What follows belongs to an exercise in optimizing a design on an open flow for small area, a short achievable clock period and few clock cycles; a production flow would make more cautious choices. RTL that was checked went through simulation tests only; none was proved equivalent to the original. Not every run is shown, and edits may drop behaviour that the tests do not exercise. No functional check of the RTL was part of runs 4 and 5.

### design/flow/design.v
`timescale 1ns / 1ps
module MTX_MUL( MP, ready, m1, m2, load, clk );
	input[7:0] m1, m2;
	input load, clk;
	output[17:0] MP;
	output ready;
	reg [4:0] cnt;
	reg pl, run, rdyn;
	wire [4:0] idx = ( load & ~pl ) ? 5'd0 : cnt;
	always @( posedge clk ) begin
		pl  <= load;
		cnt <= idx + 5'd1;
		run <= load | ( run & ( idx != 5'd31 ) );
		rdyn <= ~( run & ( idx >= 5'd15 ) & ( idx != 5'd31 ) );
	end
	reg [7:0] a [0:11];
	integer k;
	always @( posedge clk ) begin
		a[0] <= m1;
		for( k = 1; k < 12; k = k + 1 ) a[k] <= a[k-1];
	end
	reg [7:0] ar0, ar1, ar2, ar3;
	always @( posedge clk ) begin
		if( idx[1:0] == 2'b00 ) begin
			ar0 <= a[11];
			ar1 <= a[10];
		end
		if( idx[1:0] == 2'b01 ) begin
			ar2 <= a[10];
			ar3 <= a[9];
		end
	end
	reg [7:0] b0 [0:3];
	reg [7:0] b1 [0:3];
	reg [7:0] b2 [0:3];
	reg [7:0] b3 [0:3];
	always @( posedge clk ) begin
		b0[0] <= ( load && idx[3:2] == 2'd0 ) ? m2 : b0[3];
		b1[0] <= ( load && idx[3:2] == 2'd1 ) ? m2 : b1[3];
		b2[0] <= ( load && idx[3:2] == 2'd2 ) ? m2 : b2[3];
		b3[0] <= ( load && idx[3:2] == 2'd3 ) ? m2 : b3[3];
		for( k = 1; k < 4; k = k + 1 ) begin
			b0[k] <= b0[k-1];
			b1[k] <= b1[k-1];
			b2[k] <= b2[k-1];
			b3[k] <= b3[k-1];
		end
	end
	wire [7:0] b0t = b0[0];
	wire [7:0] b1t = b1[0];
	wire [7:0] b2t = b2[1];
	wire [7:0] b3t = b3[1];
	reg [16:0] cs1a, cs1b;
	reg [17:0] cs2a, cs2b;
	reg [17:0] mp;
	wire s1_1, s1_2, s1_3, s1_4, s1_5, s1_6, s1_7, s1_8, s1_9, s1_10, s1_11, s1_12, s1_13, s1_14, s1_15, s1_16, s1_17, s1_18, s1_19, s1_20, s1_21, s1_22, s1_23, s1_24, s1_25, s1_26, s1_27, s1_28, s1_29, s1_30, s1_31, s1_32, s1_33, s1_34, s1_35, s1_36, s1_37, s1_38, s1_39, s1_40, s1_41, s1_42, s1_43, s1_44, s1_45, s1_46, s1_47, s1_48, s1_49, s1_50, s1_51, s1_52, s1_53, s1_54, s1_55, s1_56, s1_57, s1_58, s1_59, s1_60, s1_61, s1_62, s1_63, s1_64, s1_65, s1_66, s1_67, s1_68, s1_69, s1_70, s1_71, s1_72, s1_73, s1_74, s1_75, s1_76, s1_77, s1_78, s1_79, s1_80, s1_81, s1_82, s1_83, s1_84, s1_85, s1_86, s1_87, s1_88, s1_89, s1_90, s1_91, s1_92, s1_93, s1_94, s1_95, s1_96, s1_97, s1_98, s1_99, s1_100, s1_101, s1_102, s1_103, s1_104, s1_105, s1_106, s1_107, s1_108, s1_109, s1_110, s1_111, s1_112, s1_113, s1_114, s1_115, s1_116, s1_117, s1_118, s1_119, s1_120, s1_121, s1_122, s1_123, s1_124, s1_125, s1_126, s1_127, s1_128, s1_129, s1_130, s1_131, s1_132, s1_133, s1_134, s1_135, s1_136, s1_137, s1_138, s1_139, s1_140, s1_141, s1_142, s1_143, s1_144, s1_145, s1_146, s1_147, s1_148, s1_149, s1_150, s1_151, s1_152, s1_153, s1_154, s1_155, s1_156, s1_157, s1_158, s1_159, s1_160, s1_161, s1_162, s1_163, s1_164, s1_165, s1_166, s1_167, s1_168, s1_169, s1_170, s1_171, s1_172, s1_173, s1_174, s1_175, s1_176, s1_177, s1_178, s1_179, s1_180, s1_181, s1_182, s1_183, s1_184, s1_185, s1_186, s1_187, s1_188, s1_189, s1_190, s1_191, s1_192, s1_193, s1_194, s1_195, s1_196, s1_197, s1_198, s1_199, s1_200, s1_201, s1_202, s1_203, s1_204, s1_205, s1_206, s1_207, s1_208;
	MTX_FA u_s1_1 ( .a( ~( ar0[0] & b0t[6] ) ), .b( ~( ar0[1] & b0t[5] ) ), .c( ~( ar0[2] & b0t[4] ) ), .s( s1_1 ), .co( s1_2 ) );
	MTX_FA u_s1_3 ( .a( ~( ar0[0] & b0t[7] ) ), .b( ~( ar0[1] & b0t[6] ) ), .c( ~( ar0[2] & b0t[5] ) ), .s( s1_3 ), .co( s1_4 ) );
	MTX_FA u_s1_5 ( .a( ~( ar0[3] & b0t[4] ) ), .b( ~( ar0[4] & b0t[3] ) ), .c( ~( ar0[5] & b0t[2] ) ), .s( s1_5 ), .co( s1_6 ) );
	MTX_FA u_s1_7 ( .a( ~( ar0[1] & b0t[7] ) ), .b( ~( ar0[2] & b0t[6] ) ), .c( ~( ar0[3] & b0t[5] ) ), .s( s1_7 ), .co( s1_8 ) );
	MTX_FA u_s1_9 ( .a( ~( ar0[4] & b0t[4] ) ), .b( ~( ar0[5] & b0t[3] ) ), .c( ~( ar0[6] & b0t[2] ) ), .s( s1_9 ), .co( s1_10 ) );
	MTX_FA u_s1_11 ( .a( ~( ar0[2] & b0t[7] ) ), .b( ~( ar0[3] & b0t[6] ) ), .c( ~( ar0[4] & b0t[5] ) ), .s( s1_11 ), .co( s1_12 ) );
	MTX_FA u_s1_13 ( .a( ~( ar0[0] & b0t[4] ) ), .b( ~( ar0[1] & b0t[3] ) ), .c( ~( ar0[2] & b0t[2] ) ), .s( s1_13 ), .co( s1_14 ) );
	MTX_FA u_s1_15 ( .a( ~( ar0[0] & b0t[5] ) ), .b( ~( ar0[1] & b0t[4] ) ), .c( ~( ar0[2] & b0t[3] ) ), .s( s1_15 ), .co( s1_16 ) );
	MTX_FA u_s1_17 ( .a( ~( ar0[3] & b0t[2] ) ), .b( ~( ar0[4] & b0t[1] ) ), .c( ~( ar0[5] & b0t[0] ) ), .s( s1_17 ), .co( s1_18 ) );
	MTX_FA u_s1_19 ( .a( ~( ar0[3] & b0t[3] ) ), .b( ~( ar0[4] & b0t[2] ) ), .c( ~( ar0[5] & b0t[1] ) ), .s( s1_19 ), .co( s1_20 ) );
	MTX_FA u_s1_21 ( .a( ~( ar0[6] & b0t[0] ) ), .b( ~( ar1[0] & b1t[6] ) ), .c( ~( ar1[1] & b1t[5] ) ), .s( s1_21 ), .co( s1_22 ) );
	MTX_FA u_s1_23 ( .a( ~( ar1[2] & b1t[4] ) ), .b( ~( ar1[3] & b1t[3] ) ), .c( ~( ar1[4] & b1t[2] ) ), .s( s1_23 ), .co( s1_24 ) );
	MTX_FA u_s1_25 ( .a( ~( ar0[6] & b0t[1] ) ), .b( ~( ar0[7] & b0t[0] ) ), .c( ~( ar1[0] & b1t[7] ) ), .s( s1_25 ), .co( s1_26 ) );
	MTX_FA u_s1_27 ( .a( ~( ar1[1] & b1t[6] ) ), .b( ~( ar1[2] & b1t[5] ) ), .c( ~( ar1[3] & b1t[4] ) ), .s( s1_27 ), .co( s1_28 ) );
	MTX_FA u_s1_29 ( .a( ~( ar1[4] & b1t[3] ) ), .b( ~( ar1[5] & b1t[2] ) ), .c( ~( ar1[6] & b1t[1] ) ), .s( s1_29 ), .co( s1_30 ) );
	MTX_FA u_s1_31 ( .a( ~( ar1[7] & b1t[0] ) ), .b( s1_2 ), .c( s1_3 ), .s( s1_31 ), .co( s1_32 ) );
	MTX_FA u_s1_33 ( .a( ~( ar0[7] & b0t[1] ) ), .b( ~( ar1[1] & b1t[7] ) ), .c( ~( ar1[2] & b1t[6] ) ), .s( s1_33 ), .co( s1_34 ) );
	MTX_FA u_s1_35 ( .a( ~( ar1[3] & b1t[5] ) ), .b( ~( ar1[4] & b1t[4] ) ), .c( ~( ar1[5] & b1t[3] ) ), .s( s1_35 ), .co( s1_36 ) );
	MTX_FA u_s1_37 ( .a( ~( ar1[6] & b1t[2] ) ), .b( ~( ar1[7] & b1t[1] ) ), .c( s1_4 ), .s( s1_37 ), .co( s1_38 ) );
	MTX_FA u_s1_39 ( .a( s1_6 ), .b( s1_7 ), .c( s1_9 ), .s( s1_39 ), .co( s1_40 ) );
	MTX_FA u_s1_41 ( .a( ~( ar0[5] & b0t[4] ) ), .b( ~( ar0[6] & b0t[3] ) ), .c( ~( ar0[7] & b0t[2] ) ), .s( s1_41 ), .co( s1_42 ) );
	MTX_FA u_s1_43 ( .a( ~( ar1[2] & b1t[7] ) ), .b( ~( ar1[3] & b1t[6] ) ), .c( ~( ar1[4] & b1t[5] ) ), .s( s1_43 ), .co( s1_44 ) );
	MTX_FA u_s1_45 ( .a( ~( ar1[5] & b1t[4] ) ), .b( ~( ar1[6] & b1t[3] ) ), .c( ~( ar1[7] & b1t[2] ) ), .s( s1_45 ), .co( s1_46 ) );
	MTX_FA u_s1_47 ( .a( s1_10 ), .b( s1_11 ), .c( s1_8 ), .s( s1_47 ), .co( s1_48 ) );
	MTX_FA u_s1_49 ( .a( ~( ar0[3] & b0t[7] ) ), .b( ~( ar0[4] & b0t[6] ) ), .c( ~( ar0[5] & b0t[5] ) ), .s( s1_49 ), .co( s1_50 ) );
	MTX_FA u_s1_51 ( .a( ~( ar0[6] & b0t[4] ) ), .b( ~( ar0[7] & b0t[3] ) ), .c( ~( ar1[3] & b1t[7] ) ), .s( s1_51 ), .co( s1_52 ) );
	MTX_FA u_s1_53 ( .a( ~( ar1[4] & b1t[6] ) ), .b( ~( ar1[5] & b1t[5] ) ), .c( ~( ar1[6] & b1t[4] ) ), .s( s1_53 ), .co( s1_54 ) );
	MTX_FA u_s1_55 ( .a( ~( ar0[4] & b0t[7] ) ), .b( ~( ar0[5] & b0t[6] ) ), .c( ~( ar0[6] & b0t[5] ) ), .s( s1_55 ), .co( s1_56 ) );
	MTX_FA u_s1_57 ( .a( ~( ar0[0] & b0t[3] ) ), .b( ~( ar0[1] & b0t[2] ) ), .c( ~( ar0[2] & b0t[1] ) ), .s( s1_57 ), .co( s1_58 ) );
	MTX_FA u_s1_59 ( .a( ~( ar0[3] & b0t[1] ) ), .b( ~( ar0[4] & b0t[0] ) ), .c( ~( ar1[0] & b1t[4] ) ), .s( s1_59 ), .co( s1_60 ) );
	MTX_FA u_s1_61 ( .a( ~( ar1[1] & b1t[3] ) ), .b( ~( ar1[2] & b1t[2] ) ), .c( ~( ar1[3] & b1t[1] ) ), .s( s1_61 ), .co( s1_62 ) );
	MTX_FA u_s1_63 ( .a( ~( ar1[0] & b1t[5] ) ), .b( ~( ar1[1] & b1t[4] ) ), .c( ~( ar1[2] & b1t[3] ) ), .s( s1_63 ), .co( s1_64 ) );
	MTX_FA u_s1_65 ( .a( ~( ar1[3] & b1t[2] ) ), .b( ~( ar1[4] & b1t[1] ) ), .c( ~( ar1[5] & b1t[0] ) ), .s( s1_65 ), .co( s1_66 ) );
	MTX_FA u_s1_67 ( .a( s1_14 ), .b( s1_15 ), .c( s1_17 ), .s( s1_67 ), .co( s1_68 ) );
	MTX_FA u_s1_69 ( .a( ~( ar1[5] & b1t[1] ) ), .b( ~( ar1[6] & b1t[0] ) ), .c( s1_1 ), .s( s1_69 ), .co( s1_70 ) );
	MTX_FA u_s1_71 ( .a( s1_16 ), .b( s1_18 ), .c( s1_19 ), .s( s1_71 ), .co( s1_72 ) );
	MTX_XNOR u_s1_73 ( .a( s1_21 ), .b( s1_23 ), .y( s1_73 ) );
	MTX_OR u_s1_74 ( .a( s1_21 ), .b( s1_23 ), .y( s1_74 ) );
	MTX_FA u_s1_75 ( .a( s1_20 ), .b( s1_22 ), .c( s1_24 ), .s( s1_75 ), .co( s1_76 ) );
	MTX_FA u_s1_77 ( .a( s1_25 ), .b( s1_27 ), .c( s1_29 ), .s( s1_77 ), .co( s1_78 ) );
	MTX_XNOR u_s1_79 ( .a( s1_5 ), .b( s1_31 ), .y( s1_79 ) );
	MTX_OR u_s1_80 ( .a( s1_5 ), .b( s1_31 ), .y( s1_80 ) );
	MTX_FA u_s1_81 ( .a( s1_26 ), .b( s1_28 ), .c( s1_30 ), .s( s1_81 ), .co( s1_82 ) );
	MTX_FA u_s1_83 ( .a( s1_33 ), .b( s1_35 ), .c( s1_32 ), .s( s1_83 ), .co( s1_84 ) );
	MTX_XNOR u_s1_85 ( .a( s1_37 ), .b( s1_39 ), .y( s1_85 ) );
	MTX_OR u_s1_86 ( .a( s1_37 ), .b( s1_39 ), .y( s1_86 ) );
	MTX_FA u_s1_87 ( .a( s1_34 ), .b( s1_36 ), .c( s1_41 ), .s( s1_87 ), .co( s1_88 ) );
	MTX_FA u_s1_89 ( .a( s1_43 ), .b( s1_45 ), .c( s1_38 ), .s( s1_89 ), .co( s1_90 ) );
	MTX_XNOR u_s1_91 ( .a( s1_40 ), .b( s1_47 ), .y( s1_91 ) );
	MTX_OR u_s1_92 ( .a( s1_40 ), .b( s1_47 ), .y( s1_92 ) );
	MTX_FA u_s1_93 ( .a( ~( ar1[7] & b1t[3] ) ), .b( s1_12 ), .c( s1_42 ), .s( s1_93 ), .co( s1_94 ) );
	MTX_FA u_s1_95 ( .a( s1_44 ), .b( s1_46 ), .c( s1_49 ), .s( s1_95 ), .co( s1_96 ) );
	MTX_FA u_s1_97 ( .a( s1_51 ), .b( s1_53 ), .c( s1_48 ), .s( s1_97 ), .co( s1_98 ) );
	MTX_FA u_s1_99 ( .a( ~( ar0[7] & b0t[4] ) ), .b( ~( ar1[4] & b1t[7] ) ), .c( ~( ar1[5] & b1t[6] ) ), .s( s1_99 ), .co( s1_100 ) );
	MTX_FA u_s1_101 ( .a( ~( ar1[6] & b1t[5] ) ), .b( ~( ar1[7] & b1t[4] ) ), .c( s1_50 ), .s( s1_101 ), .co( s1_102 ) );
	MTX_FA u_s1_103 ( .a( s1_52 ), .b( s1_54 ), .c( s1_55 ), .s( s1_103 ), .co( s1_104 ) );
	MTX_FA u_s1_105 ( .a( ~( ar0[5] & b0t[7] ) ), .b( ~( ar0[6] & b0t[6] ) ), .c( ~( ar0[7] & b0t[5] ) ), .s( s1_105 ), .co( s1_106 ) );
	MTX_FA u_s1_107 ( .a( ~( ar1[5] & b1t[7] ) ), .b( ~( ar1[6] & b1t[6] ) ), .c( ~( ar1[7] & b1t[5] ) ), .s( s1_107 ), .co( s1_108 ) );
	MTX_FA u_s1_109 ( .a( ~( ar0[0] & b0t[2] ) ), .b( ~( ar0[1] & b0t[1] ) ), .c( ~( ar0[2] & b0t[0] ) ), .s( s1_109 ), .co( s1_110 ) );
	MTX_FA u_s1_111 ( .a( ~( ar0[3] & b0t[0] ) ), .b( ~( ar1[0] & b1t[3] ) ), .c( ~( ar1[1] & b1t[2] ) ), .s( s1_111 ), .co( s1_112 ) );
	MTX_FA u_s1_113 ( .a( ~( ar1[2] & b1t[1] ) ), .b( ~( ar1[3] & b1t[0] ) ), .c( s1_57 ), .s( s1_113 ), .co( s1_114 ) );
	MTX_FA u_s1_115 ( .a( ~( ar1[4] & b1t[0] ) ), .b( s1_13 ), .c( s1_58 ), .s( s1_115 ), .co( s1_116 ) );
	MTX_XNOR u_s1_117 ( .a( s1_59 ), .b( s1_61 ), .y( s1_117 ) );
	MTX_OR u_s1_118 ( .a( s1_59 ), .b( s1_61 ), .y( s1_118 ) );
	MTX_FA u_s1_119 ( .a( s1_60 ), .b( s1_62 ), .c( s1_63 ), .s( s1_119 ), .co( s1_120 ) );
	MTX_XNOR u_s1_121 ( .a( s1_65 ), .b( s1_67 ), .y( s1_121 ) );
	MTX_OR u_s1_122 ( .a( s1_65 ), .b( s1_67 ), .y( s1_122 ) );
	MTX_FA u_s1_123 ( .a( s1_64 ), .b( s1_66 ), .c( s1_68 ), .s( s1_123 ), .co( s1_124 ) );
	MTX_FA u_s1_125 ( .a( s1_69 ), .b( s1_71 ), .c( s1_73 ), .s( s1_125 ), .co( s1_126 ) );
	MTX_FA u_s1_127 ( .a( s1_70 ), .b( s1_72 ), .c( s1_74 ), .s( s1_127 ), .co( s1_128 ) );
	MTX_FA u_s1_129 ( .a( s1_75 ), .b( s1_77 ), .c( s1_79 ), .s( s1_129 ), .co( s1_130 ) );
	MTX_FA u_s1_131 ( .a( s1_76 ), .b( s1_78 ), .c( s1_81 ), .s( s1_131 ), .co( s1_132 ) );
	MTX_FA u_s1_133 ( .a( s1_80 ), .b( s1_83 ), .c( s1_85 ), .s( s1_133 ), .co( s1_134 ) );
	MTX_FA u_s1_135 ( .a( s1_82 ), .b( s1_87 ), .c( s1_84 ), .s( s1_135 ), .co( s1_136 ) );
	MTX_FA u_s1_137 ( .a( s1_86 ), .b( s1_89 ), .c( s1_91 ), .s( s1_137 ), .co( s1_138 ) );
	MTX_FA u_s1_139 ( .a( s1_88 ), .b( s1_93 ), .c( s1_95 ), .s( s1_139 ), .co( s1_140 ) );
	MTX_FA u_s1_141 ( .a( s1_90 ), .b( s1_92 ), .c( s1_97 ), .s( s1_141 ), .co( s1_142 ) );
	MTX_FA u_s1_143 ( .a( s1_99 ), .b( s1_101 ), .c( s1_103 ), .s( s1_143 ), .co( s1_144 ) );
	MTX_FA u_s1_145 ( .a( s1_94 ), .b( s1_96 ), .c( s1_98 ), .s( s1_145 ), .co( s1_146 ) );
	MTX_FA u_s1_147 ( .a( s1_100 ), .b( s1_105 ), .c( s1_107 ), .s( s1_147 ), .co( s1_148 ) );
	MTX_FA u_s1_149 ( .a( s1_56 ), .b( s1_102 ), .c( s1_104 ), .s( s1_149 ), .co( s1_150 ) );
	MTX_FA u_s1_151 ( .a( ~( ar0[6] & b0t[7] ) ), .b( ~( ar0[7] & b0t[6] ) ), .c( ~( ar1[6] & b1t[7] ) ), .s( s1_151 ), .co( s1_152 ) );
	MTX_FA u_s1_153 ( .a( ~( ar1[7] & b1t[6] ) ), .b( s1_106 ), .c( s1_108 ), .s( s1_153 ), .co( s1_154 ) );
	MTX_FA u_s1_155 ( .a( ~( ar0[0] & b0t[1] ) ), .b( ~( ar0[1] & b0t[0] ) ), .c( ~( ar1[0] & b1t[1] ) ), .s( s1_155 ), .co( s1_156 ) );
	MTX_FA u_s1_157 ( .a( ~( ar1[0] & b1t[2] ) ), .b( ~( ar1[1] & b1t[1] ) ), .c( ~( ar1[2] & b1t[0] ) ), .s( s1_157 ), .co( s1_158 ) );
	MTX_FA u_s1_159 ( .a( s1_110 ), .b( s1_111 ), .c( s1_113 ), .s( s1_159 ), .co( s1_160 ) );
	MTX_FA u_s1_161 ( .a( s1_112 ), .b( s1_114 ), .c( s1_115 ), .s( s1_161 ), .co( s1_162 ) );
	MTX_FA u_s1_163 ( .a( s1_116 ), .b( s1_118 ), .c( s1_119 ), .s( s1_163 ), .co( s1_164 ) );
	MTX_FA u_s1_165 ( .a( s1_120 ), .b( s1_122 ), .c( s1_123 ), .s( s1_165 ), .co( s1_166 ) );
	MTX_FA u_s1_167 ( .a( s1_124 ), .b( s1_126 ), .c( s1_127 ), .s( s1_167 ), .co( s1_168 ) );
	MTX_FA u_s1_169 ( .a( s1_128 ), .b( s1_131 ), .c( s1_130 ), .s( s1_169 ), .co( s1_170 ) );
	MTX_FA u_s1_171 ( .a( s1_132 ), .b( s1_134 ), .c( s1_135 ), .s( s1_171 ), .co( s1_172 ) );
	MTX_FA u_s1_173 ( .a( s1_139 ), .b( s1_136 ), .c( s1_138 ), .s( s1_173 ), .co( s1_174 ) );
	MTX_FA u_s1_175 ( .a( s1_140 ), .b( s1_143 ), .c( s1_142 ), .s( s1_175 ), .co( s1_176 ) );
	MTX_FA u_s1_177 ( .a( s1_147 ), .b( s1_144 ), .c( s1_149 ), .s( s1_177 ), .co( s1_178 ) );
	MTX_FA u_s1_179 ( .a( s1_151 ), .b( s1_148 ), .c( s1_153 ), .s( s1_179 ), .co( s1_180 ) );
	MTX_FA u_s1_181 ( .a( ~( ar0[7] & b0t[7] ) ), .b( ~( ar1[7] & b1t[7] ) ), .c( s1_152 ), .s( s1_181 ), .co( s1_182 ) );
	MTX_FA u_s1_183 ( .a( s1_109 ), .b( s1_156 ), .c( s1_157 ), .s( s1_183 ), .co( s1_184 ) );
	MTX_XNOR u_s1_185 ( .a( s1_158 ), .b( s1_159 ), .y( s1_185 ) );
	MTX_OR u_s1_186 ( .a( s1_158 ), .b( s1_159 ), .y( s1_186 ) );
	MTX_FA u_s1_187 ( .a( s1_117 ), .b( s1_160 ), .c( s1_161 ), .s( s1_187 ), .co( s1_188 ) );
	MTX_FA u_s1_189 ( .a( s1_121 ), .b( s1_162 ), .c( s1_163 ), .s( s1_189 ), .co( s1_190 ) );
	MTX_FA u_s1_191 ( .a( s1_125 ), .b( s1_164 ), .c( s1_165 ), .s( s1_191 ), .co( s1_192 ) );
	MTX_FA u_s1_193 ( .a( s1_129 ), .b( s1_166 ), .c( s1_167 ), .s( s1_193 ), .co( s1_194 ) );
	MTX_FA u_s1_195 ( .a( s1_133 ), .b( s1_168 ), .c( s1_169 ), .s( s1_195 ), .co( s1_196 ) );
	MTX_FA u_s1_197 ( .a( s1_137 ), .b( s1_170 ), .c( s1_171 ), .s( s1_197 ), .co( s1_198 ) );
	MTX_FA u_s1_199 ( .a( s1_141 ), .b( s1_172 ), .c( s1_173 ), .s( s1_199 ), .co( s1_200 ) );
	MTX_FA u_s1_201 ( .a( s1_145 ), .b( s1_174 ), .c( s1_175 ), .s( s1_201 ), .co( s1_202 ) );
	MTX_FA u_s1_203 ( .a( s1_146 ), .b( s1_177 ), .c( s1_176 ), .s( s1_203 ), .co( s1_204 ) );
	MTX_FA u_s1_205 ( .a( s1_150 ), .b( s1_179 ), .c( s1_178 ), .s( s1_205 ), .co( s1_206 ) );
	MTX_FA u_s1_207 ( .a( s1_154 ), .b( s1_181 ), .c( s1_180 ), .s( s1_207 ), .co( s1_208 ) );
	wire [16:0] s1a = { 1'b1, s1_182, s1_207, s1_205, s1_203, s1_201, s1_199, s1_197, s1_195, s1_193, s1_191, s1_189, s1_187, s1_185, s1_183, ~( ar1[1] & b1t[0] ), ~( ar0[0] & b0t[0] ) };
	wire [16:0] s1b = { 1'b1, s1_208, s1_206, s1_204, s1_202, s1_200, s1_198, s1_196, s1_194, s1_192, s1_190, s1_188, s1_186, s1_184, 1'b1, s1_155, ~( ar1[0] & b1t[0] ) };
	wire s2_1, s2_2, s2_3, s2_4, s2_5, s2_6, s2_7, s2_8, s2_9, s2_10, s2_11, s2_12, s2_13, s2_14, s2_15, s2_16, s2_17, s2_18, s2_19, s2_20, s2_21, s2_22, s2_23, s2_24, s2_25, s2_26, s2_27, s2_28, s2_29, s2_30, s2_31, s2_32, s2_33, s2_34, s2_35, s2_36, s2_37, s2_38, s2_39, s2_40, s2_41, s2_42, s2_43, s2_44, s2_45, s2_46, s2_47, s2_48, s2_49, s2_50, s2_51, s2_52, s2_53, s2_54, s2_55, s2_56, s2_57, s2_58, s2_59, s2_60, s2_61, s2_62, s2_63, s2_64, s2_65, s2_66, s2_67, s2_68, s2_69, s2_70, s2_71, s2_72, s2_73, s2_74, s2_75, s2_76, s2_77, s2_78, s2_79, s2_80, s2_81, s2_82, s2_83, s2_84, s2_85, s2_86, s2_87, s2_88, s2_89, s2_90, s2_91, s2_92, s2_93, s2_94, s2_95, s2_96, s2_97, s2_98, s2_99, s2_100, s2_101, s2_102, s2_103, s2_104, s2_105, s2_106, s2_107, s2_108, s2_109, s2_110, s2_111, s2_112, s2_113, s2_114, s2_115, s2_116, s2_117, s2_118, s2_119, s2_120, s2_121, s2_122, s2_123, s2_124, s2_125, s2_126, s2_127, s2_128, s2_129, s2_130, s2_131, s2_132, s2_133, s2_134, s2_135, s2_136, s2_137, s2_138, s2_139, s2_140, s2_141, s2_142, s2_143, s2_144, s2_145, s2_146, s2_147, s2_148, s2_149, s2_150, s2_151, s2_152, s2_153, s2_154, s2_155, s2_156, s2_157, s2_158, s2_159, s2_160, s2_161, s2_162, s2_163, s2_164, s2_165, s2_166, s2_167, s2_168, s2_169, s2_170, s2_171, s2_172, s2_173, s2_174, s2_175, s2_176, s2_177, s2_178, s2_179, s2_180, s2_181, s2_182, s2_183, s2_184, s2_185, s2_186, s2_187, s2_188, s2_189, s2_190, s2_191, s2_192, s2_193, s2_194, s2_195, s2_196, s2_197, s2_198, s2_199, s2_200, s2_201, s2_202, s2_203, s2_204, s2_205, s2_206, s2_207, s2_208, s2_209, s2_210, s2_211, s2_212, s2_213, s2_214, s2_215, s2_216, s2_217, s2_218, s2_219, s2_220, s2_221, s2_222, s2_223, s2_224, s2_225, s2_226, s2_227, s2_228, s2_229, s2_230, s2_231, s2_232, s2_233, s2_234, s2_235, s2_236, s2_237, s2_238, s2_239, s2_240, s2_241, s2_242, s2_243, s2_244, s2_245, s2_246, s2_247, s2_248, s2_249, s2_250, s2_251, s2_252, s2_253, s2_254, s2_255, s2_256, s2_257, s2_258, s2_259, s2_260, s2_261, s2_262, s2_263, s2_264;
	MTX_FA u_s2_1 ( .a( cs1a[5] ), .b( cs1b[5] ), .c( ~( ar2[0] & b2t[5] ) ), .s( s2_1 ), .co( s2_2 ) );
	MTX_FA u_s2_3 ( .a( cs1a[6] ), .b( cs1b[6] ), .c( ~( ar2[0] & b2t[6] ) ), .s( s2_3 ), .co( s2_4 ) );
	MTX_FA u_s2_5 ( .a( ~( ar2[1] & b2t[5] ) ), .b( ~( ar2[2] & b2t[4] ) ), .c( ~( ar2[3] & b2t[3] ) ), .s( s2_5 ), .co( s2_6 ) );
	MTX_FA u_s2_7 ( .a( cs1a[7] ), .b( cs1b[7] ), .c( ~( ar2[0] & b2t[7] ) ), .s( s2_7 ), .co( s2_8 ) );
	MTX_FA u_s2_9 ( .a( ~( ar2[1] & b2t[6] ) ), .b( ~( ar2[2] & b2t[5] ) ), .c( ~( ar2[3] & b2t[4] ) ), .s( s2_9 ), .co( s2_10 ) );
	MTX_FA u_s2_11 ( .a( ~( ar2[4] & b2t[3] ) ), .b( ~( ar2[5] & b2t[2] ) ), .c( ~( ar2[6] & b2t[1] ) ), .s( s2_11 ), .co( s2_12 ) );
	MTX_FA u_s2_13 ( .a( ~( ar2[7] & b2t[0] ) ), .b( ~( ar3[0] & b3t[7] ) ), .c( ~( ar3[1] & b3t[6] ) ), .s( s2_13 ), .co( s2_14 ) );
	MTX_FA u_s2_15 ( .a( cs1a[8] ), .b( cs1b[8] ), .c( ~( ar2[1] & b2t[7] ) ), .s( s2_15 ), .co( s2_16 ) );
	MTX_FA u_s2_17 ( .a( ~( ar2[2] & b2t[6] ) ), .b( ~( ar2[3] & b2t[5] ) ), .c( ~( ar2[4] & b2t[4] ) ), .s( s2_17 ), .co( s2_18 ) );
	MTX_FA u_s2_19 ( .a( ~( ar2[5] & b2t[3] ) ), .b( ~( ar2[6] & b2t[2] ) ), .c( ~( ar2[7] & b2t[1] ) ), .s( s2_19 ), .co( s2_20 ) );
	MTX_FA u_s2_21 ( .a( ~( ar3[1] & b3t[7] ) ), .b( ~( ar3[2] & b3t[6] ) ), .c( ~( ar3[3] & b3t[5] ) ), .s( s2_21 ), .co( s2_22 ) );
	MTX_FA u_s2_23 ( .a( cs1a[9] ), .b( cs1b[9] ), .c( ~( ar2[2] & b2t[7] ) ), .s( s2_23 ), .co( s2_24 ) );
	MTX_FA u_s2_25 ( .a( ~( ar2[3] & b2t[6] ) ), .b( ~( ar2[4] & b2t[5] ) ), .c( ~( ar2[5] & b2t[4] ) ), .s( s2_25 ), .co( s2_26 ) );
	MTX_FA u_s2_27 ( .a( ~( ar2[6] & b2t[3] ) ), .b( ~( ar2[7] & b2t[2] ) ), .c( ~( ar3[2] & b3t[7] ) ), .s( s2_27 ), .co( s2_28 ) );
	MTX_FA u_s2_29 ( .a( cs1a[10] ), .b( cs1b[10] ), .c( ~( ar2[3] & b2t[7] ) ), .s( s2_29 ), .co( s2_30 ) );
	MTX_FA u_s2_31 ( .a( cs1a[3] ), .b( cs1b[3] ), .c( ~( ar2[0] & b2t[3] ) ), .s( s2_31 ), .co( s2_32 ) );
	MTX_FA u_s2_33 ( .a( cs1a[4] ), .b( cs1b[4] ), .c( ~( ar2[0] & b2t[4] ) ), .s( s2_33 ), .co( s2_34 ) );
	MTX_FA u_s2_35 ( .a( ~( ar2[1] & b2t[3] ) ), .b( ~( ar2[2] & b2t[2] ) ), .c( ~( ar2[3] & b2t[1] ) ), .s( s2_35 ), .co( s2_36 ) );
	MTX_FA u_s2_37 ( .a( ~( ar2[1] & b2t[4] ) ), .b( ~( ar2[2] & b2t[3] ) ), .c( ~( ar2[3] & b2t[2] ) ), .s( s2_37 ), .co( s2_38 ) );
	MTX_FA u_s2_39 ( .a( ~( ar2[4] & b2t[1] ) ), .b( ~( ar2[5] & b2t[0] ) ), .c( ~( ar3[0] & b3t[5] ) ), .s( s2_39 ), .co( s2_40 ) );
	MTX_FA u_s2_41 ( .a( ~( ar3[1] & b3t[4] ) ), .b( ~( ar3[2] & b3t[3] ) ), .c( ~( ar3[3] & b3t[2] ) ), .s( s2_41 ), .co( s2_42 ) );
	MTX_FA u_s2_43 ( .a( ~( ar2[4] & b2t[2] ) ), .b( ~( ar2[5] & b2t[1] ) ), .c( ~( ar2[6] & b2t[0] ) ), .s( s2_43 ), .co( s2_44 ) );
	MTX_FA u_s2_45 ( .a( ~( ar3[0] & b3t[6] ) ), .b( ~( ar3[1] & b3t[5] ) ), .c( ~( ar3[2] & b3t[4] ) ), .s( s2_45 ), .co( s2_46 ) );
	MTX_FA u_s2_47 ( .a( ~( ar3[3] & b3t[3] ) ), .b( ~( ar3[4] & b3t[2] ) ), .c( ~( ar3[5] & b3t[1] ) ), .s( s2_47 ), .co( s2_48 ) );
	MTX_FA u_s2_49 ( .a( ~( ar3[6] & b3t[0] ) ), .b( s2_2 ), .c( s2_3 ), .s( s2_49 ), .co( s2_50 ) );
	MTX_FA u_s2_51 ( .a( ~( ar3[2] & b3t[5] ) ), .b( ~( ar3[3] & b3t[4] ) ), .c( ~( ar3[4] & b3t[3] ) ), .s( s2_51 ), .co( s2_52 ) );
	MTX_FA u_s2_53 ( .a( ~( ar3[5] & b3t[2] ) ), .b( ~( ar3[6] & b3t[1] ) ), .c( ~( ar3[7] & b3t[0] ) ), .s( s2_53 ), .co( s2_54 ) );
	MTX_FA u_s2_55 ( .a( s2_11 ), .b( s2_13 ), .c( s2_4 ), .s( s2_55 ), .co( s2_56 ) );
	MTX_FA u_s2_57 ( .a( s2_6 ), .b( s2_7 ), .c( s2_9 ), .s( s2_57 ), .co( s2_58 ) );
	MTX_FA u_s2_59 ( .a( ~( ar3[4] & b3t[4] ) ), .b( ~( ar3[5] & b3t[3] ) ), .c( ~( ar3[6] & b3t[2] ) ), .s( s2_59 ), .co( s2_60 ) );
	MTX_FA u_s2_61 ( .a( ~( ar3[7] & b3t[1] ) ), .b( s2_10 ), .c( s2_12 ), .s( s2_61 ), .co( s2_62 ) );
	MTX_FA u_s2_63 ( .a( s2_14 ), .b( s2_15 ), .c( s2_17 ), .s( s2_63 ), .co( s2_64 ) );
	MTX_FA u_s2_65 ( .a( s2_19 ), .b( s2_21 ), .c( s2_8 ), .s( s2_65 ), .co( s2_66 ) );
	MTX_FA u_s2_67 ( .a( ~( ar3[3] & b3t[6] ) ), .b( ~( ar3[4] & b3t[5] ) ), .c( ~( ar3[5] & b3t[4] ) ), .s( s2_67 ), .co( s2_68 ) );
	MTX_FA u_s2_69 ( .a( ~( ar3[6] & b3t[3] ) ), .b( ~( ar3[7] & b3t[2] ) ), .c( s2_16 ), .s( s2_69 ), .co( s2_70 ) );
	MTX_FA u_s2_71 ( .a( s2_18 ), .b( s2_20 ), .c( s2_22 ), .s( s2_71 ), .co( s2_72 ) );
	MTX_FA u_s2_73 ( .a( s2_23 ), .b( s2_25 ), .c( s2_27 ), .s( s2_73 ), .co( s2_74 ) );
	MTX_FA u_s2_75 ( .a( ~( ar2[4] & b2t[6] ) ), .b( ~( ar2[5] & b2t[5] ) ), .c( ~( ar2[6] & b2t[4] ) ), .s( s2_75 ), .co( s2_76 ) );
	MTX_FA u_s2_77 ( .a( ~( ar2[7] & b2t[3] ) ), .b( ~( ar3[3] & b3t[7] ) ), .c( ~( ar3[4] & b3t[6] ) ), .s( s2_77 ), .co( s2_78 ) );
	MTX_FA u_s2_79 ( .a( ~( ar3[5] & b3t[5] ) ), .b( ~( ar3[6] & b3t[4] ) ), .c( ~( ar3[7] & b3t[3] ) ), .s( s2_79 ), .co( s2_80 ) );
	MTX_FA u_s2_81 ( .a( s2_24 ), .b( s2_26 ), .c( s2_28 ), .s( s2_81 ), .co( s2_82 ) );
	MTX_FA u_s2_83 ( .a( cs1a[11] ), .b( cs1b[11] ), .c( ~( ar2[4] & b2t[7] ) ), .s( s2_83 ), .co( s2_84 ) );
	MTX_FA u_s2_85 ( .a( ~( ar2[5] & b2t[6] ) ), .b( ~( ar2[6] & b2t[5] ) ), .c( ~( ar2[7] & b2t[4] ) ), .s( s2_85 ), .co( s2_86 ) );
	MTX_FA u_s2_87 ( .a( ~( ar3[4] & b3t[7] ) ), .b( ~( ar3[5] & b3t[6] ) ), .c( ~( ar3[6] & b3t[5] ) ), .s( s2_87 ), .co( s2_88 ) );
	MTX_FA u_s2_89 ( .a( cs1a[12] ), .b( cs1b[12] ), .c( ~( ar2[5] & b2t[7] ) ), .s( s2_89 ), .co( s2_90 ) );
	MTX_FA u_s2_91 ( .a( cs1a[2] ), .b( ~( ar2[0] & b2t[2] ) ), .c( ~( ar2[1] & b2t[1] ) ), .s( s2_91 ), .co( s2_92 ) );
	MTX_FA u_s2_93 ( .a( ~( ar2[1] & b2t[2] ) ), .b( ~( ar2[2] & b2t[1] ) ), .c( ~( ar2[3] & b2t[0] ) ), .s( s2_93 ), .co( s2_94 ) );
	MTX_FA u_s2_95 ( .a( ~( ar3[0] & b3t[3] ) ), .b( ~( ar3[1] & b3t[2] ) ), .c( ~( ar3[2] & b3t[1] ) ), .s( s2_95 ), .co( s2_96 ) );
	MTX_FA u_s2_97 ( .a( ~( ar2[4] & b2t[0] ) ), .b( ~( ar3[0] & b3t[4] ) ), .c( ~( ar3[1] & b3t[3] ) ), .s( s2_97 ), .co( s2_98 ) );
	MTX_FA u_s2_99 ( .a( ~( ar3[2] & b3t[2] ) ), .b( ~( ar3[3] & b3t[1] ) ), .c( ~( ar3[4] & b3t[0] ) ), .s( s2_99 ), .co( s2_100 ) );
	MTX_FA u_s2_101 ( .a( s2_32 ), .b( s2_33 ), .c( s2_35 ), .s( s2_101 ), .co( s2_102 ) );
	MTX_FA u_s2_103 ( .a( ~( ar3[4] & b3t[1] ) ), .b( ~( ar3[5] & b3t[0] ) ), .c( s2_1 ), .s( s2_103 ), .co( s2_104 ) );
	MTX_FA u_s2_105 ( .a( s2_34 ), .b( s2_36 ), .c( s2_37 ), .s( s2_105 ), .co( s2_106 ) );
	MTX_XNOR u_s2_107 ( .a( s2_39 ), .b( s2_41 ), .y( s2_107 ) );
	MTX_OR u_s2_108 ( .a( s2_39 ), .b( s2_41 ), .y( s2_108 ) );
	MTX_FA u_s2_109 ( .a( s2_38 ), .b( s2_40 ), .c( s2_42 ), .s( s2_109 ), .co( s2_110 ) );
	MTX_FA u_s2_111 ( .a( s2_43 ), .b( s2_45 ), .c( s2_47 ), .s( s2_111 ), .co( s2_112 ) );
	MTX_XNOR u_s2_113 ( .a( s2_5 ), .b( s2_49 ), .y( s2_113 ) );
	MTX_OR u_s2_114 ( .a( s2_5 ), .b( s2_49 ), .y( s2_114 ) );
	MTX_FA u_s2_115 ( .a( s2_44 ), .b( s2_46 ), .c( s2_48 ), .s( s2_115 ), .co( s2_116 ) );
	MTX_FA u_s2_117 ( .a( s2_51 ), .b( s2_53 ), .c( s2_50 ), .s( s2_117 ), .co( s2_118 ) );
	MTX_XNOR u_s2_119 ( .a( s2_55 ), .b( s2_57 ), .y( s2_119 ) );
	MTX_OR u_s2_120 ( .a( s2_55 ), .b( s2_57 ), .y( s2_120 ) );
	MTX_FA u_s2_121 ( .a( s2_52 ), .b( s2_54 ), .c( s2_59 ), .s( s2_121 ), .co( s2_122 ) );
	MTX_FA u_s2_123 ( .a( s2_56 ), .b( s2_58 ), .c( s2_61 ), .s( s2_123 ), .co( s2_124 ) );
	MTX_XNOR u_s2_125 ( .a( s2_63 ), .b( s2_65 ), .y( s2_125 ) );
	MTX_OR u_s2_126 ( .a( s2_63 ), .b( s2_65 ), .y( s2_126 ) );
	MTX_FA u_s2_127 ( .a( s2_60 ), .b( s2_67 ), .c( s2_62 ), .s( s2_127 ), .co( s2_128 ) );
	MTX_FA u_s2_129 ( .a( s2_64 ), .b( s2_66 ), .c( s2_69 ), .s( s2_129 ), .co( s2_130 ) );
	MTX_XNOR u_s2_131 ( .a( s2_71 ), .b( s2_73 ), .y( s2_131 ) );
	MTX_OR u_s2_132 ( .a( s2_71 ), .b( s2_73 ), .y( s2_132 ) );
	MTX_FA u_s2_133 ( .a( s2_29 ), .b( s2_68 ), .c( s2_75 ), .s( s2_133 ), .co( s2_134 ) );
	MTX_FA u_s2_135 ( .a( s2_77 ), .b( s2_79 ), .c( s2_70 ), .s( s2_135 ), .co( s2_136 ) );
	MTX_FA u_s2_137 ( .a( s2_72 ), .b( s2_74 ), .c( s2_81 ), .s( s2_137 ), .co( s2_138 ) );
	MTX_FA u_s2_139 ( .a( ~( ar3[7] & b3t[4] ) ), .b( s2_30 ), .c( s2_76 ), .s( s2_139 ), .co( s2_140 ) );
	MTX_FA u_s2_141 ( .a( s2_78 ), .b( s2_80 ), .c( s2_83 ), .s( s2_141 ), .co( s2_142 ) );
	MTX_FA u_s2_143 ( .a( s2_85 ), .b( s2_87 ), .c( s2_82 ), .s( s2_143 ), .co( s2_144 ) );
	MTX_FA u_s2_145 ( .a( ~( ar2[6] & b2t[6] ) ), .b( ~( ar2[7] & b2t[5] ) ), .c( ~( ar3[5] & b3t[7] ) ), .s( s2_145 ), .co( s2_146 ) );
	MTX_FA u_s2_147 ( .a( ~( ar3[6] & b3t[6] ) ), .b( ~( ar3[7] & b3t[5] ) ), .c( s2_84 ), .s( s2_147 ), .co( s2_148 ) );
	MTX_FA u_s2_149 ( .a( s2_86 ), .b( s2_88 ), .c( s2_89 ), .s( s2_149 ), .co( s2_150 ) );
	MTX_FA u_s2_151 ( .a( cs1a[13] ), .b( cs1b[13] ), .c( ~( ar2[6] & b2t[7] ) ), .s( s2_151 ), .co( s2_152 ) );
	MTX_FA u_s2_153 ( .a( ~( ar2[7] & b2t[6] ) ), .b( ~( ar3[6] & b3t[7] ) ), .c( ~( ar3[7] & b3t[6] ) ), .s( s2_153 ), .co( s2_154 ) );
	MTX_FA u_s2_155 ( .a( cs1a[1] ), .b( cs1b[1] ), .c( ~( ar2[0] & b2t[1] ) ), .s( s2_155 ), .co( s2_156 ) );
	MTX_FA u_s2_157 ( .a( ~( ar2[2] & b2t[0] ) ), .b( ~( ar3[0] & b3t[2] ) ), .c( ~( ar3[1] & b3t[1] ) ), .s( s2_157 ), .co( s2_158 ) );
	MTX_FA u_s2_159 ( .a( ~( ar3[3] & b3t[0] ) ), .b( s2_31 ), .c( s2_92 ), .s( s2_159 ), .co( s2_160 ) );
	MTX_FA u_s2_161 ( .a( s2_94 ), .b( s2_96 ), .c( s2_97 ), .s( s2_161 ), .co( s2_162 ) );
	MTX_FA u_s2_163 ( .a( s2_100 ), .b( s2_98 ), .c( s2_102 ), .s( s2_163 ), .co( s2_164 ) );
	MTX_FA u_s2_165 ( .a( s2_103 ), .b( s2_105 ), .c( s2_107 ), .s( s2_165 ), .co( s2_166 ) );
	MTX_FA u_s2_167 ( .a( s2_104 ), .b( s2_106 ), .c( s2_108 ), .s( s2_167 ), .co( s2_168 ) );
	MTX_FA u_s2_169 ( .a( s2_109 ), .b( s2_111 ), .c( s2_113 ), .s( s2_169 ), .co( s2_170 ) );
	MTX_FA u_s2_171 ( .a( s2_110 ), .b( s2_112 ), .c( s2_115 ), .s( s2_171 ), .co( s2_172 ) );
	MTX_FA u_s2_173 ( .a( s2_114 ), .b( s2_117 ), .c( s2_119 ), .s( s2_173 ), .co( s2_174 ) );
	MTX_FA u_s2_175 ( .a( s2_116 ), .b( s2_121 ), .c( s2_118 ), .s( s2_175 ), .co( s2_176 ) );
	MTX_FA u_s2_177 ( .a( s2_120 ), .b( s2_123 ), .c( s2_125 ), .s( s2_177 ), .co( s2_178 ) );
	MTX_FA u_s2_179 ( .a( s2_122 ), .b( s2_124 ), .c( s2_126 ), .s( s2_179 ), .co( s2_180 ) );
	MTX_FA u_s2_181 ( .a( s2_127 ), .b( s2_129 ), .c( s2_131 ), .s( s2_181 ), .co( s2_182 ) );
	MTX_FA u_s2_183 ( .a( s2_133 ), .b( s2_128 ), .c( s2_130 ), .s( s2_183 ), .co( s2_184 ) );
	MTX_FA u_s2_185 ( .a( s2_132 ), .b( s2_135 ), .c( s2_137 ), .s( s2_185 ), .co( s2_186 ) );
	MTX_FA u_s2_187 ( .a( s2_134 ), .b( s2_139 ), .c( s2_141 ), .s( s2_187 ), .co( s2_188 ) );
	MTX_FA u_s2_189 ( .a( s2_136 ), .b( s2_138 ), .c( s2_143 ), .s( s2_189 ), .co( s2_190 ) );
	MTX_FA u_s2_191 ( .a( s2_145 ), .b( s2_140 ), .c( s2_142 ), .s( s2_191 ), .co( s2_192 ) );
	MTX_FA u_s2_193 ( .a( s2_147 ), .b( s2_149 ), .c( s2_144 ), .s( s2_193 ), .co( s2_194 ) );
	MTX_FA u_s2_195 ( .a( s2_146 ), .b( s2_151 ), .c( s2_153 ), .s( s2_195 ), .co( s2_196 ) );
	MTX_FA u_s2_197 ( .a( s2_90 ), .b( s2_148 ), .c( s2_150 ), .s( s2_197 ), .co( s2_198 ) );
	MTX_FA u_s2_199 ( .a( cs1a[14] ), .b( cs1b[14] ), .c( ~( ar2[7] & b2t[7] ) ), .s( s2_199 ), .co( s2_200 ) );
	MTX_FA u_s2_201 ( .a( ~( ar3[7] & b3t[7] ) ), .b( s2_152 ), .c( s2_154 ), .s( s2_201 ), .co( s2_202 ) );
	MTX_FA u_s2_203 ( .a( cs1a[0] ), .b( cs1b[0] ), .c( ~( ar2[0] & b2t[0] ) ), .s( s2_203 ), .co( s2_204 ) );
	MTX_FA u_s2_205 ( .a( ~( ar2[1] & b2t[0] ) ), .b( ~( ar3[0] & b3t[1] ) ), .c( ~( ar3[1] & b3t[0] ) ), .s( s2_205 ), .co( s2_206 ) );
	MTX_FA u_s2_207 ( .a( ~( ar3[2] & b3t[0] ) ), .b( s2_156 ), .c( s2_157 ), .s( s2_207 ), .co( s2_208 ) );
	MTX_FA u_s2_209 ( .a( s2_158 ), .b( s2_93 ), .c( s2_95 ), .s( s2_209 ), .co( s2_210 ) );
	MTX_FA u_s2_211 ( .a( s2_99 ), .b( s2_101 ), .c( s2_160 ), .s( s2_211 ), .co( s2_212 ) );
	MTX_FA u_s2_213 ( .a( s2_162 ), .b( s2_163 ), .c( s2_165 ), .s( s2_213 ), .co( s2_214 ) );
	MTX_FA u_s2_215 ( .a( s2_164 ), .b( s2_166 ), .c( s2_167 ), .s( s2_215 ), .co( s2_216 ) );
	MTX_FA u_s2_217 ( .a( s2_168 ), .b( s2_171 ), .c( s2_170 ), .s( s2_217 ), .co( s2_218 ) );
	MTX_FA u_s2_219 ( .a( s2_172 ), .b( s2_174 ), .c( s2_175 ), .s( s2_219 ), .co( s2_220 ) );
	MTX_FA u_s2_221 ( .a( s2_176 ), .b( s2_178 ), .c( s2_179 ), .s( s2_221 ), .co( s2_222 ) );
	MTX_FA u_s2_223 ( .a( s2_180 ), .b( s2_182 ), .c( s2_183 ), .s( s2_223 ), .co( s2_224 ) );
	MTX_FA u_s2_225 ( .a( s2_187 ), .b( s2_184 ), .c( s2_186 ), .s( s2_225 ), .co( s2_226 ) );
	MTX_FA u_s2_227 ( .a( s2_188 ), .b( s2_191 ), .c( s2_190 ), .s( s2_227 ), .co( s2_228 ) );
	MTX_FA u_s2_229 ( .a( s2_195 ), .b( s2_192 ), .c( s2_197 ), .s( s2_229 ), .co( s2_230 ) );
	MTX_FA u_s2_231 ( .a( s2_199 ), .b( s2_196 ), .c( s2_201 ), .s( s2_231 ), .co( s2_232 ) );
	MTX_FA u_s2_233 ( .a( cs1a[15] ), .b( cs1b[15] ), .c( s2_200 ), .s( s2_233 ), .co( s2_234 ) );
	MTX_FA u_s2_235 ( .a( s2_155 ), .b( s2_204 ), .c( s2_205 ), .s( s2_235 ), .co( s2_236 ) );
	MTX_FA u_s2_237 ( .a( s2_206 ), .b( s2_91 ), .c( s2_207 ), .s( s2_237 ), .co( s2_238 ) );
	MTX_FA u_s2_239 ( .a( s2_159 ), .b( s2_208 ), .c( s2_209 ), .s( s2_239 ), .co( s2_240 ) );
	MTX_FA u_s2_241 ( .a( s2_161 ), .b( s2_210 ), .c( s2_211 ), .s( s2_241 ), .co( s2_242 ) );
	MTX_XNOR u_s2_243 ( .a( s2_212 ), .b( s2_213 ), .y( s2_243 ) );
	MTX_OR u_s2_244 ( .a( s2_212 ), .b( s2_213 ), .y( s2_244 ) );
	MTX_FA u_s2_245 ( .a( s2_169 ), .b( s2_214 ), .c( s2_215 ), .s( s2_245 ), .co( s2_246 ) );
	MTX_FA u_s2_247 ( .a( s2_173 ), .b( s2_216 ), .c( s2_217 ), .s( s2_247 ), .co( s2_248 ) );
	MTX_FA u_s2_249 ( .a( s2_177 ), .b( s2_218 ), .c( s2_219 ), .s( s2_249 ), .co( s2_250 ) );
	MTX_FA u_s2_251 ( .a( s2_181 ), .b( s2_220 ), .c( s2_221 ), .s( s2_251 ), .co( s2_252 ) );
	MTX_FA u_s2_253 ( .a( s2_185 ), .b( s2_222 ), .c( s2_223 ), .s( s2_253 ), .co( s2_254 ) );
	MTX_FA u_s2_255 ( .a( s2_189 ), .b( s2_224 ), .c( s2_225 ), .s( s2_255 ), .co( s2_256 ) );
	MTX_FA u_s2_257 ( .a( s2_193 ), .b( s2_226 ), .c( s2_227 ), .s( s2_257 ), .co( s2_258 ) );
	MTX_FA u_s2_259 ( .a( s2_194 ), .b( s2_229 ), .c( s2_228 ), .s( s2_259 ), .co( s2_260 ) );
	MTX_FA u_s2_261 ( .a( s2_198 ), .b( s2_231 ), .c( s2_230 ), .s( s2_261 ), .co( s2_262 ) );
	MTX_FA u_s2_263 ( .a( s2_202 ), .b( s2_233 ), .c( s2_232 ), .s( s2_263 ), .co( s2_264 ) );
	wire [17:0] s2a = { 1'b1, s2_234, s2_263, s2_261, s2_259, s2_257, s2_255, s2_253, s2_251, s2_249, s2_247, s2_245, s2_243, s2_241, s2_239, s2_237, s2_235, ~( ar3[0] & b3t[0] ) };
	wire [17:0] s2b = { 1'b1, s2_264, s2_262, s2_260, s2_258, s2_256, s2_254, s2_252, s2_250, s2_248, s2_246, s2_244, s2_242, s2_240, s2_238, s2_236, 1'b1, s2_203 };
	wire pg0_1, pg0_3, pp0_3, pg0_5, pp0_5, pg0_7, pp0_7, pg0_9, pp0_9, pg0_11, pp0_11, pg0_13, pp0_13, pg0_15, pp0_15, pg0_17, pp0_17, pg1_2, pg1_3, pg1_6, pp1_6, pg1_7, pp1_7, pg1_10, pp1_10, pg1_11, pp1_11, pg1_14, pp1_14, pg1_15, pp1_15, pg2_4, pg2_5, pg2_6, pg2_7, pg2_12, pp2_12, pg2_13, pp2_13, pg2_14, pp2_14, pg2_15, pp2_15, pg3_8, pg3_9, pg3_10, pg3_11, pg3_12, pg3_13, pg3_14, pg3_15, pg4_16, pg4_17;
	wire [17:0] ag = cs2a & cs2b;
	wire [17:0] ap = cs2a ^ cs2b;
	wire ag0 = ag[0] | ap[0];
	assign pg0_1 = ag[1] | ( ap[1] & ag0 );
	assign pg0_3 = ag[3] | ( ap[3] & ag[2] );
	assign pp0_3 = ap[3] & ap[2];
	assign pg0_5 = ag[5] | ( ap[5] & ag[4] );
	assign pp0_5 = ap[5] & ap[4];
	assign pg0_7 = ag[7] | ( ap[7] & ag[6] );
	assign pp0_7 = ap[7] & ap[6];
	assign pg0_9 = ag[9] | ( ap[9] & ag[8] );
	assign pp0_9 = ap[9] & ap[8];
	assign pg0_11 = ag[11] | ( ap[11] & ag[10] );
	assign pp0_11 = ap[11] & ap[10];
	assign pg0_13 = ag[13] | ( ap[13] & ag[12] );
	assign pp0_13 = ap[13] & ap[12];
	assign pg0_15 = ag[15] | ( ap[15] & ag[14] );
	assign pp0_15 = ap[15] & ap[14];
	assign pg0_17 = ag[17] | ( ap[17] & ag[16] );
	assign pp0_17 = ap[17] & ap[16];
	assign pg1_2 = ag[2] | ( ap[2] & pg0_1 );
	assign pg1_3 = pg0_3 | ( pp0_3 & pg0_1 );
	assign pg1_6 = ag[6] | ( ap[6] & pg0_5 );
	assign pp1_6 = ap[6] & pp0_5;
	assign pg1_7 = pg0_7 | ( pp0_7 & pg0_5 );
	assign pp1_7 = pp0_7 & pp0_5;
	assign pg1_10 = ag[10] | ( ap[10] & pg0_9 );
	assign pp1_10 = ap[10] & pp0_9;
	assign pg1_11 = pg0_11 | ( pp0_11 & pg0_9 );
	assign pp1_11 = pp0_11 & pp0_9;
	assign pg1_14 = ag[14] | ( ap[14] & pg0_13 );
	assign pp1_14 = ap[14] & pp0_13;
	assign pg1_15 = pg0_15 | ( pp0_15 & pg0_13 );
	assign pp1_15 = pp0_15 & pp0_13;
	assign pg2_4 = ag[4] | ( ap[4] & pg1_3 );
	assign pg2_5 = pg0_5 | ( pp0_5 & pg1_3 );
	assign pg2_6 = pg1_6 | ( pp1_6 & pg1_3 );
	assign pg2_7 = pg1_7 | ( pp1_7 & pg1_3 );
	assign pg2_12 = ag[12] | ( ap[12] & pg1_11 );
	assign pp2_12 = ap[12] & pp1_11;
	assign pg2_13 = pg0_13 | ( pp0_13 & pg1_11 );
	assign pp2_13 = pp0_13 & pp1_11;
	assign pg2_14 = pg1_14 | ( pp1_14 & pg1_11 );
	assign pp2_14 = pp1_14 & pp1_11;
	assign pg2_15 = pg1_15 | ( pp1_15 & pg1_11 );
	assign pp2_15 = pp1_15 & pp1_11;
	assign pg3_8 = ag[8] | ( ap[8] & pg2_7 );
	assign pg3_9 = pg0_9 | ( pp0_9 & pg2_7 );
	assign pg3_10 = pg1_10 | ( pp1_10 & pg2_7 );
	assign pg3_11 = pg1_11 | ( pp1_11 & pg2_7 );
	assign pg3_12 = pg2_12 | ( pp2_12 & pg2_7 );
	assign pg3_13 = pg2_13 | ( pp2_13 & pg2_7 );
	assign pg3_14 = pg2_14 | ( pp2_14 & pg2_7 );
	assign pg3_15 = pg2_15 | ( pp2_15 & pg2_7 );
	assign pg4_16 = ag[16] | ( ap[16] & pg3_15 );
	assign pg4_17 = pg0_17 | ( pp0_17 & pg3_15 );
	wire [17:0] fsum = { ( ap[17] ^ pg4_16 ), ( ap[16] ^ pg3_15 ), ( ap[15] ^ pg3_14 ), ( ap[14] ^ pg3_13 ), ( ap[13] ^ pg3_12 ), ( ap[12] ^ pg3_11 ), ( ap[11] ^ pg3_10 ), ( ap[10] ^ pg3_9 ), ( ap[9] ^ pg3_8 ), ( ap[8] ^ pg2_7 ), ( ap[7] ^ pg2_6 ), ( ap[6] ^ pg2_5 ), ( ap[5] ^ pg2_4 ), ( ap[4] ^ pg1_3 ), ( ap[3] ^ pg1_2 ), ( ap[2] ^ pg0_1 ), ( ap[1] ^ ag0 ), ~ap[0] };
	always @( posedge clk ) begin
		cs1a <= s1a;
		cs1b <= s1b;
		cs2a <= s2a;
		cs2b <= s2b;
		mp <= ~fsum;
	end
	assign ready = ~( rdyn | load );
	assign MP = mp;
endmodule
module MTX_FA( a, b, c, s, co );
	input a, b, c;
	output s, co;
	assign s = a ^ b ^ c;
	assign co = ( a & b ) | ( a & c ) | ( b & c );
endmodule
module MTX_XNOR( a, b, y );
	input a, b;
	output y;
	assign y = ~( a ^ b );
endmodule
module MTX_OR( a, b, y );
	input a, b;
	output y;
	assign y = a | b;
endmodule
### design/flow/flow/run.sh
#!/bin/bash
# The standard layout (standard.sh), with three changes: ports are buffered with
# buf_1 instead of the default buffer; CTS uses clkbuf_8 sink clusters without
# dummy loads; and timing repair aims at 5.1 ns of setup slack (a 3.9 ns period),
# the clock itself staying at the design's period.
# make's output goes to flow.log here; each ORFS step also keeps its own log
# under orfs/logs/.
set -euo pipefail
bash standard.sh \
  "BUFFER_PORTS_ARGS=-buffer_cell sky130_fd_sc_hd__buf_1" \
  "CTS_ARGS=-sink_clustering_enable -repair_clock_nets -sink_clustering_size 20 -sink_clustering_max_diameter 50 -buf_list sky130_fd_sc_hd__clkbuf_8 -dont_use_dummy_load" \
  SETUP_SLACK_MARGIN=5.05 \
  finish > flow.log 2>&1
### design/flow/standard.sh
#!/bin/bash
# synth_recipe.tcl (not shown) runs the flow's synth.tcl, then flattens the netlist and writes it again
# the make line also repeats each setting of config.mk as NAME=value (left out here)
make -C /OpenROAD-flow-scripts/flow DESIGN_CONFIG=/design/flow/config.mk WORK_HOME=/design/flow/orfs CLKGATE_MAP_FILE= SYNTH_SCRIPT=/design/flow/synth_recipe.tcl "${@:-finish}"
### design/flow/config.mk
export PLATFORM = sky130hd
export DESIGN_NAME = MTX_MUL
export DESIGN_NICKNAME = MTX_MUL
export VERILOG_FILES = /design/flow/design.v
export SDC_FILE = /design/flow/constraint.sdc
export NUM_CORES = 4
export LEC_CHECK = 0
export ABC_CLOCK_PERIOD_IN_PS = 4000
export CAP_MARGIN = 20
export CORE_MARGIN = 2
export CORE_UTILIZATION = 75
export CTS_BUF_LIST = sky130_fd_sc_hd__clkbuf_8
export CTS_CLUSTER_DIAMETER = 50
export CTS_CLUSTER_SIZE = 20
export SETUP_SLACK_MARGIN = 5.0
export SLEW_MARGIN = 20
export SYNTH_HIERARCHICAL = 1
export SYNTH_MINIMUM_KEEP_SIZE = 0
### design/flow/constraint.sdc
create_clock -name core_clock -period 9.0 [get_ports {clk}]
set_input_delay 1.8000 -clock core_clock [delete_from_list [all_inputs] [get_ports {clk}]]
set_output_delay 1.8000 -clock core_clock [all_outputs]
set_load 0.01 [all_outputs]
Fig. 1: run 1, cells colored by class
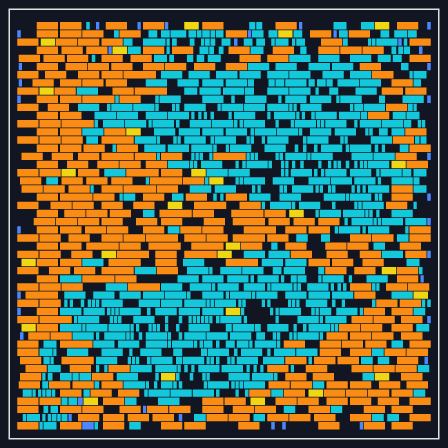
| color | class | cells |
|---|---|---|
| yellow | clock drivers | 26 |
| orange | flops | 346 |
| blue | other buffers and delay cells | 36 |
| cyan | combinational and other logic | 658 |
fraction of area in registers: 0.4845
final core utilization: 0.7969
final instance area: 14960 um2
core area: 18770 um2
row cnt: 50

Fig. 2: run 1, zoomed window
Scale bar: 10 um. Region (21, 21) to (51, 51) um. Cells in gray, sequential cells in the stronger gray; small squares are vias.
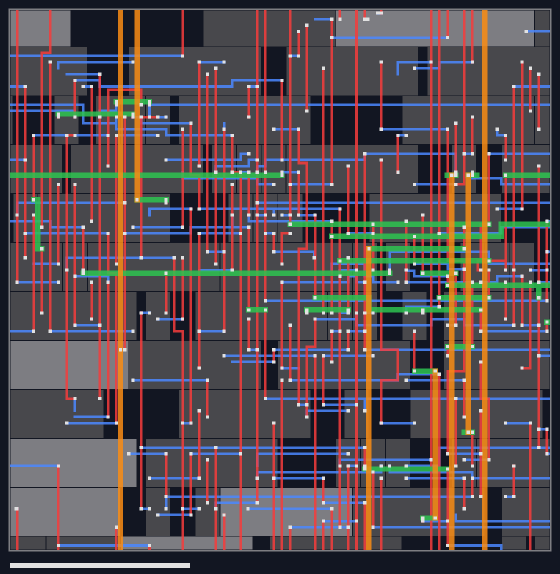
| color | layer |
|---|---|
| orange | metal 4 |
| blue | metal 1 |
| red | metal 2 |
| green | metal 3 |
sequential cells in the window: 5
netlist names of flops here include: ar0 (2)
most frequent: nand2_1 (29), fa_1 (25), edfxtp_1 (3)
cells with their middle in the window: 59

Fig. 3: run 1, selected gate families
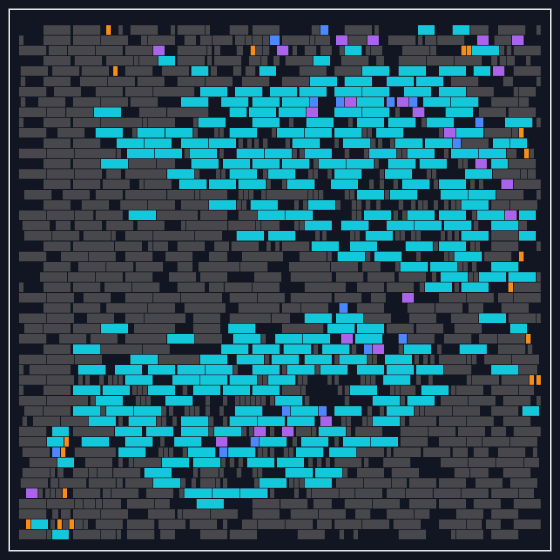
| color | family | cells | most used |
|---|---|---|---|
| purple | XOR/XNOR gates | 23 | xnor2_1 |
| cyan | adder and majority cells | 248 | fa_1 |
| orange | inverters | 18 | inv_1 |
| blue | AND and OR gates | 16 | or2_1 |
fraction of area in multi-input gates: 0.4578
non-filler cells, final: 1300
commonest non-fill, non-tap cell in the layout: dfxtp_1

Fig. 4: run 1, M3 wires
Cells faint in the background.
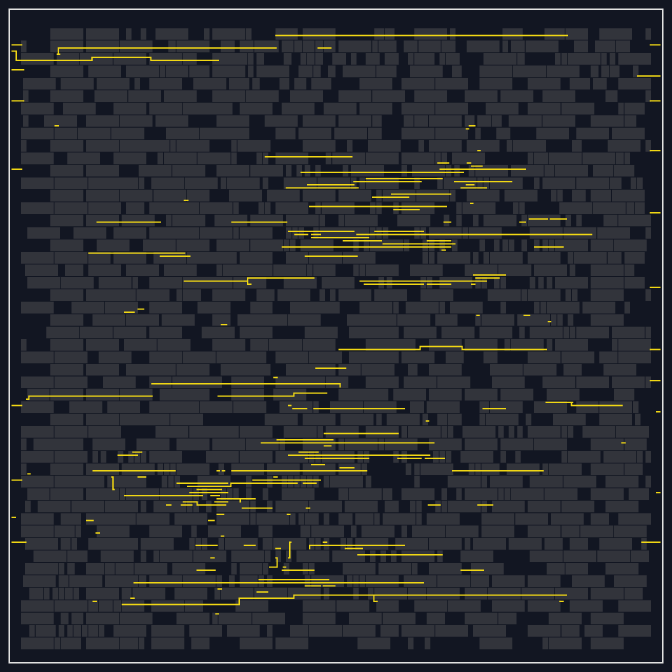
longest straight run: 63.7 um
wire length on this layer: 1550 um
share of all routed wire: 6.1%
detailed-route wire length: 25450 um
Vias: 7437
grt met3 use: 0.04091

==> impl_metrics.ini, run 1 <==
[run_status]
status = finished clean

[finish]
final_cell_mix = dfxtp_1, nand2_1, fa_1
synthToLayoutAreaGrowth_pct = 3.794
fill_cells = 1110
num-nets-final = 1334
seqCellArea_um2 = 7247

[timing]
max_slew_margin = 0.3843
fin_ws_ps = 5084
fin_crit_sh = 0.4352
hold_violations = 0
period_minus_slack_ps = 3916
maxSlewViolCount = 0
setup_tns_ps = 0
setup_viol = 0
finClkSkew_ps = 72.77
fmax_ghz = 0.2553

[critical_path]
startpoint_type = input pin
critPathKind = input pin to output port
cp_data_required_time_ps = 7200
endpoint_kind = output port
r2r-start = b2[1][0]
cp.arrival_ps = 2120
crit_start = load

[floorplanning]
die_area_um2 = 20340
io_pins = 37
fp.dieW_um = 142.6

[clocking]
cts_buffers = 26
cts_tree = done
clk_latency_ps = 580
cts_sinks = 346
clk_pin_slew_ps = 110
postCtsSetupRepairBufs = 0

[drt]
highest_layer = met4
dr_wl_met2_um = 13170
drc = 0
wire_per_inst_um = 19.58
final_antenna_net_count = 0
viasPerCell = 5.721
wl_met1_um = 9861
met3_length_um = 1554

[logic_synthesis]
ys_warn_count = 12
async_reset_ff_frac = 0
syn_area_um2 = 14410
synth_top_cell_by_area = dfxtp_1
synth_cells = 1070
synth_cell_types = 44
synth-adder-area-share = 0.3336
synth_top_area_frac = 0.4362
synth_xor_area_frac = 0.01398
synth_area_leaders = dfxtp_1, fa_1, nand2_1
syn-num-nets = 1336
synthMuxAreaShare = 0.02501
yosysSeqAreaShare = 0.5029
ys.flop_type = dfxtp_1
synth_compound_area_frac = 0.01606
yosys.area_share.simple = 0.08639
synth_top_family_by_area = adder cells
synth_seq_cells = 346

[hold_path]
hold_path.class = flip-flop to flip-flop
hold_start = b3[2][4]

[job]
drv_cap = 0

[global_route]
grt.total_usage = 0.2732
grt_start_max_net_pins = 21
grt_pass1_wl_um = 41700

[placed_design]
place.port_buffers = 36
placed_cells = 1274
gp_congestion = 0.9266
Testbench counts for the RTL of run 1, summed over its fixed seeds: cycles 6,144.
run 1: Yosys stat by module (local to each module, per instance):
module | flops+latches | times used | cells | cell area [um2]
MTX_FA | 0 | 223 | 1 | 20.02
MTX_MUL | 346 | 1 | 821 | 9751
MTX_OR | 0 | 13 | 1 | 6.256
MTX_XNOR | 0 | 13 | 1 | 8.758
run 1: through the flow:
step	hold slack [ps]	utilization	area, um2
floorplan	309.6	-	14410
global placement	309.5	0.7773	14590
detailed placement	312.1	0.7773	14590
CTS	291.5	0.7968	14950
global route	298.6	0.7969	14960
finish	291.3	0.7969	14960
run 1: metal layers:
metal	global-route usage	vias up
met5	0	-
met3	0.04091	70
met4	0.09380	0
met1	0.3547	3806
met2	0.4780	280
li1	-	3281
run 1: synth_stat cells (all sizes together) (2+ instances only):
cell      n
a211oi    3
fa      227
ha       21
edfxtp   32
xnor2    19
nor2      7
clkbuf   64
and2      2
o21ai     5
nand2b    3
nor3      3
or2      13
inv      18
buf       2
dfxtp   314
mux2     32
nand3     5
nand4     4
xor2      4
a21o      5
a21oi     9
nand2   266
run 1: path summary, 6_finish.rpt:
kind	slack (ps)	end	cells after the start
setup / recovery	5080	ready	3
setup reg to reg	5200	cs2a[9]	7
hold / removal	290	b3[3][4]	0
hold reg to reg	290	b3[3][4]	0
run 1: critical path, cell delays in order:
cell,delay [ps]
buf_6,110
nor2_2,70
buf_2,130
run 1: sequential cells by signal, indices dropped and copies added (netlist names), 5 cells and up:
name / cells
cs2b: 16
a: 96
b2: 32
b0: 32
cs2a: 17
ar2: 8
cs1b: 15
mp: 18
cs1a: 16
ar3: 8
cnt: 5
ar0: 8
ar1: 8
b1: 32
b3: 32
run 1: logic make-up (layout without fill, tap and decap cells):
family                     Yosys count  count (layout)
adders and majority gates          248             248
DFF                                346             346
and+or+nand+nor                    307             307
AOI/OAI and AO/OA                   30              30
muxes                               32              32
buffers and inverters               84              80
xor gates and xnor gates            23              23
run 1: area by class of cell:
type                    count  area share
clock buffers              26     0.02393
inverters                  18    0.004517
multi-input cells         640      0.4578
flip-flops and latches    346      0.4845
well taps                 234     0.01958
repair buffers             36    0.009620
run 1: timing repair:
item                                    4_1_cts  5_1_grt
resized for setup                             4        1
endpoints found under the setup margin        1        1
pin swaps                                     1        0
==> inputs of run 2 (changes only) <==
--- a/design/flow/flow/run.sh
+++ b/design/flow/flow/run.sh
@@ -11,3 +11,3 @@
   "CTS_ARGS=-sink_clustering_enable -repair_clock_nets -sink_clustering_size 20 -sink_clustering_max_diameter 50 -buf_list sky130_fd_sc_hd__clkbuf_8 -dont_use_dummy_load" \
-  SETUP_SLACK_MARGIN=5.05 \
+  SETUP_SLACK_MARGIN=5.15 \
   finish > flow.log 2>&1
Fig. 5: run 2, selected gate families
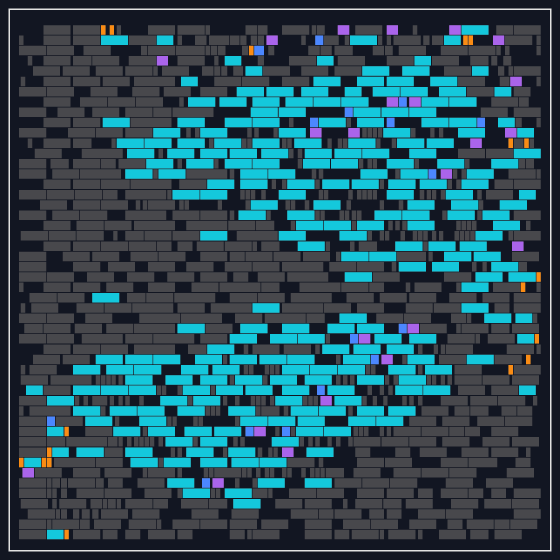
| color | family | cells | most used |
|---|---|---|---|
| cyan | adder and majority cells | 248 | fa_1 |
| orange | inverters | 18 | inv_1 |
| blue | AND and OR gates | 16 | or2_1 |
| purple | XOR/XNOR gates | 23 | xnor2_1 |

Fig. 6: run 2, the whole layout, all layers
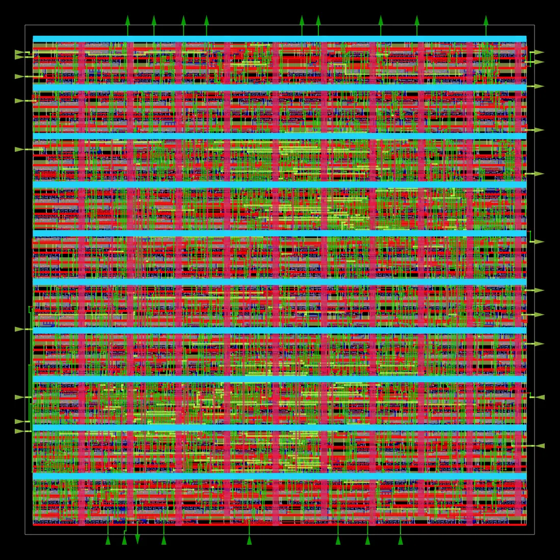
total die area: 20340 um2
io pins: 37
detailed-route wire length: 25860 um

Fig. 7: run 2, M3 wires
Cells faint in the background.
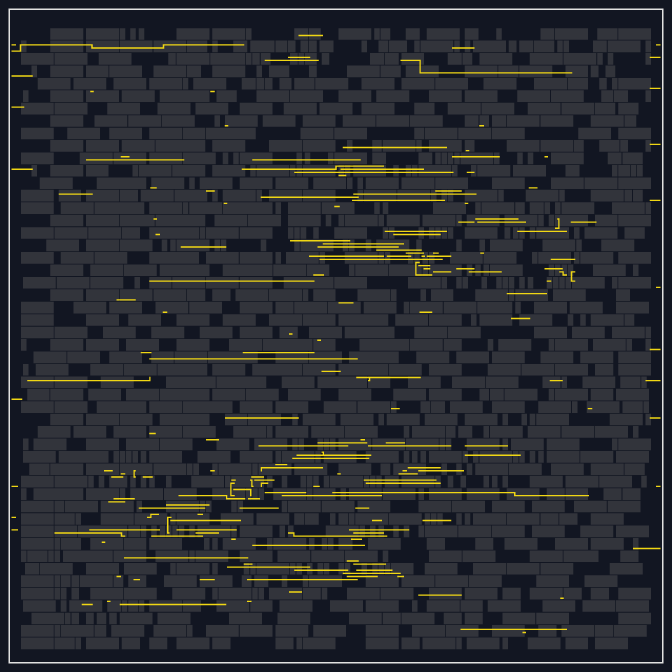
nets with wire on the layer: 118
longest straight run: 45.3 um
main direction: horizontal
wire length on this layer: 1540 um
share of all routed wire: 5.9%

==> run 2 against run 1 <==
  * Synthesized area did not move
  * Via count rose by 0.70%
  * Register-to-register slack improved by 30 ps
  * First-iteration DRC count rose by 8.8%
  * Largest cell class unchanged
  * Critical endpoint unchanged
  * Critical path type unchanged
  * Global-route usage rose by 0.25 points
==> impl_metrics.ini, run 2 <==
[critical_path]
endpoint_kind = output port
critPathMaxStageDelay_ps = 100
cp_max_fo = 2
startpoint_type = input pin
cp.arrival_ps = 2070
r2r-start = b2[1][5]
slowest_stage = buf_12
path_cells = buf_12 > nor2_4 > buf_6
reg2reg_slack_ps = 5230
reg2reg_to = cs2a[9]
r2r_cells = 7
cp_data_required_time_ps = 7200
critPathKind = input pin to output port

[drt]
dr.first_iter.drc_count = 497
routed-via-count = 7489
final_antenna_net_count = 0
drc = 0
wire_per_inst_um = 19.89
viasPerCell = 5.761

[timing]
setup_viol = 0
setup_tns_ps = 0
fin_crit_sh = 0.4299
finClkSkew_ps = 88.90
period_minus_slack_ps = 3869
rsz0062_at_grt = true
hold_violations = 0
worstMarginPinSlew_ps = 955.7
maxSlewViolCount = 0
holdWs_ps = 268.3
max_slew_margin = 0.3595
fmax_ghz = 0.2585

[finish]
num-nets-final = 1334
fill_cells = 1080
largest_reg_flops = 96
diodes = 0
synthToLayoutAreaGrowth_pct = 3.916
final_design_area_no_fill_um2 = 14970
drive_gt1_frac = 0.06848
layout_commonest_cell = dfxtp_1
postLayoutCoreUtil = 0.7979
top_register = a
final_cell_mix = dfxtp_1, nand2_1, fa_1

[logic_synthesis]
synth_seq_cells = 346
yosysSeqAreaShare = 0.5029
synth.most_common_cell = dfxtp_1
synth_top_area_frac = 0.4362
synth_cells = 1070
synth_commonest_cells = dfxtp_1, nand2_1, fa_1
syn-num-nets = 1336
ys.flop_type = dfxtp_1
synth_top_cell_by_area = dfxtp_1
syn_area_per_cell_um2 = 13.47
synth_cell_types = 44
syn_area_um2 = 14410
async_reset_ff_frac = 0
synth_area_leaders = dfxtp_1, fa_1, nand2_1
ys_warn_count = 12

[global_route]
grt_start_max_net_pins = 21
grt_pass1_vias = 8325
antenna_found_initial = 0
grt.total_usage = 0.2757
grt_pass1_wl_um = 41760
overflow = 0

[hold_path]
hold_path.class = flip-flop to flip-flop
hold_start = b2[0][2]
hold_depth = 0
min_to = b2[1][2]

[run_status]
status = finished clean

[clocking]
cts_tree = done
cts_buffers = 25
hold_buffers = 0
clk_pin_slew_ps = 100
cts_sinks = 346
clk_latency_ps = 590
root_buffer = clkbuf_8

[placed_design]
dpl.hpwl_um = 19880
place_area_um2 = 14600
place.port_buffers = 36
gp_congestion = 0.9313

[floorplanning]
core-area_um2 = 18770
die_h_um = 142.6
row_count = 50
fp.dieW_um = 142.6
initial_core_util = 0.7678

[job]
drv_cap = 0
[run 2: worst max-delay path by stage]
stage,slack [ps],to,start
CTS,5120,ready,load
finish,5130,ready,load
global route,5120,ready,load
floorplan,5160,ready,load
global placement,4960,ready,load
detailed placement,4950,ready,load
[run 2: repair_timing]
item	CTS	global route
endpoints found under the setup margin	1	4
resized for setup	5	5
setup buffers	0	1
[run 2: logic make-up (layout without fill, tap and decap cells)]
kind of cell	count (synthesis)	in the layout	synth area share
adders and majority gates	248	248	0.3336
and+or+nand+nor	307	307	0.08639
muxes	32	32	0.02501
xor gates and xnor gates	23	23	0.01398
buffers and inverters	84	80	0.02205
DFF	346	346	0.5029
AOI/OAI and AO/OA	30	30	0.01606
[run 2: final cells by class]
class / count / area, um2 / area share
clock buffer: 25 / 344.1 / 0.02298
inverter: 18 / 67.56 / 0.004512
multi-input combinational: 640 / 6853 / 0.4576
sequential: 346 / 7251 / 0.4842
tap: 234 / 292.8 / 0.01955
timing repair buffer: 37 / 166.4 / 0.01111
[run 2: modules after synthesis, one instance, submodules excluded]
module	flip-flops and latches	copies in the design
MTX_XNOR	0	13
MTX_FA	0	223
MTX_MUL	346	1
MTX_OR	0	13
[run 2: critical path, delay by kind of cell]
family	cells	cell delay, ps
buffers and inverters	2	200
and+or+nand+nor	1	70
[run 2: per-stage QoR]
| stage | setup slack, ps | instances |
|---|---|---|
| final | 5131 | 1300 |
| after global routing | 5117 | 1300 |
| after CTS | 5115 | 1299 |
| after detailed placement | 4952 | 1274 |
| after global placement | 4965 | 1274 |
| after floorplan | 5160 | 1070 |
[run 2: per-layer routing]
| metal | vias up | part of all wire | track usage |
|---|---|---|---|
| met3 | 91 | 0.059 | 0.04359 |
| met1 | 3810 | 0.37 | 0.3401 |
| li1 | 3283 | - | - |
| met2 | 305 | 0.52 | 0.4785 |
| met5 | - | 0 | 0 |
| met4 | 0 | 0.052 | 0.1376 |
==> inputs of run 3 (changes only) <==
--- a/design/flow/flow/run.sh
+++ b/design/flow/flow/run.sh
@@ -11,3 +11,3 @@
   "CTS_ARGS=-sink_clustering_enable -repair_clock_nets -sink_clustering_size 20 -sink_clustering_max_diameter 50 -buf_list sky130_fd_sc_hd__clkbuf_8 -dont_use_dummy_load" \
-  SETUP_SLACK_MARGIN=5.15 \
+  SETUP_SLACK_MARGIN=5.1 \
   finish > flow.log 2>&1
Fig. 8: run 3, cells colored by class
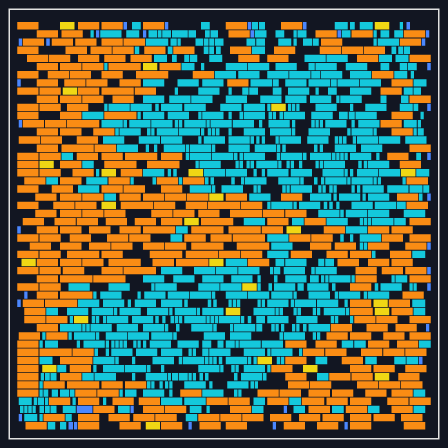
| color | class | cells |
|---|---|---|
| blue | other buffers and delay cells | 36 |
| cyan | combinational and other logic | 658 |
| yellow | clock drivers | 25 |
| orange | flops | 346 |
fraction of area in registers: 0.4849
final core utilization: 0.7965

Fig. 9: run 3, selected gate families
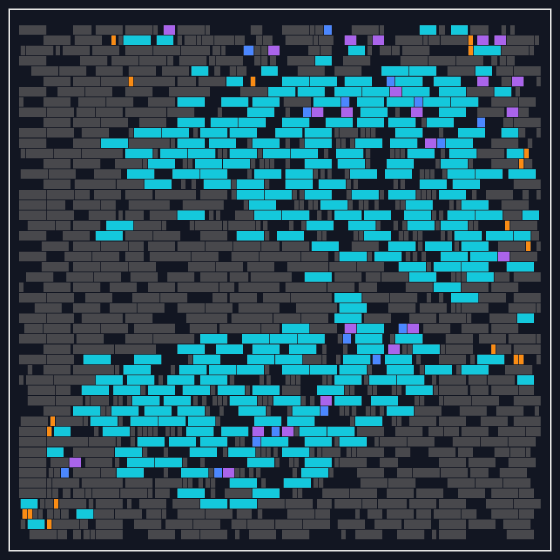
| color | family | cells | most used |
|---|---|---|---|
| cyan | adder and majority cells | 248 | fa_1 |
| purple | XOR/XNOR gates | 23 | xnor2_1 |
| orange | inverters | 18 | inv_1 |
| blue | AND and OR gates | 16 | or2_1 |
non-filler cells, final: 1299
fraction of area in multi-input gates: 0.4581

Fig. 10: run 3, zoomed window
Scale bar: 10 um. Region (21, 21) to (51, 51) um. Cells in gray, sequential cells in the stronger gray; small squares are vias.
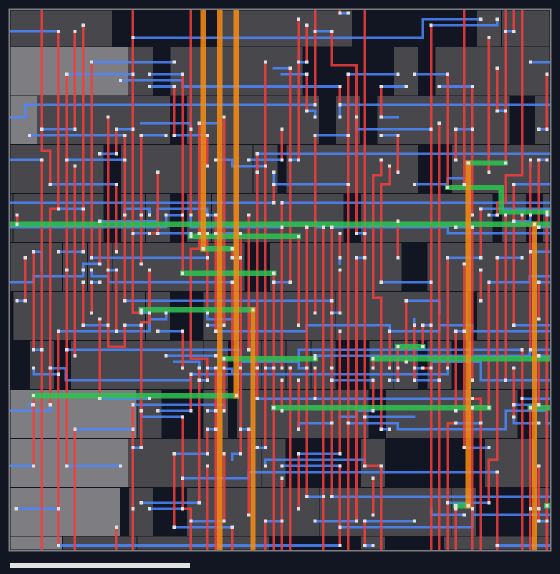

==> run 3 against run 2 <==
  * Still clean on timing, DRC and antenna
  * Sequential cell count did not move
  * Largest cell class unchanged
  * Highest routed layer unchanged
  * Via count shrank 0.52%
  * Non-clock buffer count fell by 1
  * Global-route usage is 0.15 points higher
==> impl_metrics.ini, run 3 <==
[run_status]
status = finished clean

[job]
drv_cap = 0

[clocking]
cts_sinks = 346
clk_latency_ps = 590
postCtsSetupRepairBufs = 0
clk_pin_slew_ps = 100
cts_tree = done
cts_buffers = 25

[floorplanning]
io_pins = 37
core-area_um2 = 18770
initial_core_util = 0.7678
die_area_um2 = 20340
die_h_um = 142.6
row_count = 50

[critical_path]
critPathMaxStageDelay_ps = 120
cp_data_required_time_ps = 7200
critPathKind = input pin to output port
startpoint_type = input pin
slowest_stage = buf_2
critPathBufInv = 2

[timing]
period_minus_slack_ps = 3891
holdWs_ps = 275.1
setup_tns_ps = 0
setup_viol = 0
fin_ws_ps = 5109
hold_violations = 0
worstMarginPinSlew_ps = 1008
fin_crit_sh = 0.4323
finClkSkew_ps = 79.49
rsz0062_at_grt = true
max_slew_margin = 0.3245
maxSlewViolCount = 0
fmax_ghz = 0.2570

[placed_design]
dpl.hpwl_um = 19570
gp_congestion = 0.9149
dp_slack_ps = 4946
place_area_um2 = 14590

[drt]
routed-via-count = 7450
final_antenna_net_count = 0
viasPerCell = 5.735
drc = 0
wl_um = 25780
wire_per_inst_um = 19.85

[logic_synthesis]
synth.most_common_cell = dfxtp_1
ys_warn_count = 12
synth_seq_cells = 346
synth_top_area_frac = 0.4362
async_reset_ff_frac = 0
synth_top_cell_by_area = dfxtp_1
syn-num-nets = 1336
synth_area_leaders = dfxtp_1, fa_1, nand2_1
ys.flop_type = dfxtp_1
yosysSeqAreaShare = 0.5029
syn_area_um2 = 14410
syn_area_per_cell_um2 = 13.47

[finish]
top_register = a
final_cell_mix = dfxtp_1, nand2_1, fa_1
num-nets-final = 1333
drive_gt1_frac = 0.06667
synthToLayoutAreaGrowth_pct = 3.742
final_design_area_no_fill_um2 = 14950
largest_reg_flops = 96

[global_route]
grt_start_max_net_pins = 21
antenna_found_initial = 0
grt_pass1_wl_um = 41920
## run 3: logic make-up after synthesis
kind of cell | after synthesis | synth area share
fa+ha+maj | 248 | 0.3336
buf+inv | 84 | 0.02205
xor+xnor | 23 | 0.01398
compound gates | 30 | 0.01606
mux | 32 | 0.02501
flops | 346 | 0.5029
simple gates | 307 | 0.08639
## run 3: layout make-up
cell class / count / area (um2)
Sequential cell: 346 / 7249
Multi-Input combinational cell: 640 / 6848
Fill cell: 1071 / 3819
Clock buffer: 25 / 344.1
Tap cell: 234 / 292.8
Timing Repair Buffer: 36 / 147.6
Inverter: 18 / 67.56
## run 3: metal layers
| metal | track usage | up-vias | share of wire |
|---|---|---|---|
| met2 | 0.4613 | 270 | 0.50 |
| met3 | 0.04829 | 84 | 0.056 |
| met1 | 0.3554 | 3816 | 0.39 |
| met5 | 0 | - | 0 |
| met4 | 0.1433 | 0 | 0.055 |
| li1 | - | 3280 | - |
## run 3: worst reg2reg max path: cells and delay by family (launching register included)
kind,cells,cell delay (ps)
and+or+nand+nor,1,140
adders and majority gates,6,2900
DFF,1,550
## run 3: repair_timing
action | CTS | global route
gates resized for setup | 4 | 3
gates cloned | 0 | 0
setup endpoints to repair | 1 | 2
pin swaps | 1 | 0
## run 3: modules after synthesis, one instance, submodules excluded
module | flops+latches | cells inside | copies in the design | cell area, um2
MTX_FA | 0 | 1 | 223 | 20.02
MTX_XNOR | 0 | 1 | 13 | 8.758
MTX_OR | 0 | 1 | 13 | 6.256
MTX_MUL | 346 | 821 | 1 | 9751
## run 3: per-stage QoR
step,std cells,utilization
floorplan,1070,-
global placement,1274,0.7774
detailed placement,1274,0.7774
CTS,1299,0.7962
global route,1299,0.7965
finish,1299,0.7965
## run 3: path summary, 6_finish.rpt
kind / end / slack (ps) / cells after the start / from
hold / removal: b0[2][7] / 280 / 0 / b0[1][7]
setup reg to reg: cs2a[9] / 5240 / 7 / b2[1][2]
hold reg to reg: b0[2][7] / 280 / 0 / b0[1][7]
setup / recovery: ready / 5110 / 3 / load
--- run 4: outline of the changes from run 3 ---
design/flow/design.v: 394 -> 382 lines; modules unchanged: 3
  MTX_MUL: edited, 377 -> 365 lines
==> design/flow/flow/run.sh (replaced) <==
#!/bin/bash
# The standard layout (standard.sh), with three changes: ports are buffered with
# buf_1 instead of the default buffer; CTS uses clkbuf_8 sink clusters without
# dummy loads; and timing repair aims at 5.15 ns of setup slack (a 3.85 ns period),
# the clock itself staying at the design's period.
# make's output goes to flow.log here; each ORFS step also keeps its own log
# under orfs/logs/.
set -euo pipefail
bash standard.sh \
  "BUFFER_PORTS_ARGS=-buffer_cell sky130_fd_sc_hd__buf_1" \
  "CTS_ARGS=-sink_clustering_enable -repair_clock_nets -sink_clustering_size 20 -sink_clustering_max_diameter 50 -buf_list sky130_fd_sc_hd__clkbuf_8 -dont_use_dummy_load" \
  SETUP_SLACK_MARGIN=5.15 \
  finish > flow.log 2>&1
Fig. 11: run 4, cells colored by class
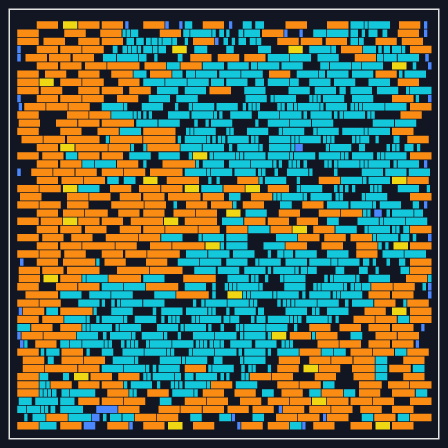
| color | class | cells |
|---|---|---|
| blue | other buffers and delay cells | 39 |
| yellow | clock drivers | 27 |
| orange | flops | 340 |
| cyan | combinational and other logic | 657 |

Fig. 12: run 4, M3 wires
Cells faint in the background.
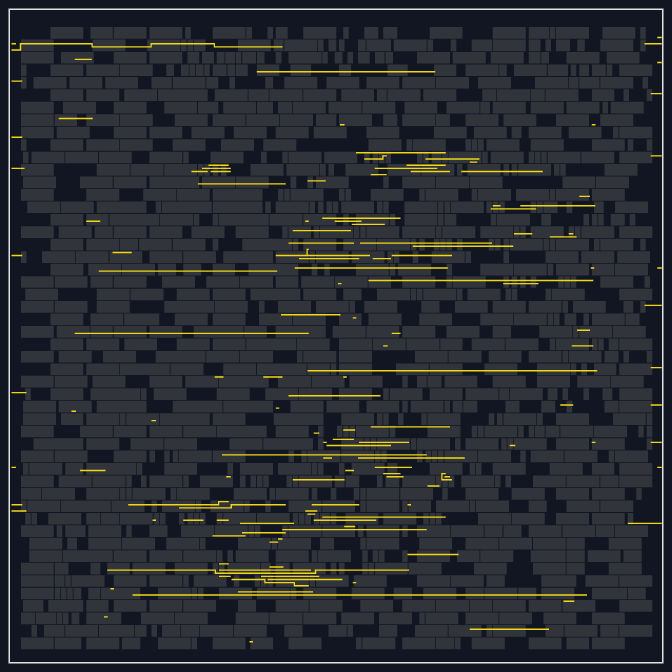
share of all routed wire: 5.5%
nets with wire on the layer: 90
longest straight run: 98.9 um
wire length on this layer: 1400 um
grt met3 use: 0.04576
Vias: 7272
detailed-route wire length: 25430 um

Fig. 13: run 4, zoomed window
Scale bar: 10 um. Region (21, 21) to (51, 51) um. Cells in gray, sequential cells in the stronger gray; small squares are vias.
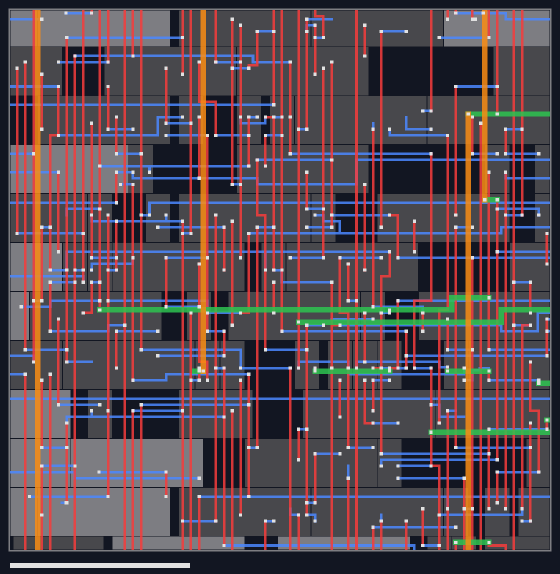

==> run 4 against run 3 <==
  * Still clean
  * Synthesized cell count shrank 0.56%
  * Routed wire length shrank 1.3%
  * Worst setup slack lost 11 ps
  * Largest cell class unchanged
  * Utilization grew 0.053 points
  * Synthesized area shrank 0.37%
  * Worst hold slack lost 26 ps
  * Sequential cell count shrank 6
  * Die area shrank 0.36%
  * Global-route usage shrank 0.52 points
  * Register-to-register slack gained 40 ps
==> impl_metrics.ini, run 4 <==
[run_status]
status = finished clean

[placed_design]
gp_congestion = 0.8833
dpl.hpwl_um = 19250

[logic_synthesis]
synth_top_area_frac = 0.4295
synth_edf_count = 32
ys.flop_type = dfxtp_1
syn_area_um2 = 14360
syn_area_per_cell_um2 = 13.49
synth_commonest_cells = dfxtp_1, nand2_1, fa_1
synth_top_cell_by_area = dfxtp_1
ys_warn_count = 12
async_reset_ff_frac = 0
yosysSeqAreaShare = 0.4964
syn-num-nets = 1328
synth_seq_cells = 340
synth_area_leaders = dfxtp_1, fa_1, nand2_1
synth.most_common_cell = dfxtp_1

[critical_path]
reg2reg_slack_ps = 5280
cp_max_fo = 2
cp_data_required_time_ps = 7200
r2r-start = ar3[2]
critPathKind = input pin to output port
startpoint_type = input pin
cp.arrival_ps = 2100
crit_start = load

[timing]
fmax_ghz = 0.2563
setup_viol = 0
hold_violations = 0
maxSlewViolCount = 0
finClkSkew_ps = 81.10
worstMarginPinSlew_ps = 847.5
max_slew_margin = 0.4350
rsz0062_at_grt = true
fin_crit_sh = 0.4336
setup_tns_ps = 0

[finish]
drive_gt1_frac = 0.07432
top_register = a
diodes = 0
synthToLayoutAreaGrowth_pct = 4.200
largest_reg_flops = 96
final_cell_mix = dfxtp_1, nand2_1, fa_1
postLayoutCoreUtil = 0.7971

[floorplanning]
io_pins = 37
die_area_um2 = 20260
row_count = 50
core-area_um2 = 18770
initial_core_util = 0.7649
die_h_um = 142.4

[job]
drv_cap = 0

[drt]
dr.first_iter.drc_count = 461
viasPerCell = 5.607
final_antenna_net_count = 0
drc = 0

[clocking]
cts_buffers = 27
clk_pin_slew_ps = 100
clk_latency_ps = 600
cts_tree = done
cts_sinks = 340

[hold_path]
hold_start = b1[2][1]

[global_route]
antenna_found_initial = 0
grt_start_max_net_pins = 21
grt_pass1_wl_um = 41080
grt_pass1_vias = 8028
==> run 4: routing by layer <==
metal,wire [um],track usage,vias up
met4,840,0.09536,0
met3,1398,0.04576,60
met1,10110,0.3476,3727
li1,-,-,3250
met2,13090,0.4775,235
met5,0,0,-
==> run 4: cells by family (layout without fill, tap and decap cells) <==
| kind of cell | after synthesis | in the layout | share of synthesized area |
|---|---|---|---|
| compound gates | 25 | 25 | 0.01272 |
| xor+xnor | 23 | 23 | 0.01403 |
| fa+ha+maj | 246 | 246 | 0.3352 |
| buf+inv | 90 | 89 | 0.02379 |
| flops | 340 | 340 | 0.4964 |
| mux | 32 | 32 | 0.02510 |
| simple gates | 308 | 308 | 0.09273 |
==> run 4: critical path, cell delays in order <==
cell    delay, ps
buf_12        100
nor2_4         90
buf_6         110
==> run 4: repair_timing <==
item,4_1_cts,5_1_grt
hold buffers,0,0
endpoints found under the setup margin,1,4
pin swaps,1,1
gates resized for setup,7,4
setup buffers,1,2
==> run 4: final timing paths <==
kind                                  to  cells past startpoint
worst min-delay path            b1[3][1]                      0
worst min register to register  b1[3][1]                      0
worst max-delay path               ready                      3
worst max register to register   cs2[24]                      7
==> run 4: final cells by class <==
cell class / instances / area [um2]
Inverter: 23 / 86.33
Fill cell: 1089 / 3809
Timing Repair Buffer: 39 / 181.4
Tap cell: 234 / 292.8
Multi-Input combinational cell: 634 / 6895
Clock buffer: 27 / 371.6
Sequential cell: 340 / 7132
==> run 4: Yosys stat by module, one instance, submodules excluded <==
module	cells inside	flip-flops and latches
MTX_FA	1	0
MTX_MUL	802	340
MTX_OR	1	0
MTX_XNOR	1	0
==> run 4: per-stage QoR <==
stage / cells / worst slack, ps / area, um2 / hold WS, ps
2_1_floorplan: 1064 / 5173 / 14370 / 309.6
3_3_place_gp: 1267 / 4738 / 14540 / 309.5
3_5_place_dp: 1267 / 4700 / 14540 / 312.1
4_1_cts: 1295 / 5079 / 14940 / 251.2
5_1_grt: 1297 / 5090 / 14960 / 258.8
6_report: 1297 / 5098 / 14960 / 248.9
==> inputs of run 5 (changes only) <==
--- a/design/flow/flow/run.sh
+++ b/design/flow/flow/run.sh
@@ -11,3 +11,3 @@
   "CTS_ARGS=-sink_clustering_enable -repair_clock_nets -sink_clustering_size 20 -sink_clustering_max_diameter 50 -buf_list sky130_fd_sc_hd__clkbuf_8 -dont_use_dummy_load" \
-  SETUP_SLACK_MARGIN=5.15 \
+  SETUP_SLACK_MARGIN=5.25 \
   finish > flow.log 2>&1
Fig. 14: run 5, selected gate families
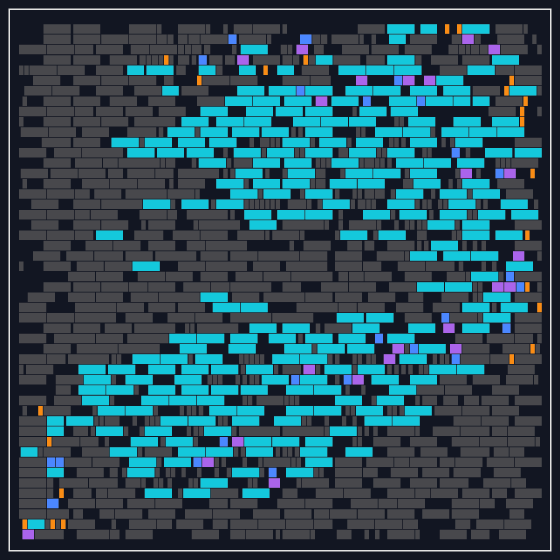
| color | family | cells | most used |
|---|---|---|---|
| purple | XOR/XNOR gates | 23 | xnor2_1 |
| orange | inverters | 23 | inv_1 |
| blue | AND and OR gates | 24 | or2_1 |
| cyan | adder and majority cells | 246 | fa_1 |
non-filler cells, final: 1307
fraction of area in multi-input gates: 0.4587

Fig. 15: run 5, M3 wires
Cells faint in the background.
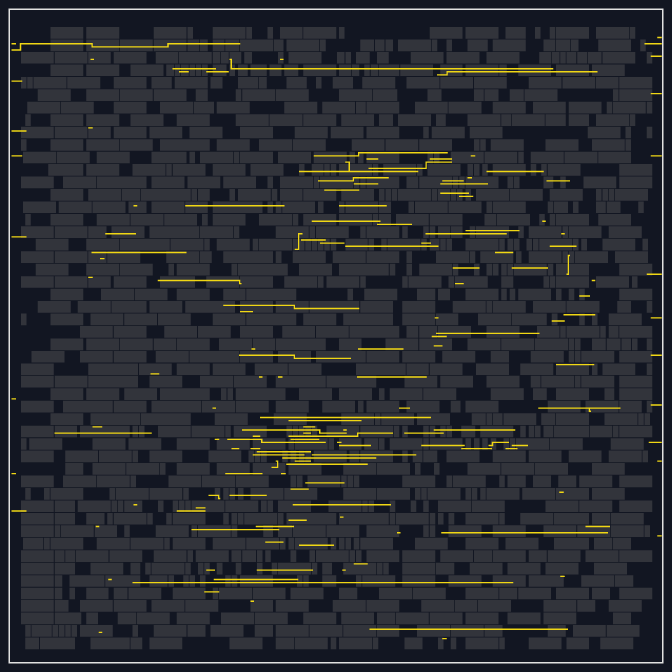
longest straight run: 82.8 um
share of all routed wire: 5.3%
wire length on this layer: 1330 um
grt met3 use: 0.05148
Vias: 7381
detailed-route wire length: 25180 um

Fig. 16: run 5, the whole layout, all layers
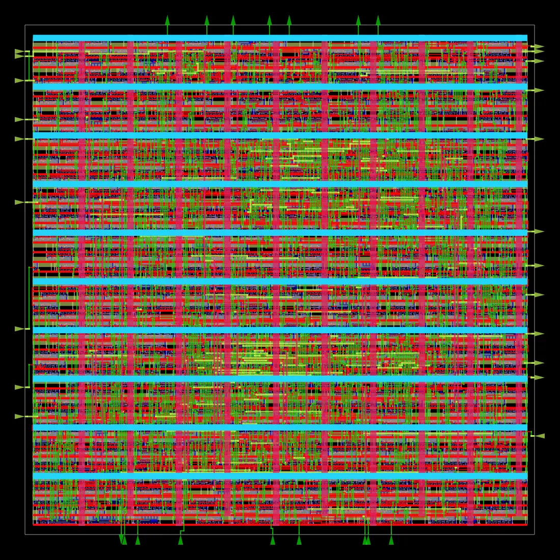
DIE HEIGHT: 142.4 um
final instance area: 15040 um2
final core utilization: 0.8012
chip width: 142.4 um

==> run 5 against run 4 <==
  * Design area up 0.52%
  * Worst setup slack improved by 20 ps
  * Utilization up 0.41 points
  * Routed wire length down 1.0%
  * Critical endpoint unchanged
  * Largest cell class unchanged
==> impl_metrics.ini, run 5 <==
[run_status]
status = finished clean

[drt]
viasPerCell = 5.647
dr.first_iter.drc_count = 543
wire_per_inst_um = 19.26
drc = 0
final_antenna_net_count = 0

[critical_path]
slowest_stage = buf_6
cp.arrival_ps = 2080
critPathKind = input pin to output port
reg2reg_slack_ps = 5330
critPathMaxStageDelay_ps = 110
reg2reg_to = cs2[24]
cp_data_required_time_ps = 7200
r2r_cells = 7
r2r-start = ar2[5]
path_cells = buf_12 > nor2_4 > buf_6
startpoint_type = input pin
endpoint_kind = output port
cp_max_fo = 2

[clocking]
clk_pin_slew_ps = 80
clk_latency_ps = 570
cts_buffer_depth = 3
hold_buffers = 0
cts_sinks = 340
cts_tree = done
cts_buffers = 26

[global_route]
use_met2 = 0.4668
antenna_found_initial = 0
grt_start_max_net_pins = 21
grt.met1_usage = 0.3429
grt_pass1_vias = 8185
grt-busiest-layer = met2
grt_pass1_wl_um = 41330

[logic_synthesis]
synth_seq_cells = 340
synth_area_leaders = dfxtp_1, fa_1, nand2_1
async_reset_ff_frac = 0
synth_top_area_frac = 0.4295
syn-num-nets = 1328
syn_area_um2 = 14360
synth_edf_count = 32
syn_area_per_cell_um2 = 13.49
synth.most_common_cell = dfxtp_1
synth_cell_types = 38
synth_top_cell_by_area = dfxtp_1
synth_commonest_cells = dfxtp_1, nand2_1, fa_1
ys.flop_type = dfxtp_1
yosysSeqAreaShare = 0.4964
ys_warn_count = 12

[floorplanning]
initial_core_util = 0.7649
core-area_um2 = 18770
row_count = 50
die_area_um2 = 20260
io_pins = 37

[finish]
top_register = a
drive_gt1_frac = 0.08854
final_cell_mix = dfxtp_1, nand2_1, fa_1
synthToLayoutAreaGrowth_pct = 4.741
diodes = 0
largest_reg_flops = 96
fill_cells = 1059

[hold_path]
hold_path.class = flip-flop to flip-flop
hold_start = b2[2][5]
hold_depth = 0
min_to = b2[3][5]

[timing]
finClkSkew_ps = 69.12
fin_crit_sh = 0.4313
fin_ws_ps = 5118
worstMarginPinSlew_ps = 857.5
rsz0062_at_grt = true
fmax_ghz = 0.2576
max_slew_margin = 0.4284
hold_violations = 0
setup_viol = 0
setup_tns_ps = 0
maxSlewViolCount = 0

[job]
drv_cap = 0

[placed_design]
place.port_buffers = 36
dp_slack_ps = 4693
dpl.hpwl_um = 19060
place_area_um2 = 14540
placed_cells = 1267
gp_congestion = 0.8877
-- run 5: how the worst max path moves through the flow --
stage | startpoint | end | slack, ps | cells after the start
finish | load | ready | 5120 | 3
global route | load | ready | 5110 | 3
CTS | load | ready | 5090 | 3
global placement | load | ready | 4730 | 3
floorplan | load | ready | 5180 | 2
detailed placement | load | ready | 4690 | 3
-- run 5: critical path: cells and delay by family --
family                 cells  cell delay, ps
buffers and inverters      2             210
AND/OR/NAND/NOR            1              70
-- run 5: area by class of cell --
type	instances	area [um2]	area share
flip-flops and latches	340	7138	0.4747
multi-input cells	634	6898	0.4587
clock buffers	26	357.8	0.02380
well taps	234	292.8	0.01947
repair buffers	50	264.0	0.01756
inverters	23	86.33	0.005741
-- run 5: timing repair --
item                       4_1_cts  5_1_grt
setup endpoints to repair        2        6
pin swaps                        1        2
gates resized for setup          8        9
hold endpoints to repair         0        0
buffers inserted                 1       13
-- run 5: modules after synthesis, one instance, submodules excluded --
module    area (um2)  flops+latches  cells
MTX_MUL         9562            340    802
MTX_FA         20.02              0      1
MTX_OR         6.256              0      1
MTX_XNOR       8.758              0      1
-- run 5: kinds of logic after synthesis --
| kind of cell | share of synthesized area |
|---|---|
| AO/OA/AOI/OAI | 0.01272 |
| XOR/XNOR | 0.01403 |
| adder cells (fa/ha/maj) | 0.3352 |
| buffers and inverters | 0.02379 |
| flip-flops | 0.4964 |
| multiplexers | 0.02510 |
| AND/OR/NAND/NOR | 0.09273 |
-- run 5: layer usage --
| metal | routed length [um] | part of all wire |
|---|---|---|
| met5 | 0 | 0 |
| met4 | 1183 | 0.047 |
| met3 | 1334 | 0.053 |
| met2 | 12820 | 0.51 |
| met1 | 9841 | 0.39 |
-- run 5: metrics by stage --
stage,utilization,hold slack [ps]
2_1_floorplan,-,309.6
3_3_place_gp,0.7745,309.7
3_5_place_dp,0.7745,312.1
4_1_cts,0.7953,279.8
5_1_grt,0.8012,280.3
6_report,0.8012,282.8
==> inputs of run 6 (changes only) <==
--- a/design/flow/design.v
+++ b/design/flow/design.v
@@ -7,9 +7,9 @@
 	reg [4:0] cnt;
-	reg pl, run, rdyn;
-	wire [4:0] idx = ( load & ~pl ) ? 5'd0 : cnt;
+	reg pl, rdyn;
+	wire first = load & ~pl;
+	wire [4:0] idx = first ? 5'd0 : cnt;
 	always @( posedge clk ) begin
-		pl  <= load;
-		cnt <= idx + 5'd1;
-		run <= load | ( run & ( idx != 5'd31 ) );
-		rdyn <= ~( run & ( idx >= 5'd15 ) & ( idx != 5'd31 ) );
+		pl <= load;
+		if( first | ( cnt != 5'd31 ) ) cnt <= idx + 5'd1;
+		rdyn <= ~( ( idx >= 5'd15 ) & ( idx != 5'd31 ) );
 	end
@@ -37,6 +37,6 @@
 	always @( posedge clk ) begin
-		b0[0] <= ( load && idx[3:2] == 2'd0 ) ? m2 : b0[3];
-		b1[0] <= ( load && idx[3:2] == 2'd1 ) ? m2 : b1[3];
-		b2[0] <= ( load && idx[3:2] == 2'd2 ) ? m2 : b2[3];
-		b3[0] <= ( load && idx[3:2] == 2'd3 ) ? m2 : b3[3];
+		b0[0] <= ( idx[4:2] == 3'd0 ) ? m2 : b0[3];
+		b1[0] <= ( idx[4:2] == 3'd1 ) ? m2 : b1[3];
+		b2[0] <= ( idx[4:2] == 3'd2 ) ? m2 : b2[3];
+		b3[0] <= ( idx[4:2] == 3'd3 ) ? m2 : b3[3];
 		for( k = 1; k < 4; k = k + 1 ) begin
Fig. 17: run 6, M3 wires
Cells faint in the background.
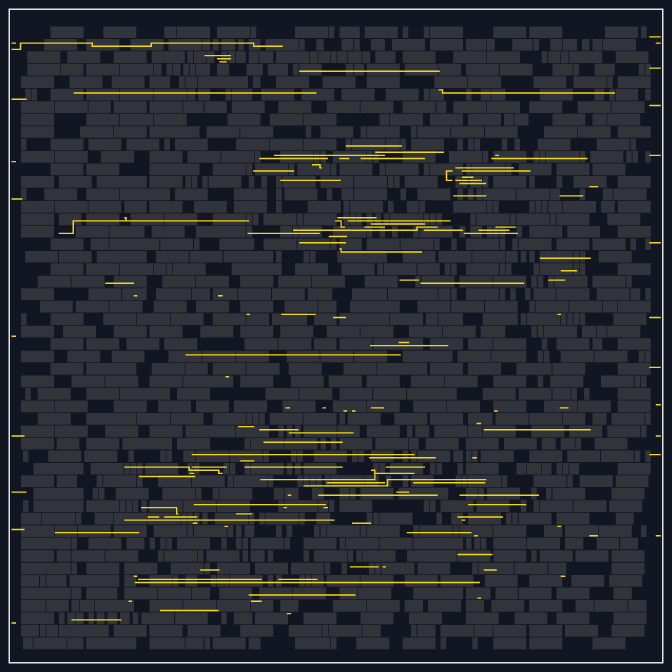
share of all routed wire: 5.7%
nets with wire on the layer: 91

Fig. 18: run 6, selected gate families
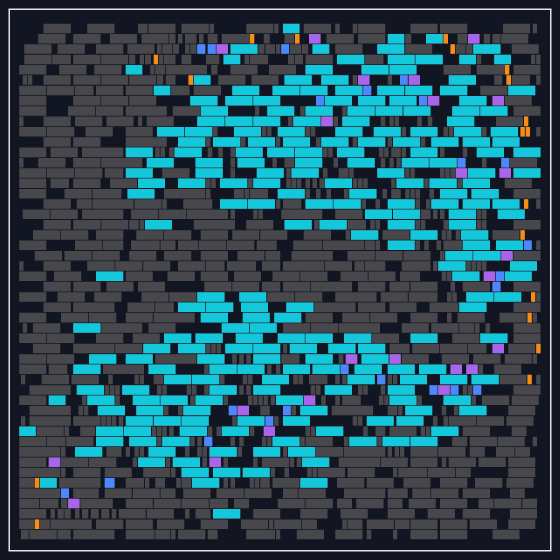
| color | family | cells | most used |
|---|---|---|---|
| purple | XOR/XNOR gates | 24 | xnor2_1 |
| blue | AND and OR gates | 23 | or2_1 |
| orange | inverters | 19 | inv_1 |
| cyan | adder and majority cells | 244 | fa_1 |

Fig. 19: run 6, cells colored by class
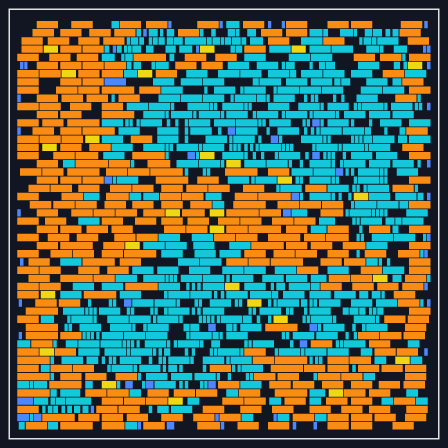
| color | class | cells |
|---|---|---|
| orange | flops | 339 |
| blue | other buffers and delay cells | 55 |
| yellow | clock drivers | 26 |
| cyan | combinational and other logic | 653 |

==> run 6 against run 5 <==
  * Critical path depth unchanged
  * Worst hold slack lost 14 ps
  * Register-to-register slack about the same
  * Cell count unchanged
  * Synthesized cell count fell by 0.66%
  * Via count is 0.27% lower
  * Clock skew is 28 ps higher
==> impl_metrics.ini, run 6 <==
[timing]
worstMarginPinSlew_ps = 896.0
fin_crit_sh = 0.4307
fmax_ghz = 0.2580
hold_violations = 0
setup_tns_ps = 0
finClkSkew_ps = 97.07
maxSlewViolCount = 0
max_slew_margin = 0.4026

[critical_path]
endpoint = ready
r2r-start = ar2[5]
crit_start = load
reg2reg_to = cs2[23]
critPathKind = input pin to output port
slowest_stage = buf_8
r2r_cells = 7
cp.arrival_ps = 2080

[logic_synthesis]
synth_top_cell_by_area = dfxtp_1
syn_area_um2 = 14330
synth_area_leaders = dfxtp_1, fa_1, edfxtp_1
yosysSeqAreaShare = 0.4995
synth_edf_count = 37
syn-num-nets = 1319
ys.flop_type = dfxtp_1
ys_warn_count = 12

[drt]
final_antenna_net_count = 0
dr.first_iter.drc_count = 484
viasPerCell = 5.632
routed-via-count = 7361
wl_um = 25480

[hold_path]
hold_path.class = flip-flop to flip-flop

[clocking]
hold_buffers = 0
cts_buffer_depth = 3
clk_latency_ps = 590
cts_tree = done

[finish]
largest_reg_flops = 96
drive_gt1_frac = 0.08947
final_design_area_no_fill_um2 = 15060
final_cell_mix = dfxtp_1, nand2_1, fa_1
diodes = 0

[global_route]
antenna_found_initial = 0
grt_pass1_wl_um = 41680
grt_start_max_net_pins = 21

[floorplanning]
row_count = 50
die_h_um = 142.2

[run_status]
status = finished clean

[placed_design]
place.port_buffers = 36
Testbench counts for the RTL of run 6, summed over its fixed seeds: cycles 6,144.
-- run 6: cell count changes after synthesis, moves of 2 or more --
cell      before  now
buf_2          2    0
nand4_4        3    0
mux2_4         0    8
dfxtp_1      308  302
ha_1          15   13
inv_1         23   19
nand2_1      264  266
edfxtp_1      32   37
mux2_2        32   24
-- run 6: worst min-delay path by stage --
stage	from	endpoint	slack [ps]	depth (start not counted)
2_1_floorplan	a[0][0]	a[1][0]	310	0
3_3_place_gp	b0[2][5]	b0[3][5]	310	0
3_5_place_dp	a[0][7]	a[1][7]	310	0
4_1_cts	b2[2][3]	b2[3][3]	270	0
5_1_grt	b2[2][3]	b2[3][3]	290	0
6_report	b2[2][3]	b2[3][3]	270	0
-- run 6: what timing repair did --
action	in CTS	in global routing
buffers inserted	1	18
pin swaps	1	1
resized for setup	7	11
setup endpoints to repair	1	9
-- run 6: layout make-up --
cell class | count | area, um2
flip-flops and latches | 339 | 7171
inverters | 19 | 71.32
multi-input cells | 634 | 6855
repair buffers | 55 | 309.0
well taps | 234 | 292.8
clock buffers | 26 | 357.8
fillers | 1061 | 3649
-- run 6: kinds of logic (layout without fill, tap and decap cells) --
logic type | count (synthesis) | in the layout | share of synthesized area
DFF | 339 | 339 | 0.4995
and+or+nand+nor | 311 | 311 | 0.09117
xor gates and xnor gates | 24 | 24 | 0.01467
AOI/OAI and AO/OA | 22 | 22 | 0.01004
buffers and inverters | 84 | 100 | 0.02253
muxes | 33 | 33 | 0.02795
adders and majority gates | 244 | 244 | 0.3341
-- run 6: layer usage --
layer / track usage / share of wire
met5: 0 / 0
met1: 0.3621 / 0.40
met4: 0.1011 / 0.038
met3: 0.04610 / 0.057
met2: 0.4658 / 0.50
-- run 6: per-stage QoR --
stage	cells	worst slack (ps)	hold WS, ps	utilization
after global placement	1262	5038	309.6	0.7755
after detailed placement	1262	5007	312.1	0.7755
after CTS	1289	5122	270.5	0.7963
after global routing	1307	5117	285.7	0.8050
after floorplan	1057	5272	309.6	-
final	1307	5124	268.4	0.8050
-- run 6: modules after synthesis (local to each module, per instance) --
module	times used	flip-flops and latches	cells inside
MTX_MUL	1	339	795
MTX_FA	226	0	1
MTX_OR	18	0	1
MTX_XNOR	18	0	1
==> inputs of run 7 (changes only) <==
--- a/design/flow/flow/run.sh
+++ b/design/flow/flow/run.sh
@@ -11,3 +11,3 @@
   "CTS_ARGS=-sink_clustering_enable -repair_clock_nets -sink_clustering_size 20 -sink_clustering_max_diameter 50 -buf_list sky130_fd_sc_hd__clkbuf_8 -dont_use_dummy_load" \
-  SETUP_SLACK_MARGIN=5.25 \
+  SETUP_SLACK_MARGIN=5.15 \
   finish > flow.log 2>&1
Fig. 20: run 7, cells colored by class
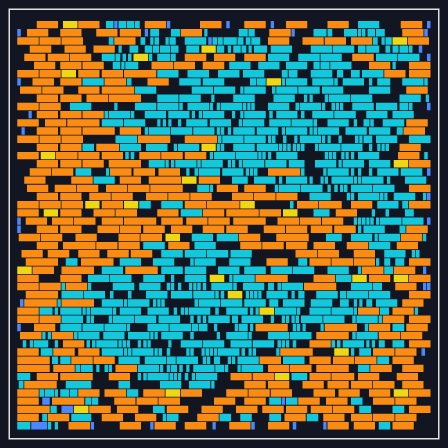
| color | class | cells |
|---|---|---|
| orange | flops | 339 |
| cyan | combinational and other logic | 653 |
| yellow | clock drivers | 27 |
| blue | other buffers and delay cells | 37 |

Fig. 21: run 7, zoomed window
Scale bar: 10 um. Region (21, 21) to (51, 51) um. Cells in gray, sequential cells in the stronger gray; small squares are vias.
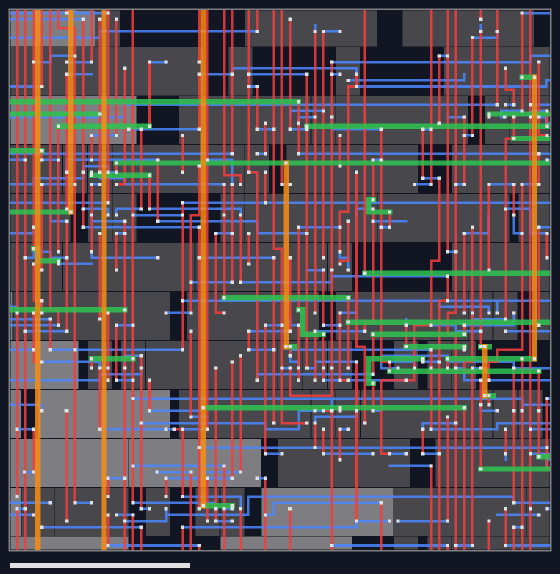
| color | layer |
|---|---|
| green | metal 3 |
| red | metal 2 |
| orange | metal 4 |
| blue | metal 1 |
sequential cells in the window: 7
cells with their middle in the window: 65
most frequent: nand2_1 (33), fa_1 (23), dfxtp_1 (6)
netlist names of flops here include: b1 (3), b0 (2)

Fig. 22: run 7, selected gate families
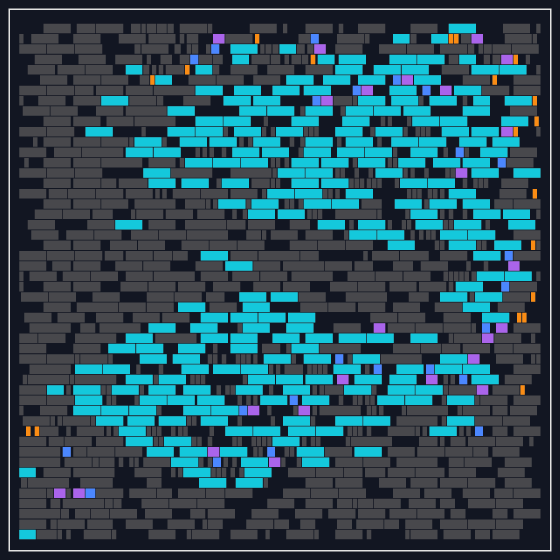
| color | family | cells | most used |
|---|---|---|---|
| blue | AND and OR gates | 23 | or2_1 |
| purple | XOR/XNOR gates | 24 | xnor2_1 |
| orange | inverters | 19 | inv_1 |
| cyan | adder and majority cells | 244 | fa_1 |
fraction of area in multi-input gates: 0.4597
non-filler cells, final: 1290

==> run 7 against run 6 <==
  * Critical path depth unchanged
  * Sequential share of layout area increased by 0.39 points
  * Utilization decreased by 0.77 points
  * Die area unchanged
  * Design area decreased by 0.96%
  * Synthesized area unchanged
  * Cell count decreased by 1.3%
  * Clock skew decreased by 19 ps
  * Non-clock buffer count decreased by 18
==> impl_metrics.ini, run 7 <==
[run_status]
status = finished clean

[global_route]
grt_start_max_net_pins = 21
grt_pass1_vias = 8218
grt_pass1_wl_um = 42250
antenna_found_initial = 0

[critical_path]
cp.arrival_ps = 2100
slowest_stage = buf_6
reg2reg_to = cs2[23]
startpoint_type = input pin
r2r_cells = 7
critPathKind = input pin to output port
cp_data_required_time_ps = 7200
r2r-start = ar2[7]

[finish]
diodes = 0
final_cell_mix = dfxtp_1, nand2_1, fa_1
num-nets-final = 1320
final_design_area_no_fill_um2 = 14910
postLayoutCoreUtil = 0.7973
synthToLayoutAreaGrowth_pct = 4.087
drive_gt1_frac = 0.06723
top_register = a
largest_reg_flops = 96

[drt]
first_pass_iters = 5
routed-via-count = 7314
dr.first_iter.drc_count = 502
met3_length_um = 1515
dr_wl_met2_um = 13240
highest_layer = met4
viasPerCell = 5.670
wl_um = 25990
wl_met1_um = 10210
final_antenna_net_count = 0

[logic_synthesis]
syn_area_um2 = 14330
synth_top_family_by_area = adder cells
synth_compound_area_frac = 0.01004
yosysSeqAreaShare = 0.4995
synth_top_cell_by_area = dfxtp_1
synthMuxAreaShare = 0.02795
ys.flop_type = dfxtp_1
syn-num-nets = 1319
synth_top_area_frac = 0.4220
synth_seq_cells = 339
ys_warn_count = 12
synth_edf_count = 37
synth_cells = 1057
synth-adder-area-share = 0.3341
synth_area_leaders = dfxtp_1, fa_1, edfxtp_1
synth.most_common_cell = dfxtp_1
yosys.area_share.simple = 0.09117
synth_xor_area_frac = 0.01467

[placed_design]
gp_congestion = 0.8981
placed_cells = 1262
place.port_buffers = 36

[timing]
max_slew_margin = 0.3976
maxSlewViolCount = 0
finClkSkew_ps = 78.35
period_minus_slack_ps = 3898
fmax_ghz = 0.2566
hold_violations = 0
fin_crit_sh = 0.4331
worstMarginPinSlew_ps = 903.7
rsz0062_at_grt = true
setup_tns_ps = 0
setup_viol = 0

[hold_path]
hold_path.class = flip-flop to flip-flop
hold_start = b2[2][4]
min_to = b2[3][4]
hold_depth = 0

[clocking]
clk_latency_ps = 590
cts_max_level = 1
hold_buffers = 0
cts_buffer_depth = 3
cts_tree = done

[floorplanning]
row_count = 50
die_h_um = 142.2
[run 7: worst max path at each step]
stage | cells after the start | slack (ps) | startpoint | end
6_report | 3 | 5100 | load | ready
5_1_grt | 3 | 5100 | load | ready
3_3_place_gp | 3 | 5040 | load | ready
4_1_cts | 3 | 5120 | load | ready
3_5_place_dp | 3 | 5000 | load | ready
2_1_floorplan | 1 | 5230 | load | ready
[run 7: area by class of cell]
class	instances	area [um2]
clock buffer	27	371.6
fill	1083	3792
inverter	19	71.32
multi-input combinational	634	6855
sequential	339	7161
tap	234	292.8
timing repair buffer	37	161.4
[run 7: cell families after synthesis]
logic type | count (synthesis)
AO/OA/AOI/OAI | 22
flip-flops | 339
adder cells (fa/ha/maj) | 244
buffers and inverters | 84
multiplexers | 33
AND/OR/NAND/NOR | 311
XOR/XNOR | 24
[run 7: critical path: cells and delay by family]
family	cells	cell delay, ps
simple gates	1	90
buf+inv	2	210
[run 7: timing repair]
item | CTS | global route
pin swaps | 1 | 0
endpoints found under the setup margin | 1 | 3
resized for setup | 7 | 3
buffers inserted | 0 | 1
[run 7: routing by layer]
| metal | track usage | vias to the layer above |
|---|---|---|
| met1 | 0.3601 | 3727 |
| met5 | 0 | - |
| met2 | 0.4869 | 287 |
| li1 | - | 3237 |
| met3 | 0.04273 | 63 |
| met4 | 0.1126 | 0 |
[run 7: modules after synthesis, one instance, submodules excluded]
module	cells inside	copies in the design	cell area [um2]	flip-flops and latches
MTX_OR	1	18	6.256	0
MTX_XNOR	1	18	8.758	0
MTX_MUL	795	1	9533	339
MTX_FA	1	226	20.02	0
[run 7: per-stage QoR]
step,hold slack [ps],setup slack (ps)
6_report,265.8,5102
3_5_place_dp,312.1,5004
2_1_floorplan,309.6,5231
3_3_place_gp,309.5,5038
5_1_grt,265.5,5100
4_1_cts,267.8,5121
==> run 8: too many edits to list; what changed since run 7 <==
design/flow/design.v: 382 -> 691 lines; modules unchanged: 0
  MTX_MUL: edited, 365 -> 690 lines
  removed: MTX_FA, MTX_XNOR, MTX_OR
==> design/flow/run.sh (new file) <==
#!/bin/bash
# synth_recipe.tcl (not shown) runs the flow's synth.tcl, then flattens the netlist and writes it again
# the make line also repeats each setting of config.mk as NAME=value (left out here)
make -C /OpenROAD-flow-scripts/flow DESIGN_CONFIG=/design/flow/config.mk WORK_HOME=/design/flow/orfs CLKGATE_MAP_FILE= SYNTH_SCRIPT=/design/flow/synth_recipe.tcl finish
==> design/flow/config.mk (replaced) <==
export PLATFORM = sky130hd
export DESIGN_NAME = MTX_MUL
export DESIGN_NICKNAME = MTX_MUL
export VERILOG_FILES = /design/flow/design.v
export SDC_FILE = /design/flow/constraint.sdc
export NUM_CORES = 4
export LEC_CHECK = 0
export CAP_MARGIN = 20
export CORE_MARGIN = 2
export CORE_UTILIZATION = 40
export SLEW_MARGIN = 20
removed: design/flow/flow/run.sh
removed: design/flow/standard.sh
Fig. 23: run 8, the whole layout, all layers
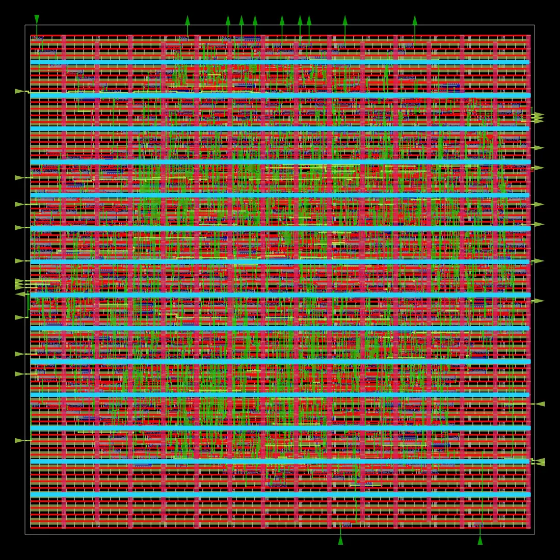
row cnt: 74
chip width: 208.3 um
non-filler cells, final: 2000

Fig. 24: run 8, cells colored by class
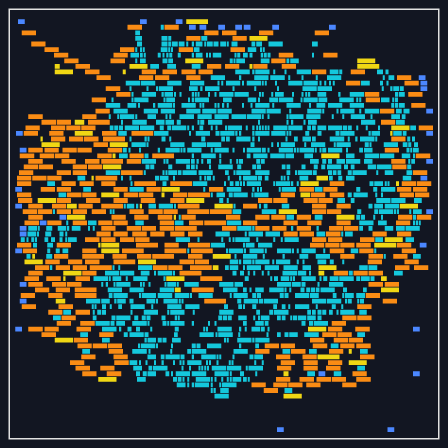
| color | class | cells |
|---|---|---|
| cyan | combinational and other logic | 1017 |
| yellow | clock drivers and dummy loads | 65 |
| orange | flops | 350 |
| blue | other buffers and delay cells | 36 |

Fig. 25: run 8, selected gate families
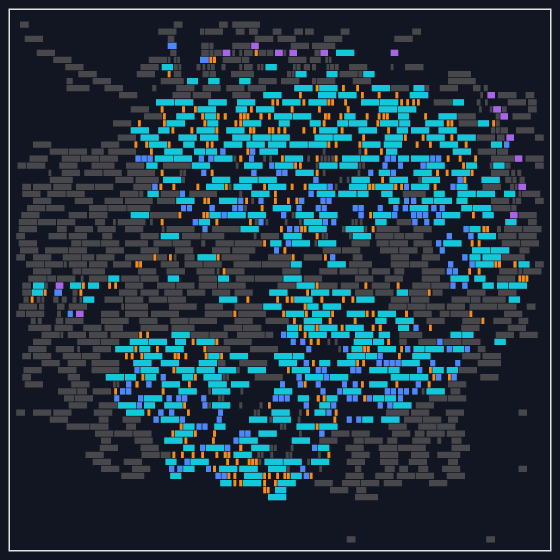
fraction of area in multi-input gates: 0.4380

==> run 8 against run 7 <==
  * First-iteration DRC count fell by 21%
  * Clock skew down 64 ps
  * Maximum frequency decreased by 20%
  * Still clean
  * Sequential cell count up 11
  * Utilization fell by 34 points
  * Global-route usage shrank 12 points
  * Largest cell class is now multi-input gates
==> impl_metrics.ini, run 8 <==
[finish]
num-nets-final = 1791
seqCellArea_um2 = 7327
synthToLayoutAreaGrowth_pct = 13.20
largest_reg_flops = 96
drive_gt1_frac = 0.06335
multiInputGateArea_um2 = 8278
final_cell_mix = dfxtp_1, inv_1, fa_1
fill_cells = 3774
top_register = a
diodes = 0

[timing]
period_minus_slack_ps = 4859
fin_ws_ps = 4141
worstMarginPinSlew_ps = 834.7
rsz0062_at_grt = false
max_slew_margin = 0.4435
holdWs_ps = 315.0
fin_crit_sh = 0.5399
maxSlewViolCount = 0
setup_viol = 0
setup_tns_ps = 0
fmax_ghz = 0.2058
finClkSkew_ps = 14.16
hold_violations = 0

[global_route]
grt_pass1_vias = 10320
grt_pass1_wl_um = 53530
antenna_found_initial = 0
overflow = 0
grt_start_max_net_pins = 17

[floorplanning]
core-area_um2 = 41020
initial_core_util = 0.4071
die_area_um2 = 43390
io_pins = 37

[clocking]
root_buffer = clkbuf_16
hold_buffers = 0
clk_latency_ps = 530
cts_buffer_depth = 3
cts_sinks = 350
cts_max_level = 2
postCtsSetupRepairBufs = 0
post_cts_resize_count = 0
cts_buffers = 36
clk_pin_slew_ps = 70
cts_tree = done

[hold_path]
hold_path.class = flip-flop to flip-flop
hold_depth = 0
hold_start = b3[0][3]
min_to = b3[1][3]

[logic_synthesis]
ys.flop_type = dfxtp_1
ys_warn_count = 6
synth_compound_area_frac = 0.01461
syn_area_um2 = 16700
synth.most_common_cell = dfxtp_1
async_reset_ff_frac = 0
syn_area_per_cell_um2 = 12.17
synth_top_family_by_area = adder cells
synthMuxAreaShare = 0.02218
synth_area_leaders = dfxtp_1, fa_1, ha_1
yosys.area_share.simple = 0.1025
synth-adder-area-share = 0.3486
synth_top_area_frac = 0.3813
synth_xor_area_frac = 0.007868
synth_edf_count = 32
yosysSeqAreaShare = 0.4388
syn-num-nets = 1722
synth_cells = 1372
synth_top_cell_by_area = dfxtp_1
synth_commonest_cells = dfxtp_1, inv_1, fa_1
synth_cell_types = 41
synth_seq_cells = 350

[critical_path]
crit_family = buffers and inverters
path_cells = clkdlybuf4s50_1 > nor2b_1 > clkdlybuf4s50_1
startpoint_type = input pin
critPathKind = input pin to output port
slowest_stage = clkdlybuf4s50_1
endpoint_kind = output port
critPathBufInv = 2
r2r-start = ar0[2]
cp_data_required_time_ps = 7200
crit_top_cell = clkdlybuf4s50_1
r2r_cells = 11
cp.arrival_ps = 3060
critPathMaxStageDelay_ps = 550
reg2reg_slack_ps = 4930
reg2reg_to = cs1b[8]
cp_max_fo = 8

[drt]
drc = 0
dr.first_iter.drc_count = 397
wl_um = 31710
viasPerCell = 4.549
first_pass_iters = 4
wire_per_inst_um = 15.85
routed-via-count = 9098
final_antenna_net_count = 0

[placed_design]
gp_congestion = 0.8493
placed_cells = 1935
dpl.hpwl_um = 24380
place.port_buffers = 36
dp_slack_ps = 4157

[run_status]
status = finished clean

[job]
drv_cap = 0
Testbench counts for the RTL of run 8, summed over its fixed seeds: cycles 6,144.
[run 8: cell count changes after synthesis, moves of 9 or more]
cell / delta
dfxtp_1: +16
or2_1: -18
inv_1: +265
nor2_1: +10
nand2_1: -167
fa_1: -9
and2_1: +173
xnor2_1: -9
clkbuf_1: -61
ha_1: +97
[run 8: area by class of cell]
cell class / instances / area share
Clock buffer: 47 / 0.05197
Clock inverter: 18 / 0.01172
Inverter: 284 / 0.05640
Multi-Input combinational cell: 733 / 0.4380
Sequential cell: 350 / 0.3877
Tap cell: 532 / 0.03522
Timing Repair Buffer: 36 / 0.01907
[run 8: cells by family after synthesis]
| family | after synthesis |
|---|---|
| buffers and inverters | 289 |
| and+or+nand+nor | 316 |
| DFF | 350 |
| adders and majority gates | 332 |
| xor gates and xnor gates | 15 |
| AOI/OAI and AO/OA | 37 |
| muxes | 33 |
[run 8: how the worst max path moves through the flow]
| stage | from | to | slack (ps) | depth (start not counted) |
|---|---|---|---|---|
| after floorplan | load | ready | 5060 | 2 |
| after global placement | load | ready | 4190 | 3 |
| after detailed placement | load | ready | 4160 | 3 |
| after CTS | load | ready | 4130 | 3 |
| after global routing | load | ready | 4060 | 3 |
| final | load | ready | 4140 | 3 |
[run 8: metal layers]
metal	share of wire	global-route usage
met2	0.50	0.2817
met1	0.44	0.1984
met5	0	0
met4	0.024	0.04366
met3	0.041	0.02838
[run 8: through the flow]
step	area [um2]	util
final	18900	0.4608
after global routing	18900	0.4608
after CTS	18900	0.4608
after detailed placement	17700	0.4315
after global placement	17700	0.4315
after floorplan	16700	-

==> port drivers added, routing unchanged <==
The results above use ideal ports. As a check the final layouts listed here were re-extracted and re-timed, cells and wires unchanged. Step 1: set_driving_cell puts a clkbuf_16 on clk and a buf_2 on each other input, an assumption about the parent block. Step 2, shift: input delay + t, output delay - t, t = (earliest + latest rising clock arrival at the registers) / 2. This alone moves slack from input paths to output paths. a / b / c = no drivers / after step 1 / after step 2; a / b = the first two.
| run | t (ns) | slack for setup (ns) | hold WS [ns] | worst setup path after step 2 | worst data-port slew with drivers (ns) |
|---|---|---|---|---|---|
| run 1 | 0.586 | 5.084 / 5.053 / 5.053 | 0.291 / 0.291 / 0.291 | input to output | 0.04 |
| run 2 | 0.590 | 5.131 / 5.085 / 5.085 | 0.268 / 0.268 / 0.268 | input to output | 0.06 |
| run 3 | 0.598 | 5.109 / 5.068 / 5.068 | 0.275 / 0.275 / 0.275 | input to output | 0.05 |
| run 4 | 0.599 | 5.098 / 5.049 / 5.049 | 0.249 / 0.249 / 0.249 | input to output | 0.06 |
| run 5 | 0.583 | 5.118 / 5.073 / 5.073 | 0.283 / 0.283 / 0.283 | input to output | 0.06 |
| run 6 | 0.584 | 5.124 / 5.085 / 5.085 | 0.268 / 0.268 / 0.268 | input to output | 0.05 |
| run 7 | 0.597 | 5.102 / 5.065 / 5.065 | 0.266 / 0.266 / 0.266 | input to output | 0.05 |
| run 8 | 0.570 | 4.141 / 4.115 / 4.115 | 0.315 / 0.315 / 0.315 | input to output | 0.06 |
After both steps setup and hold are still met in every run listed. The setup slack of run 4, which loses most, moves by -0.049 ns with the drivers and by -0.049 ns with both steps.
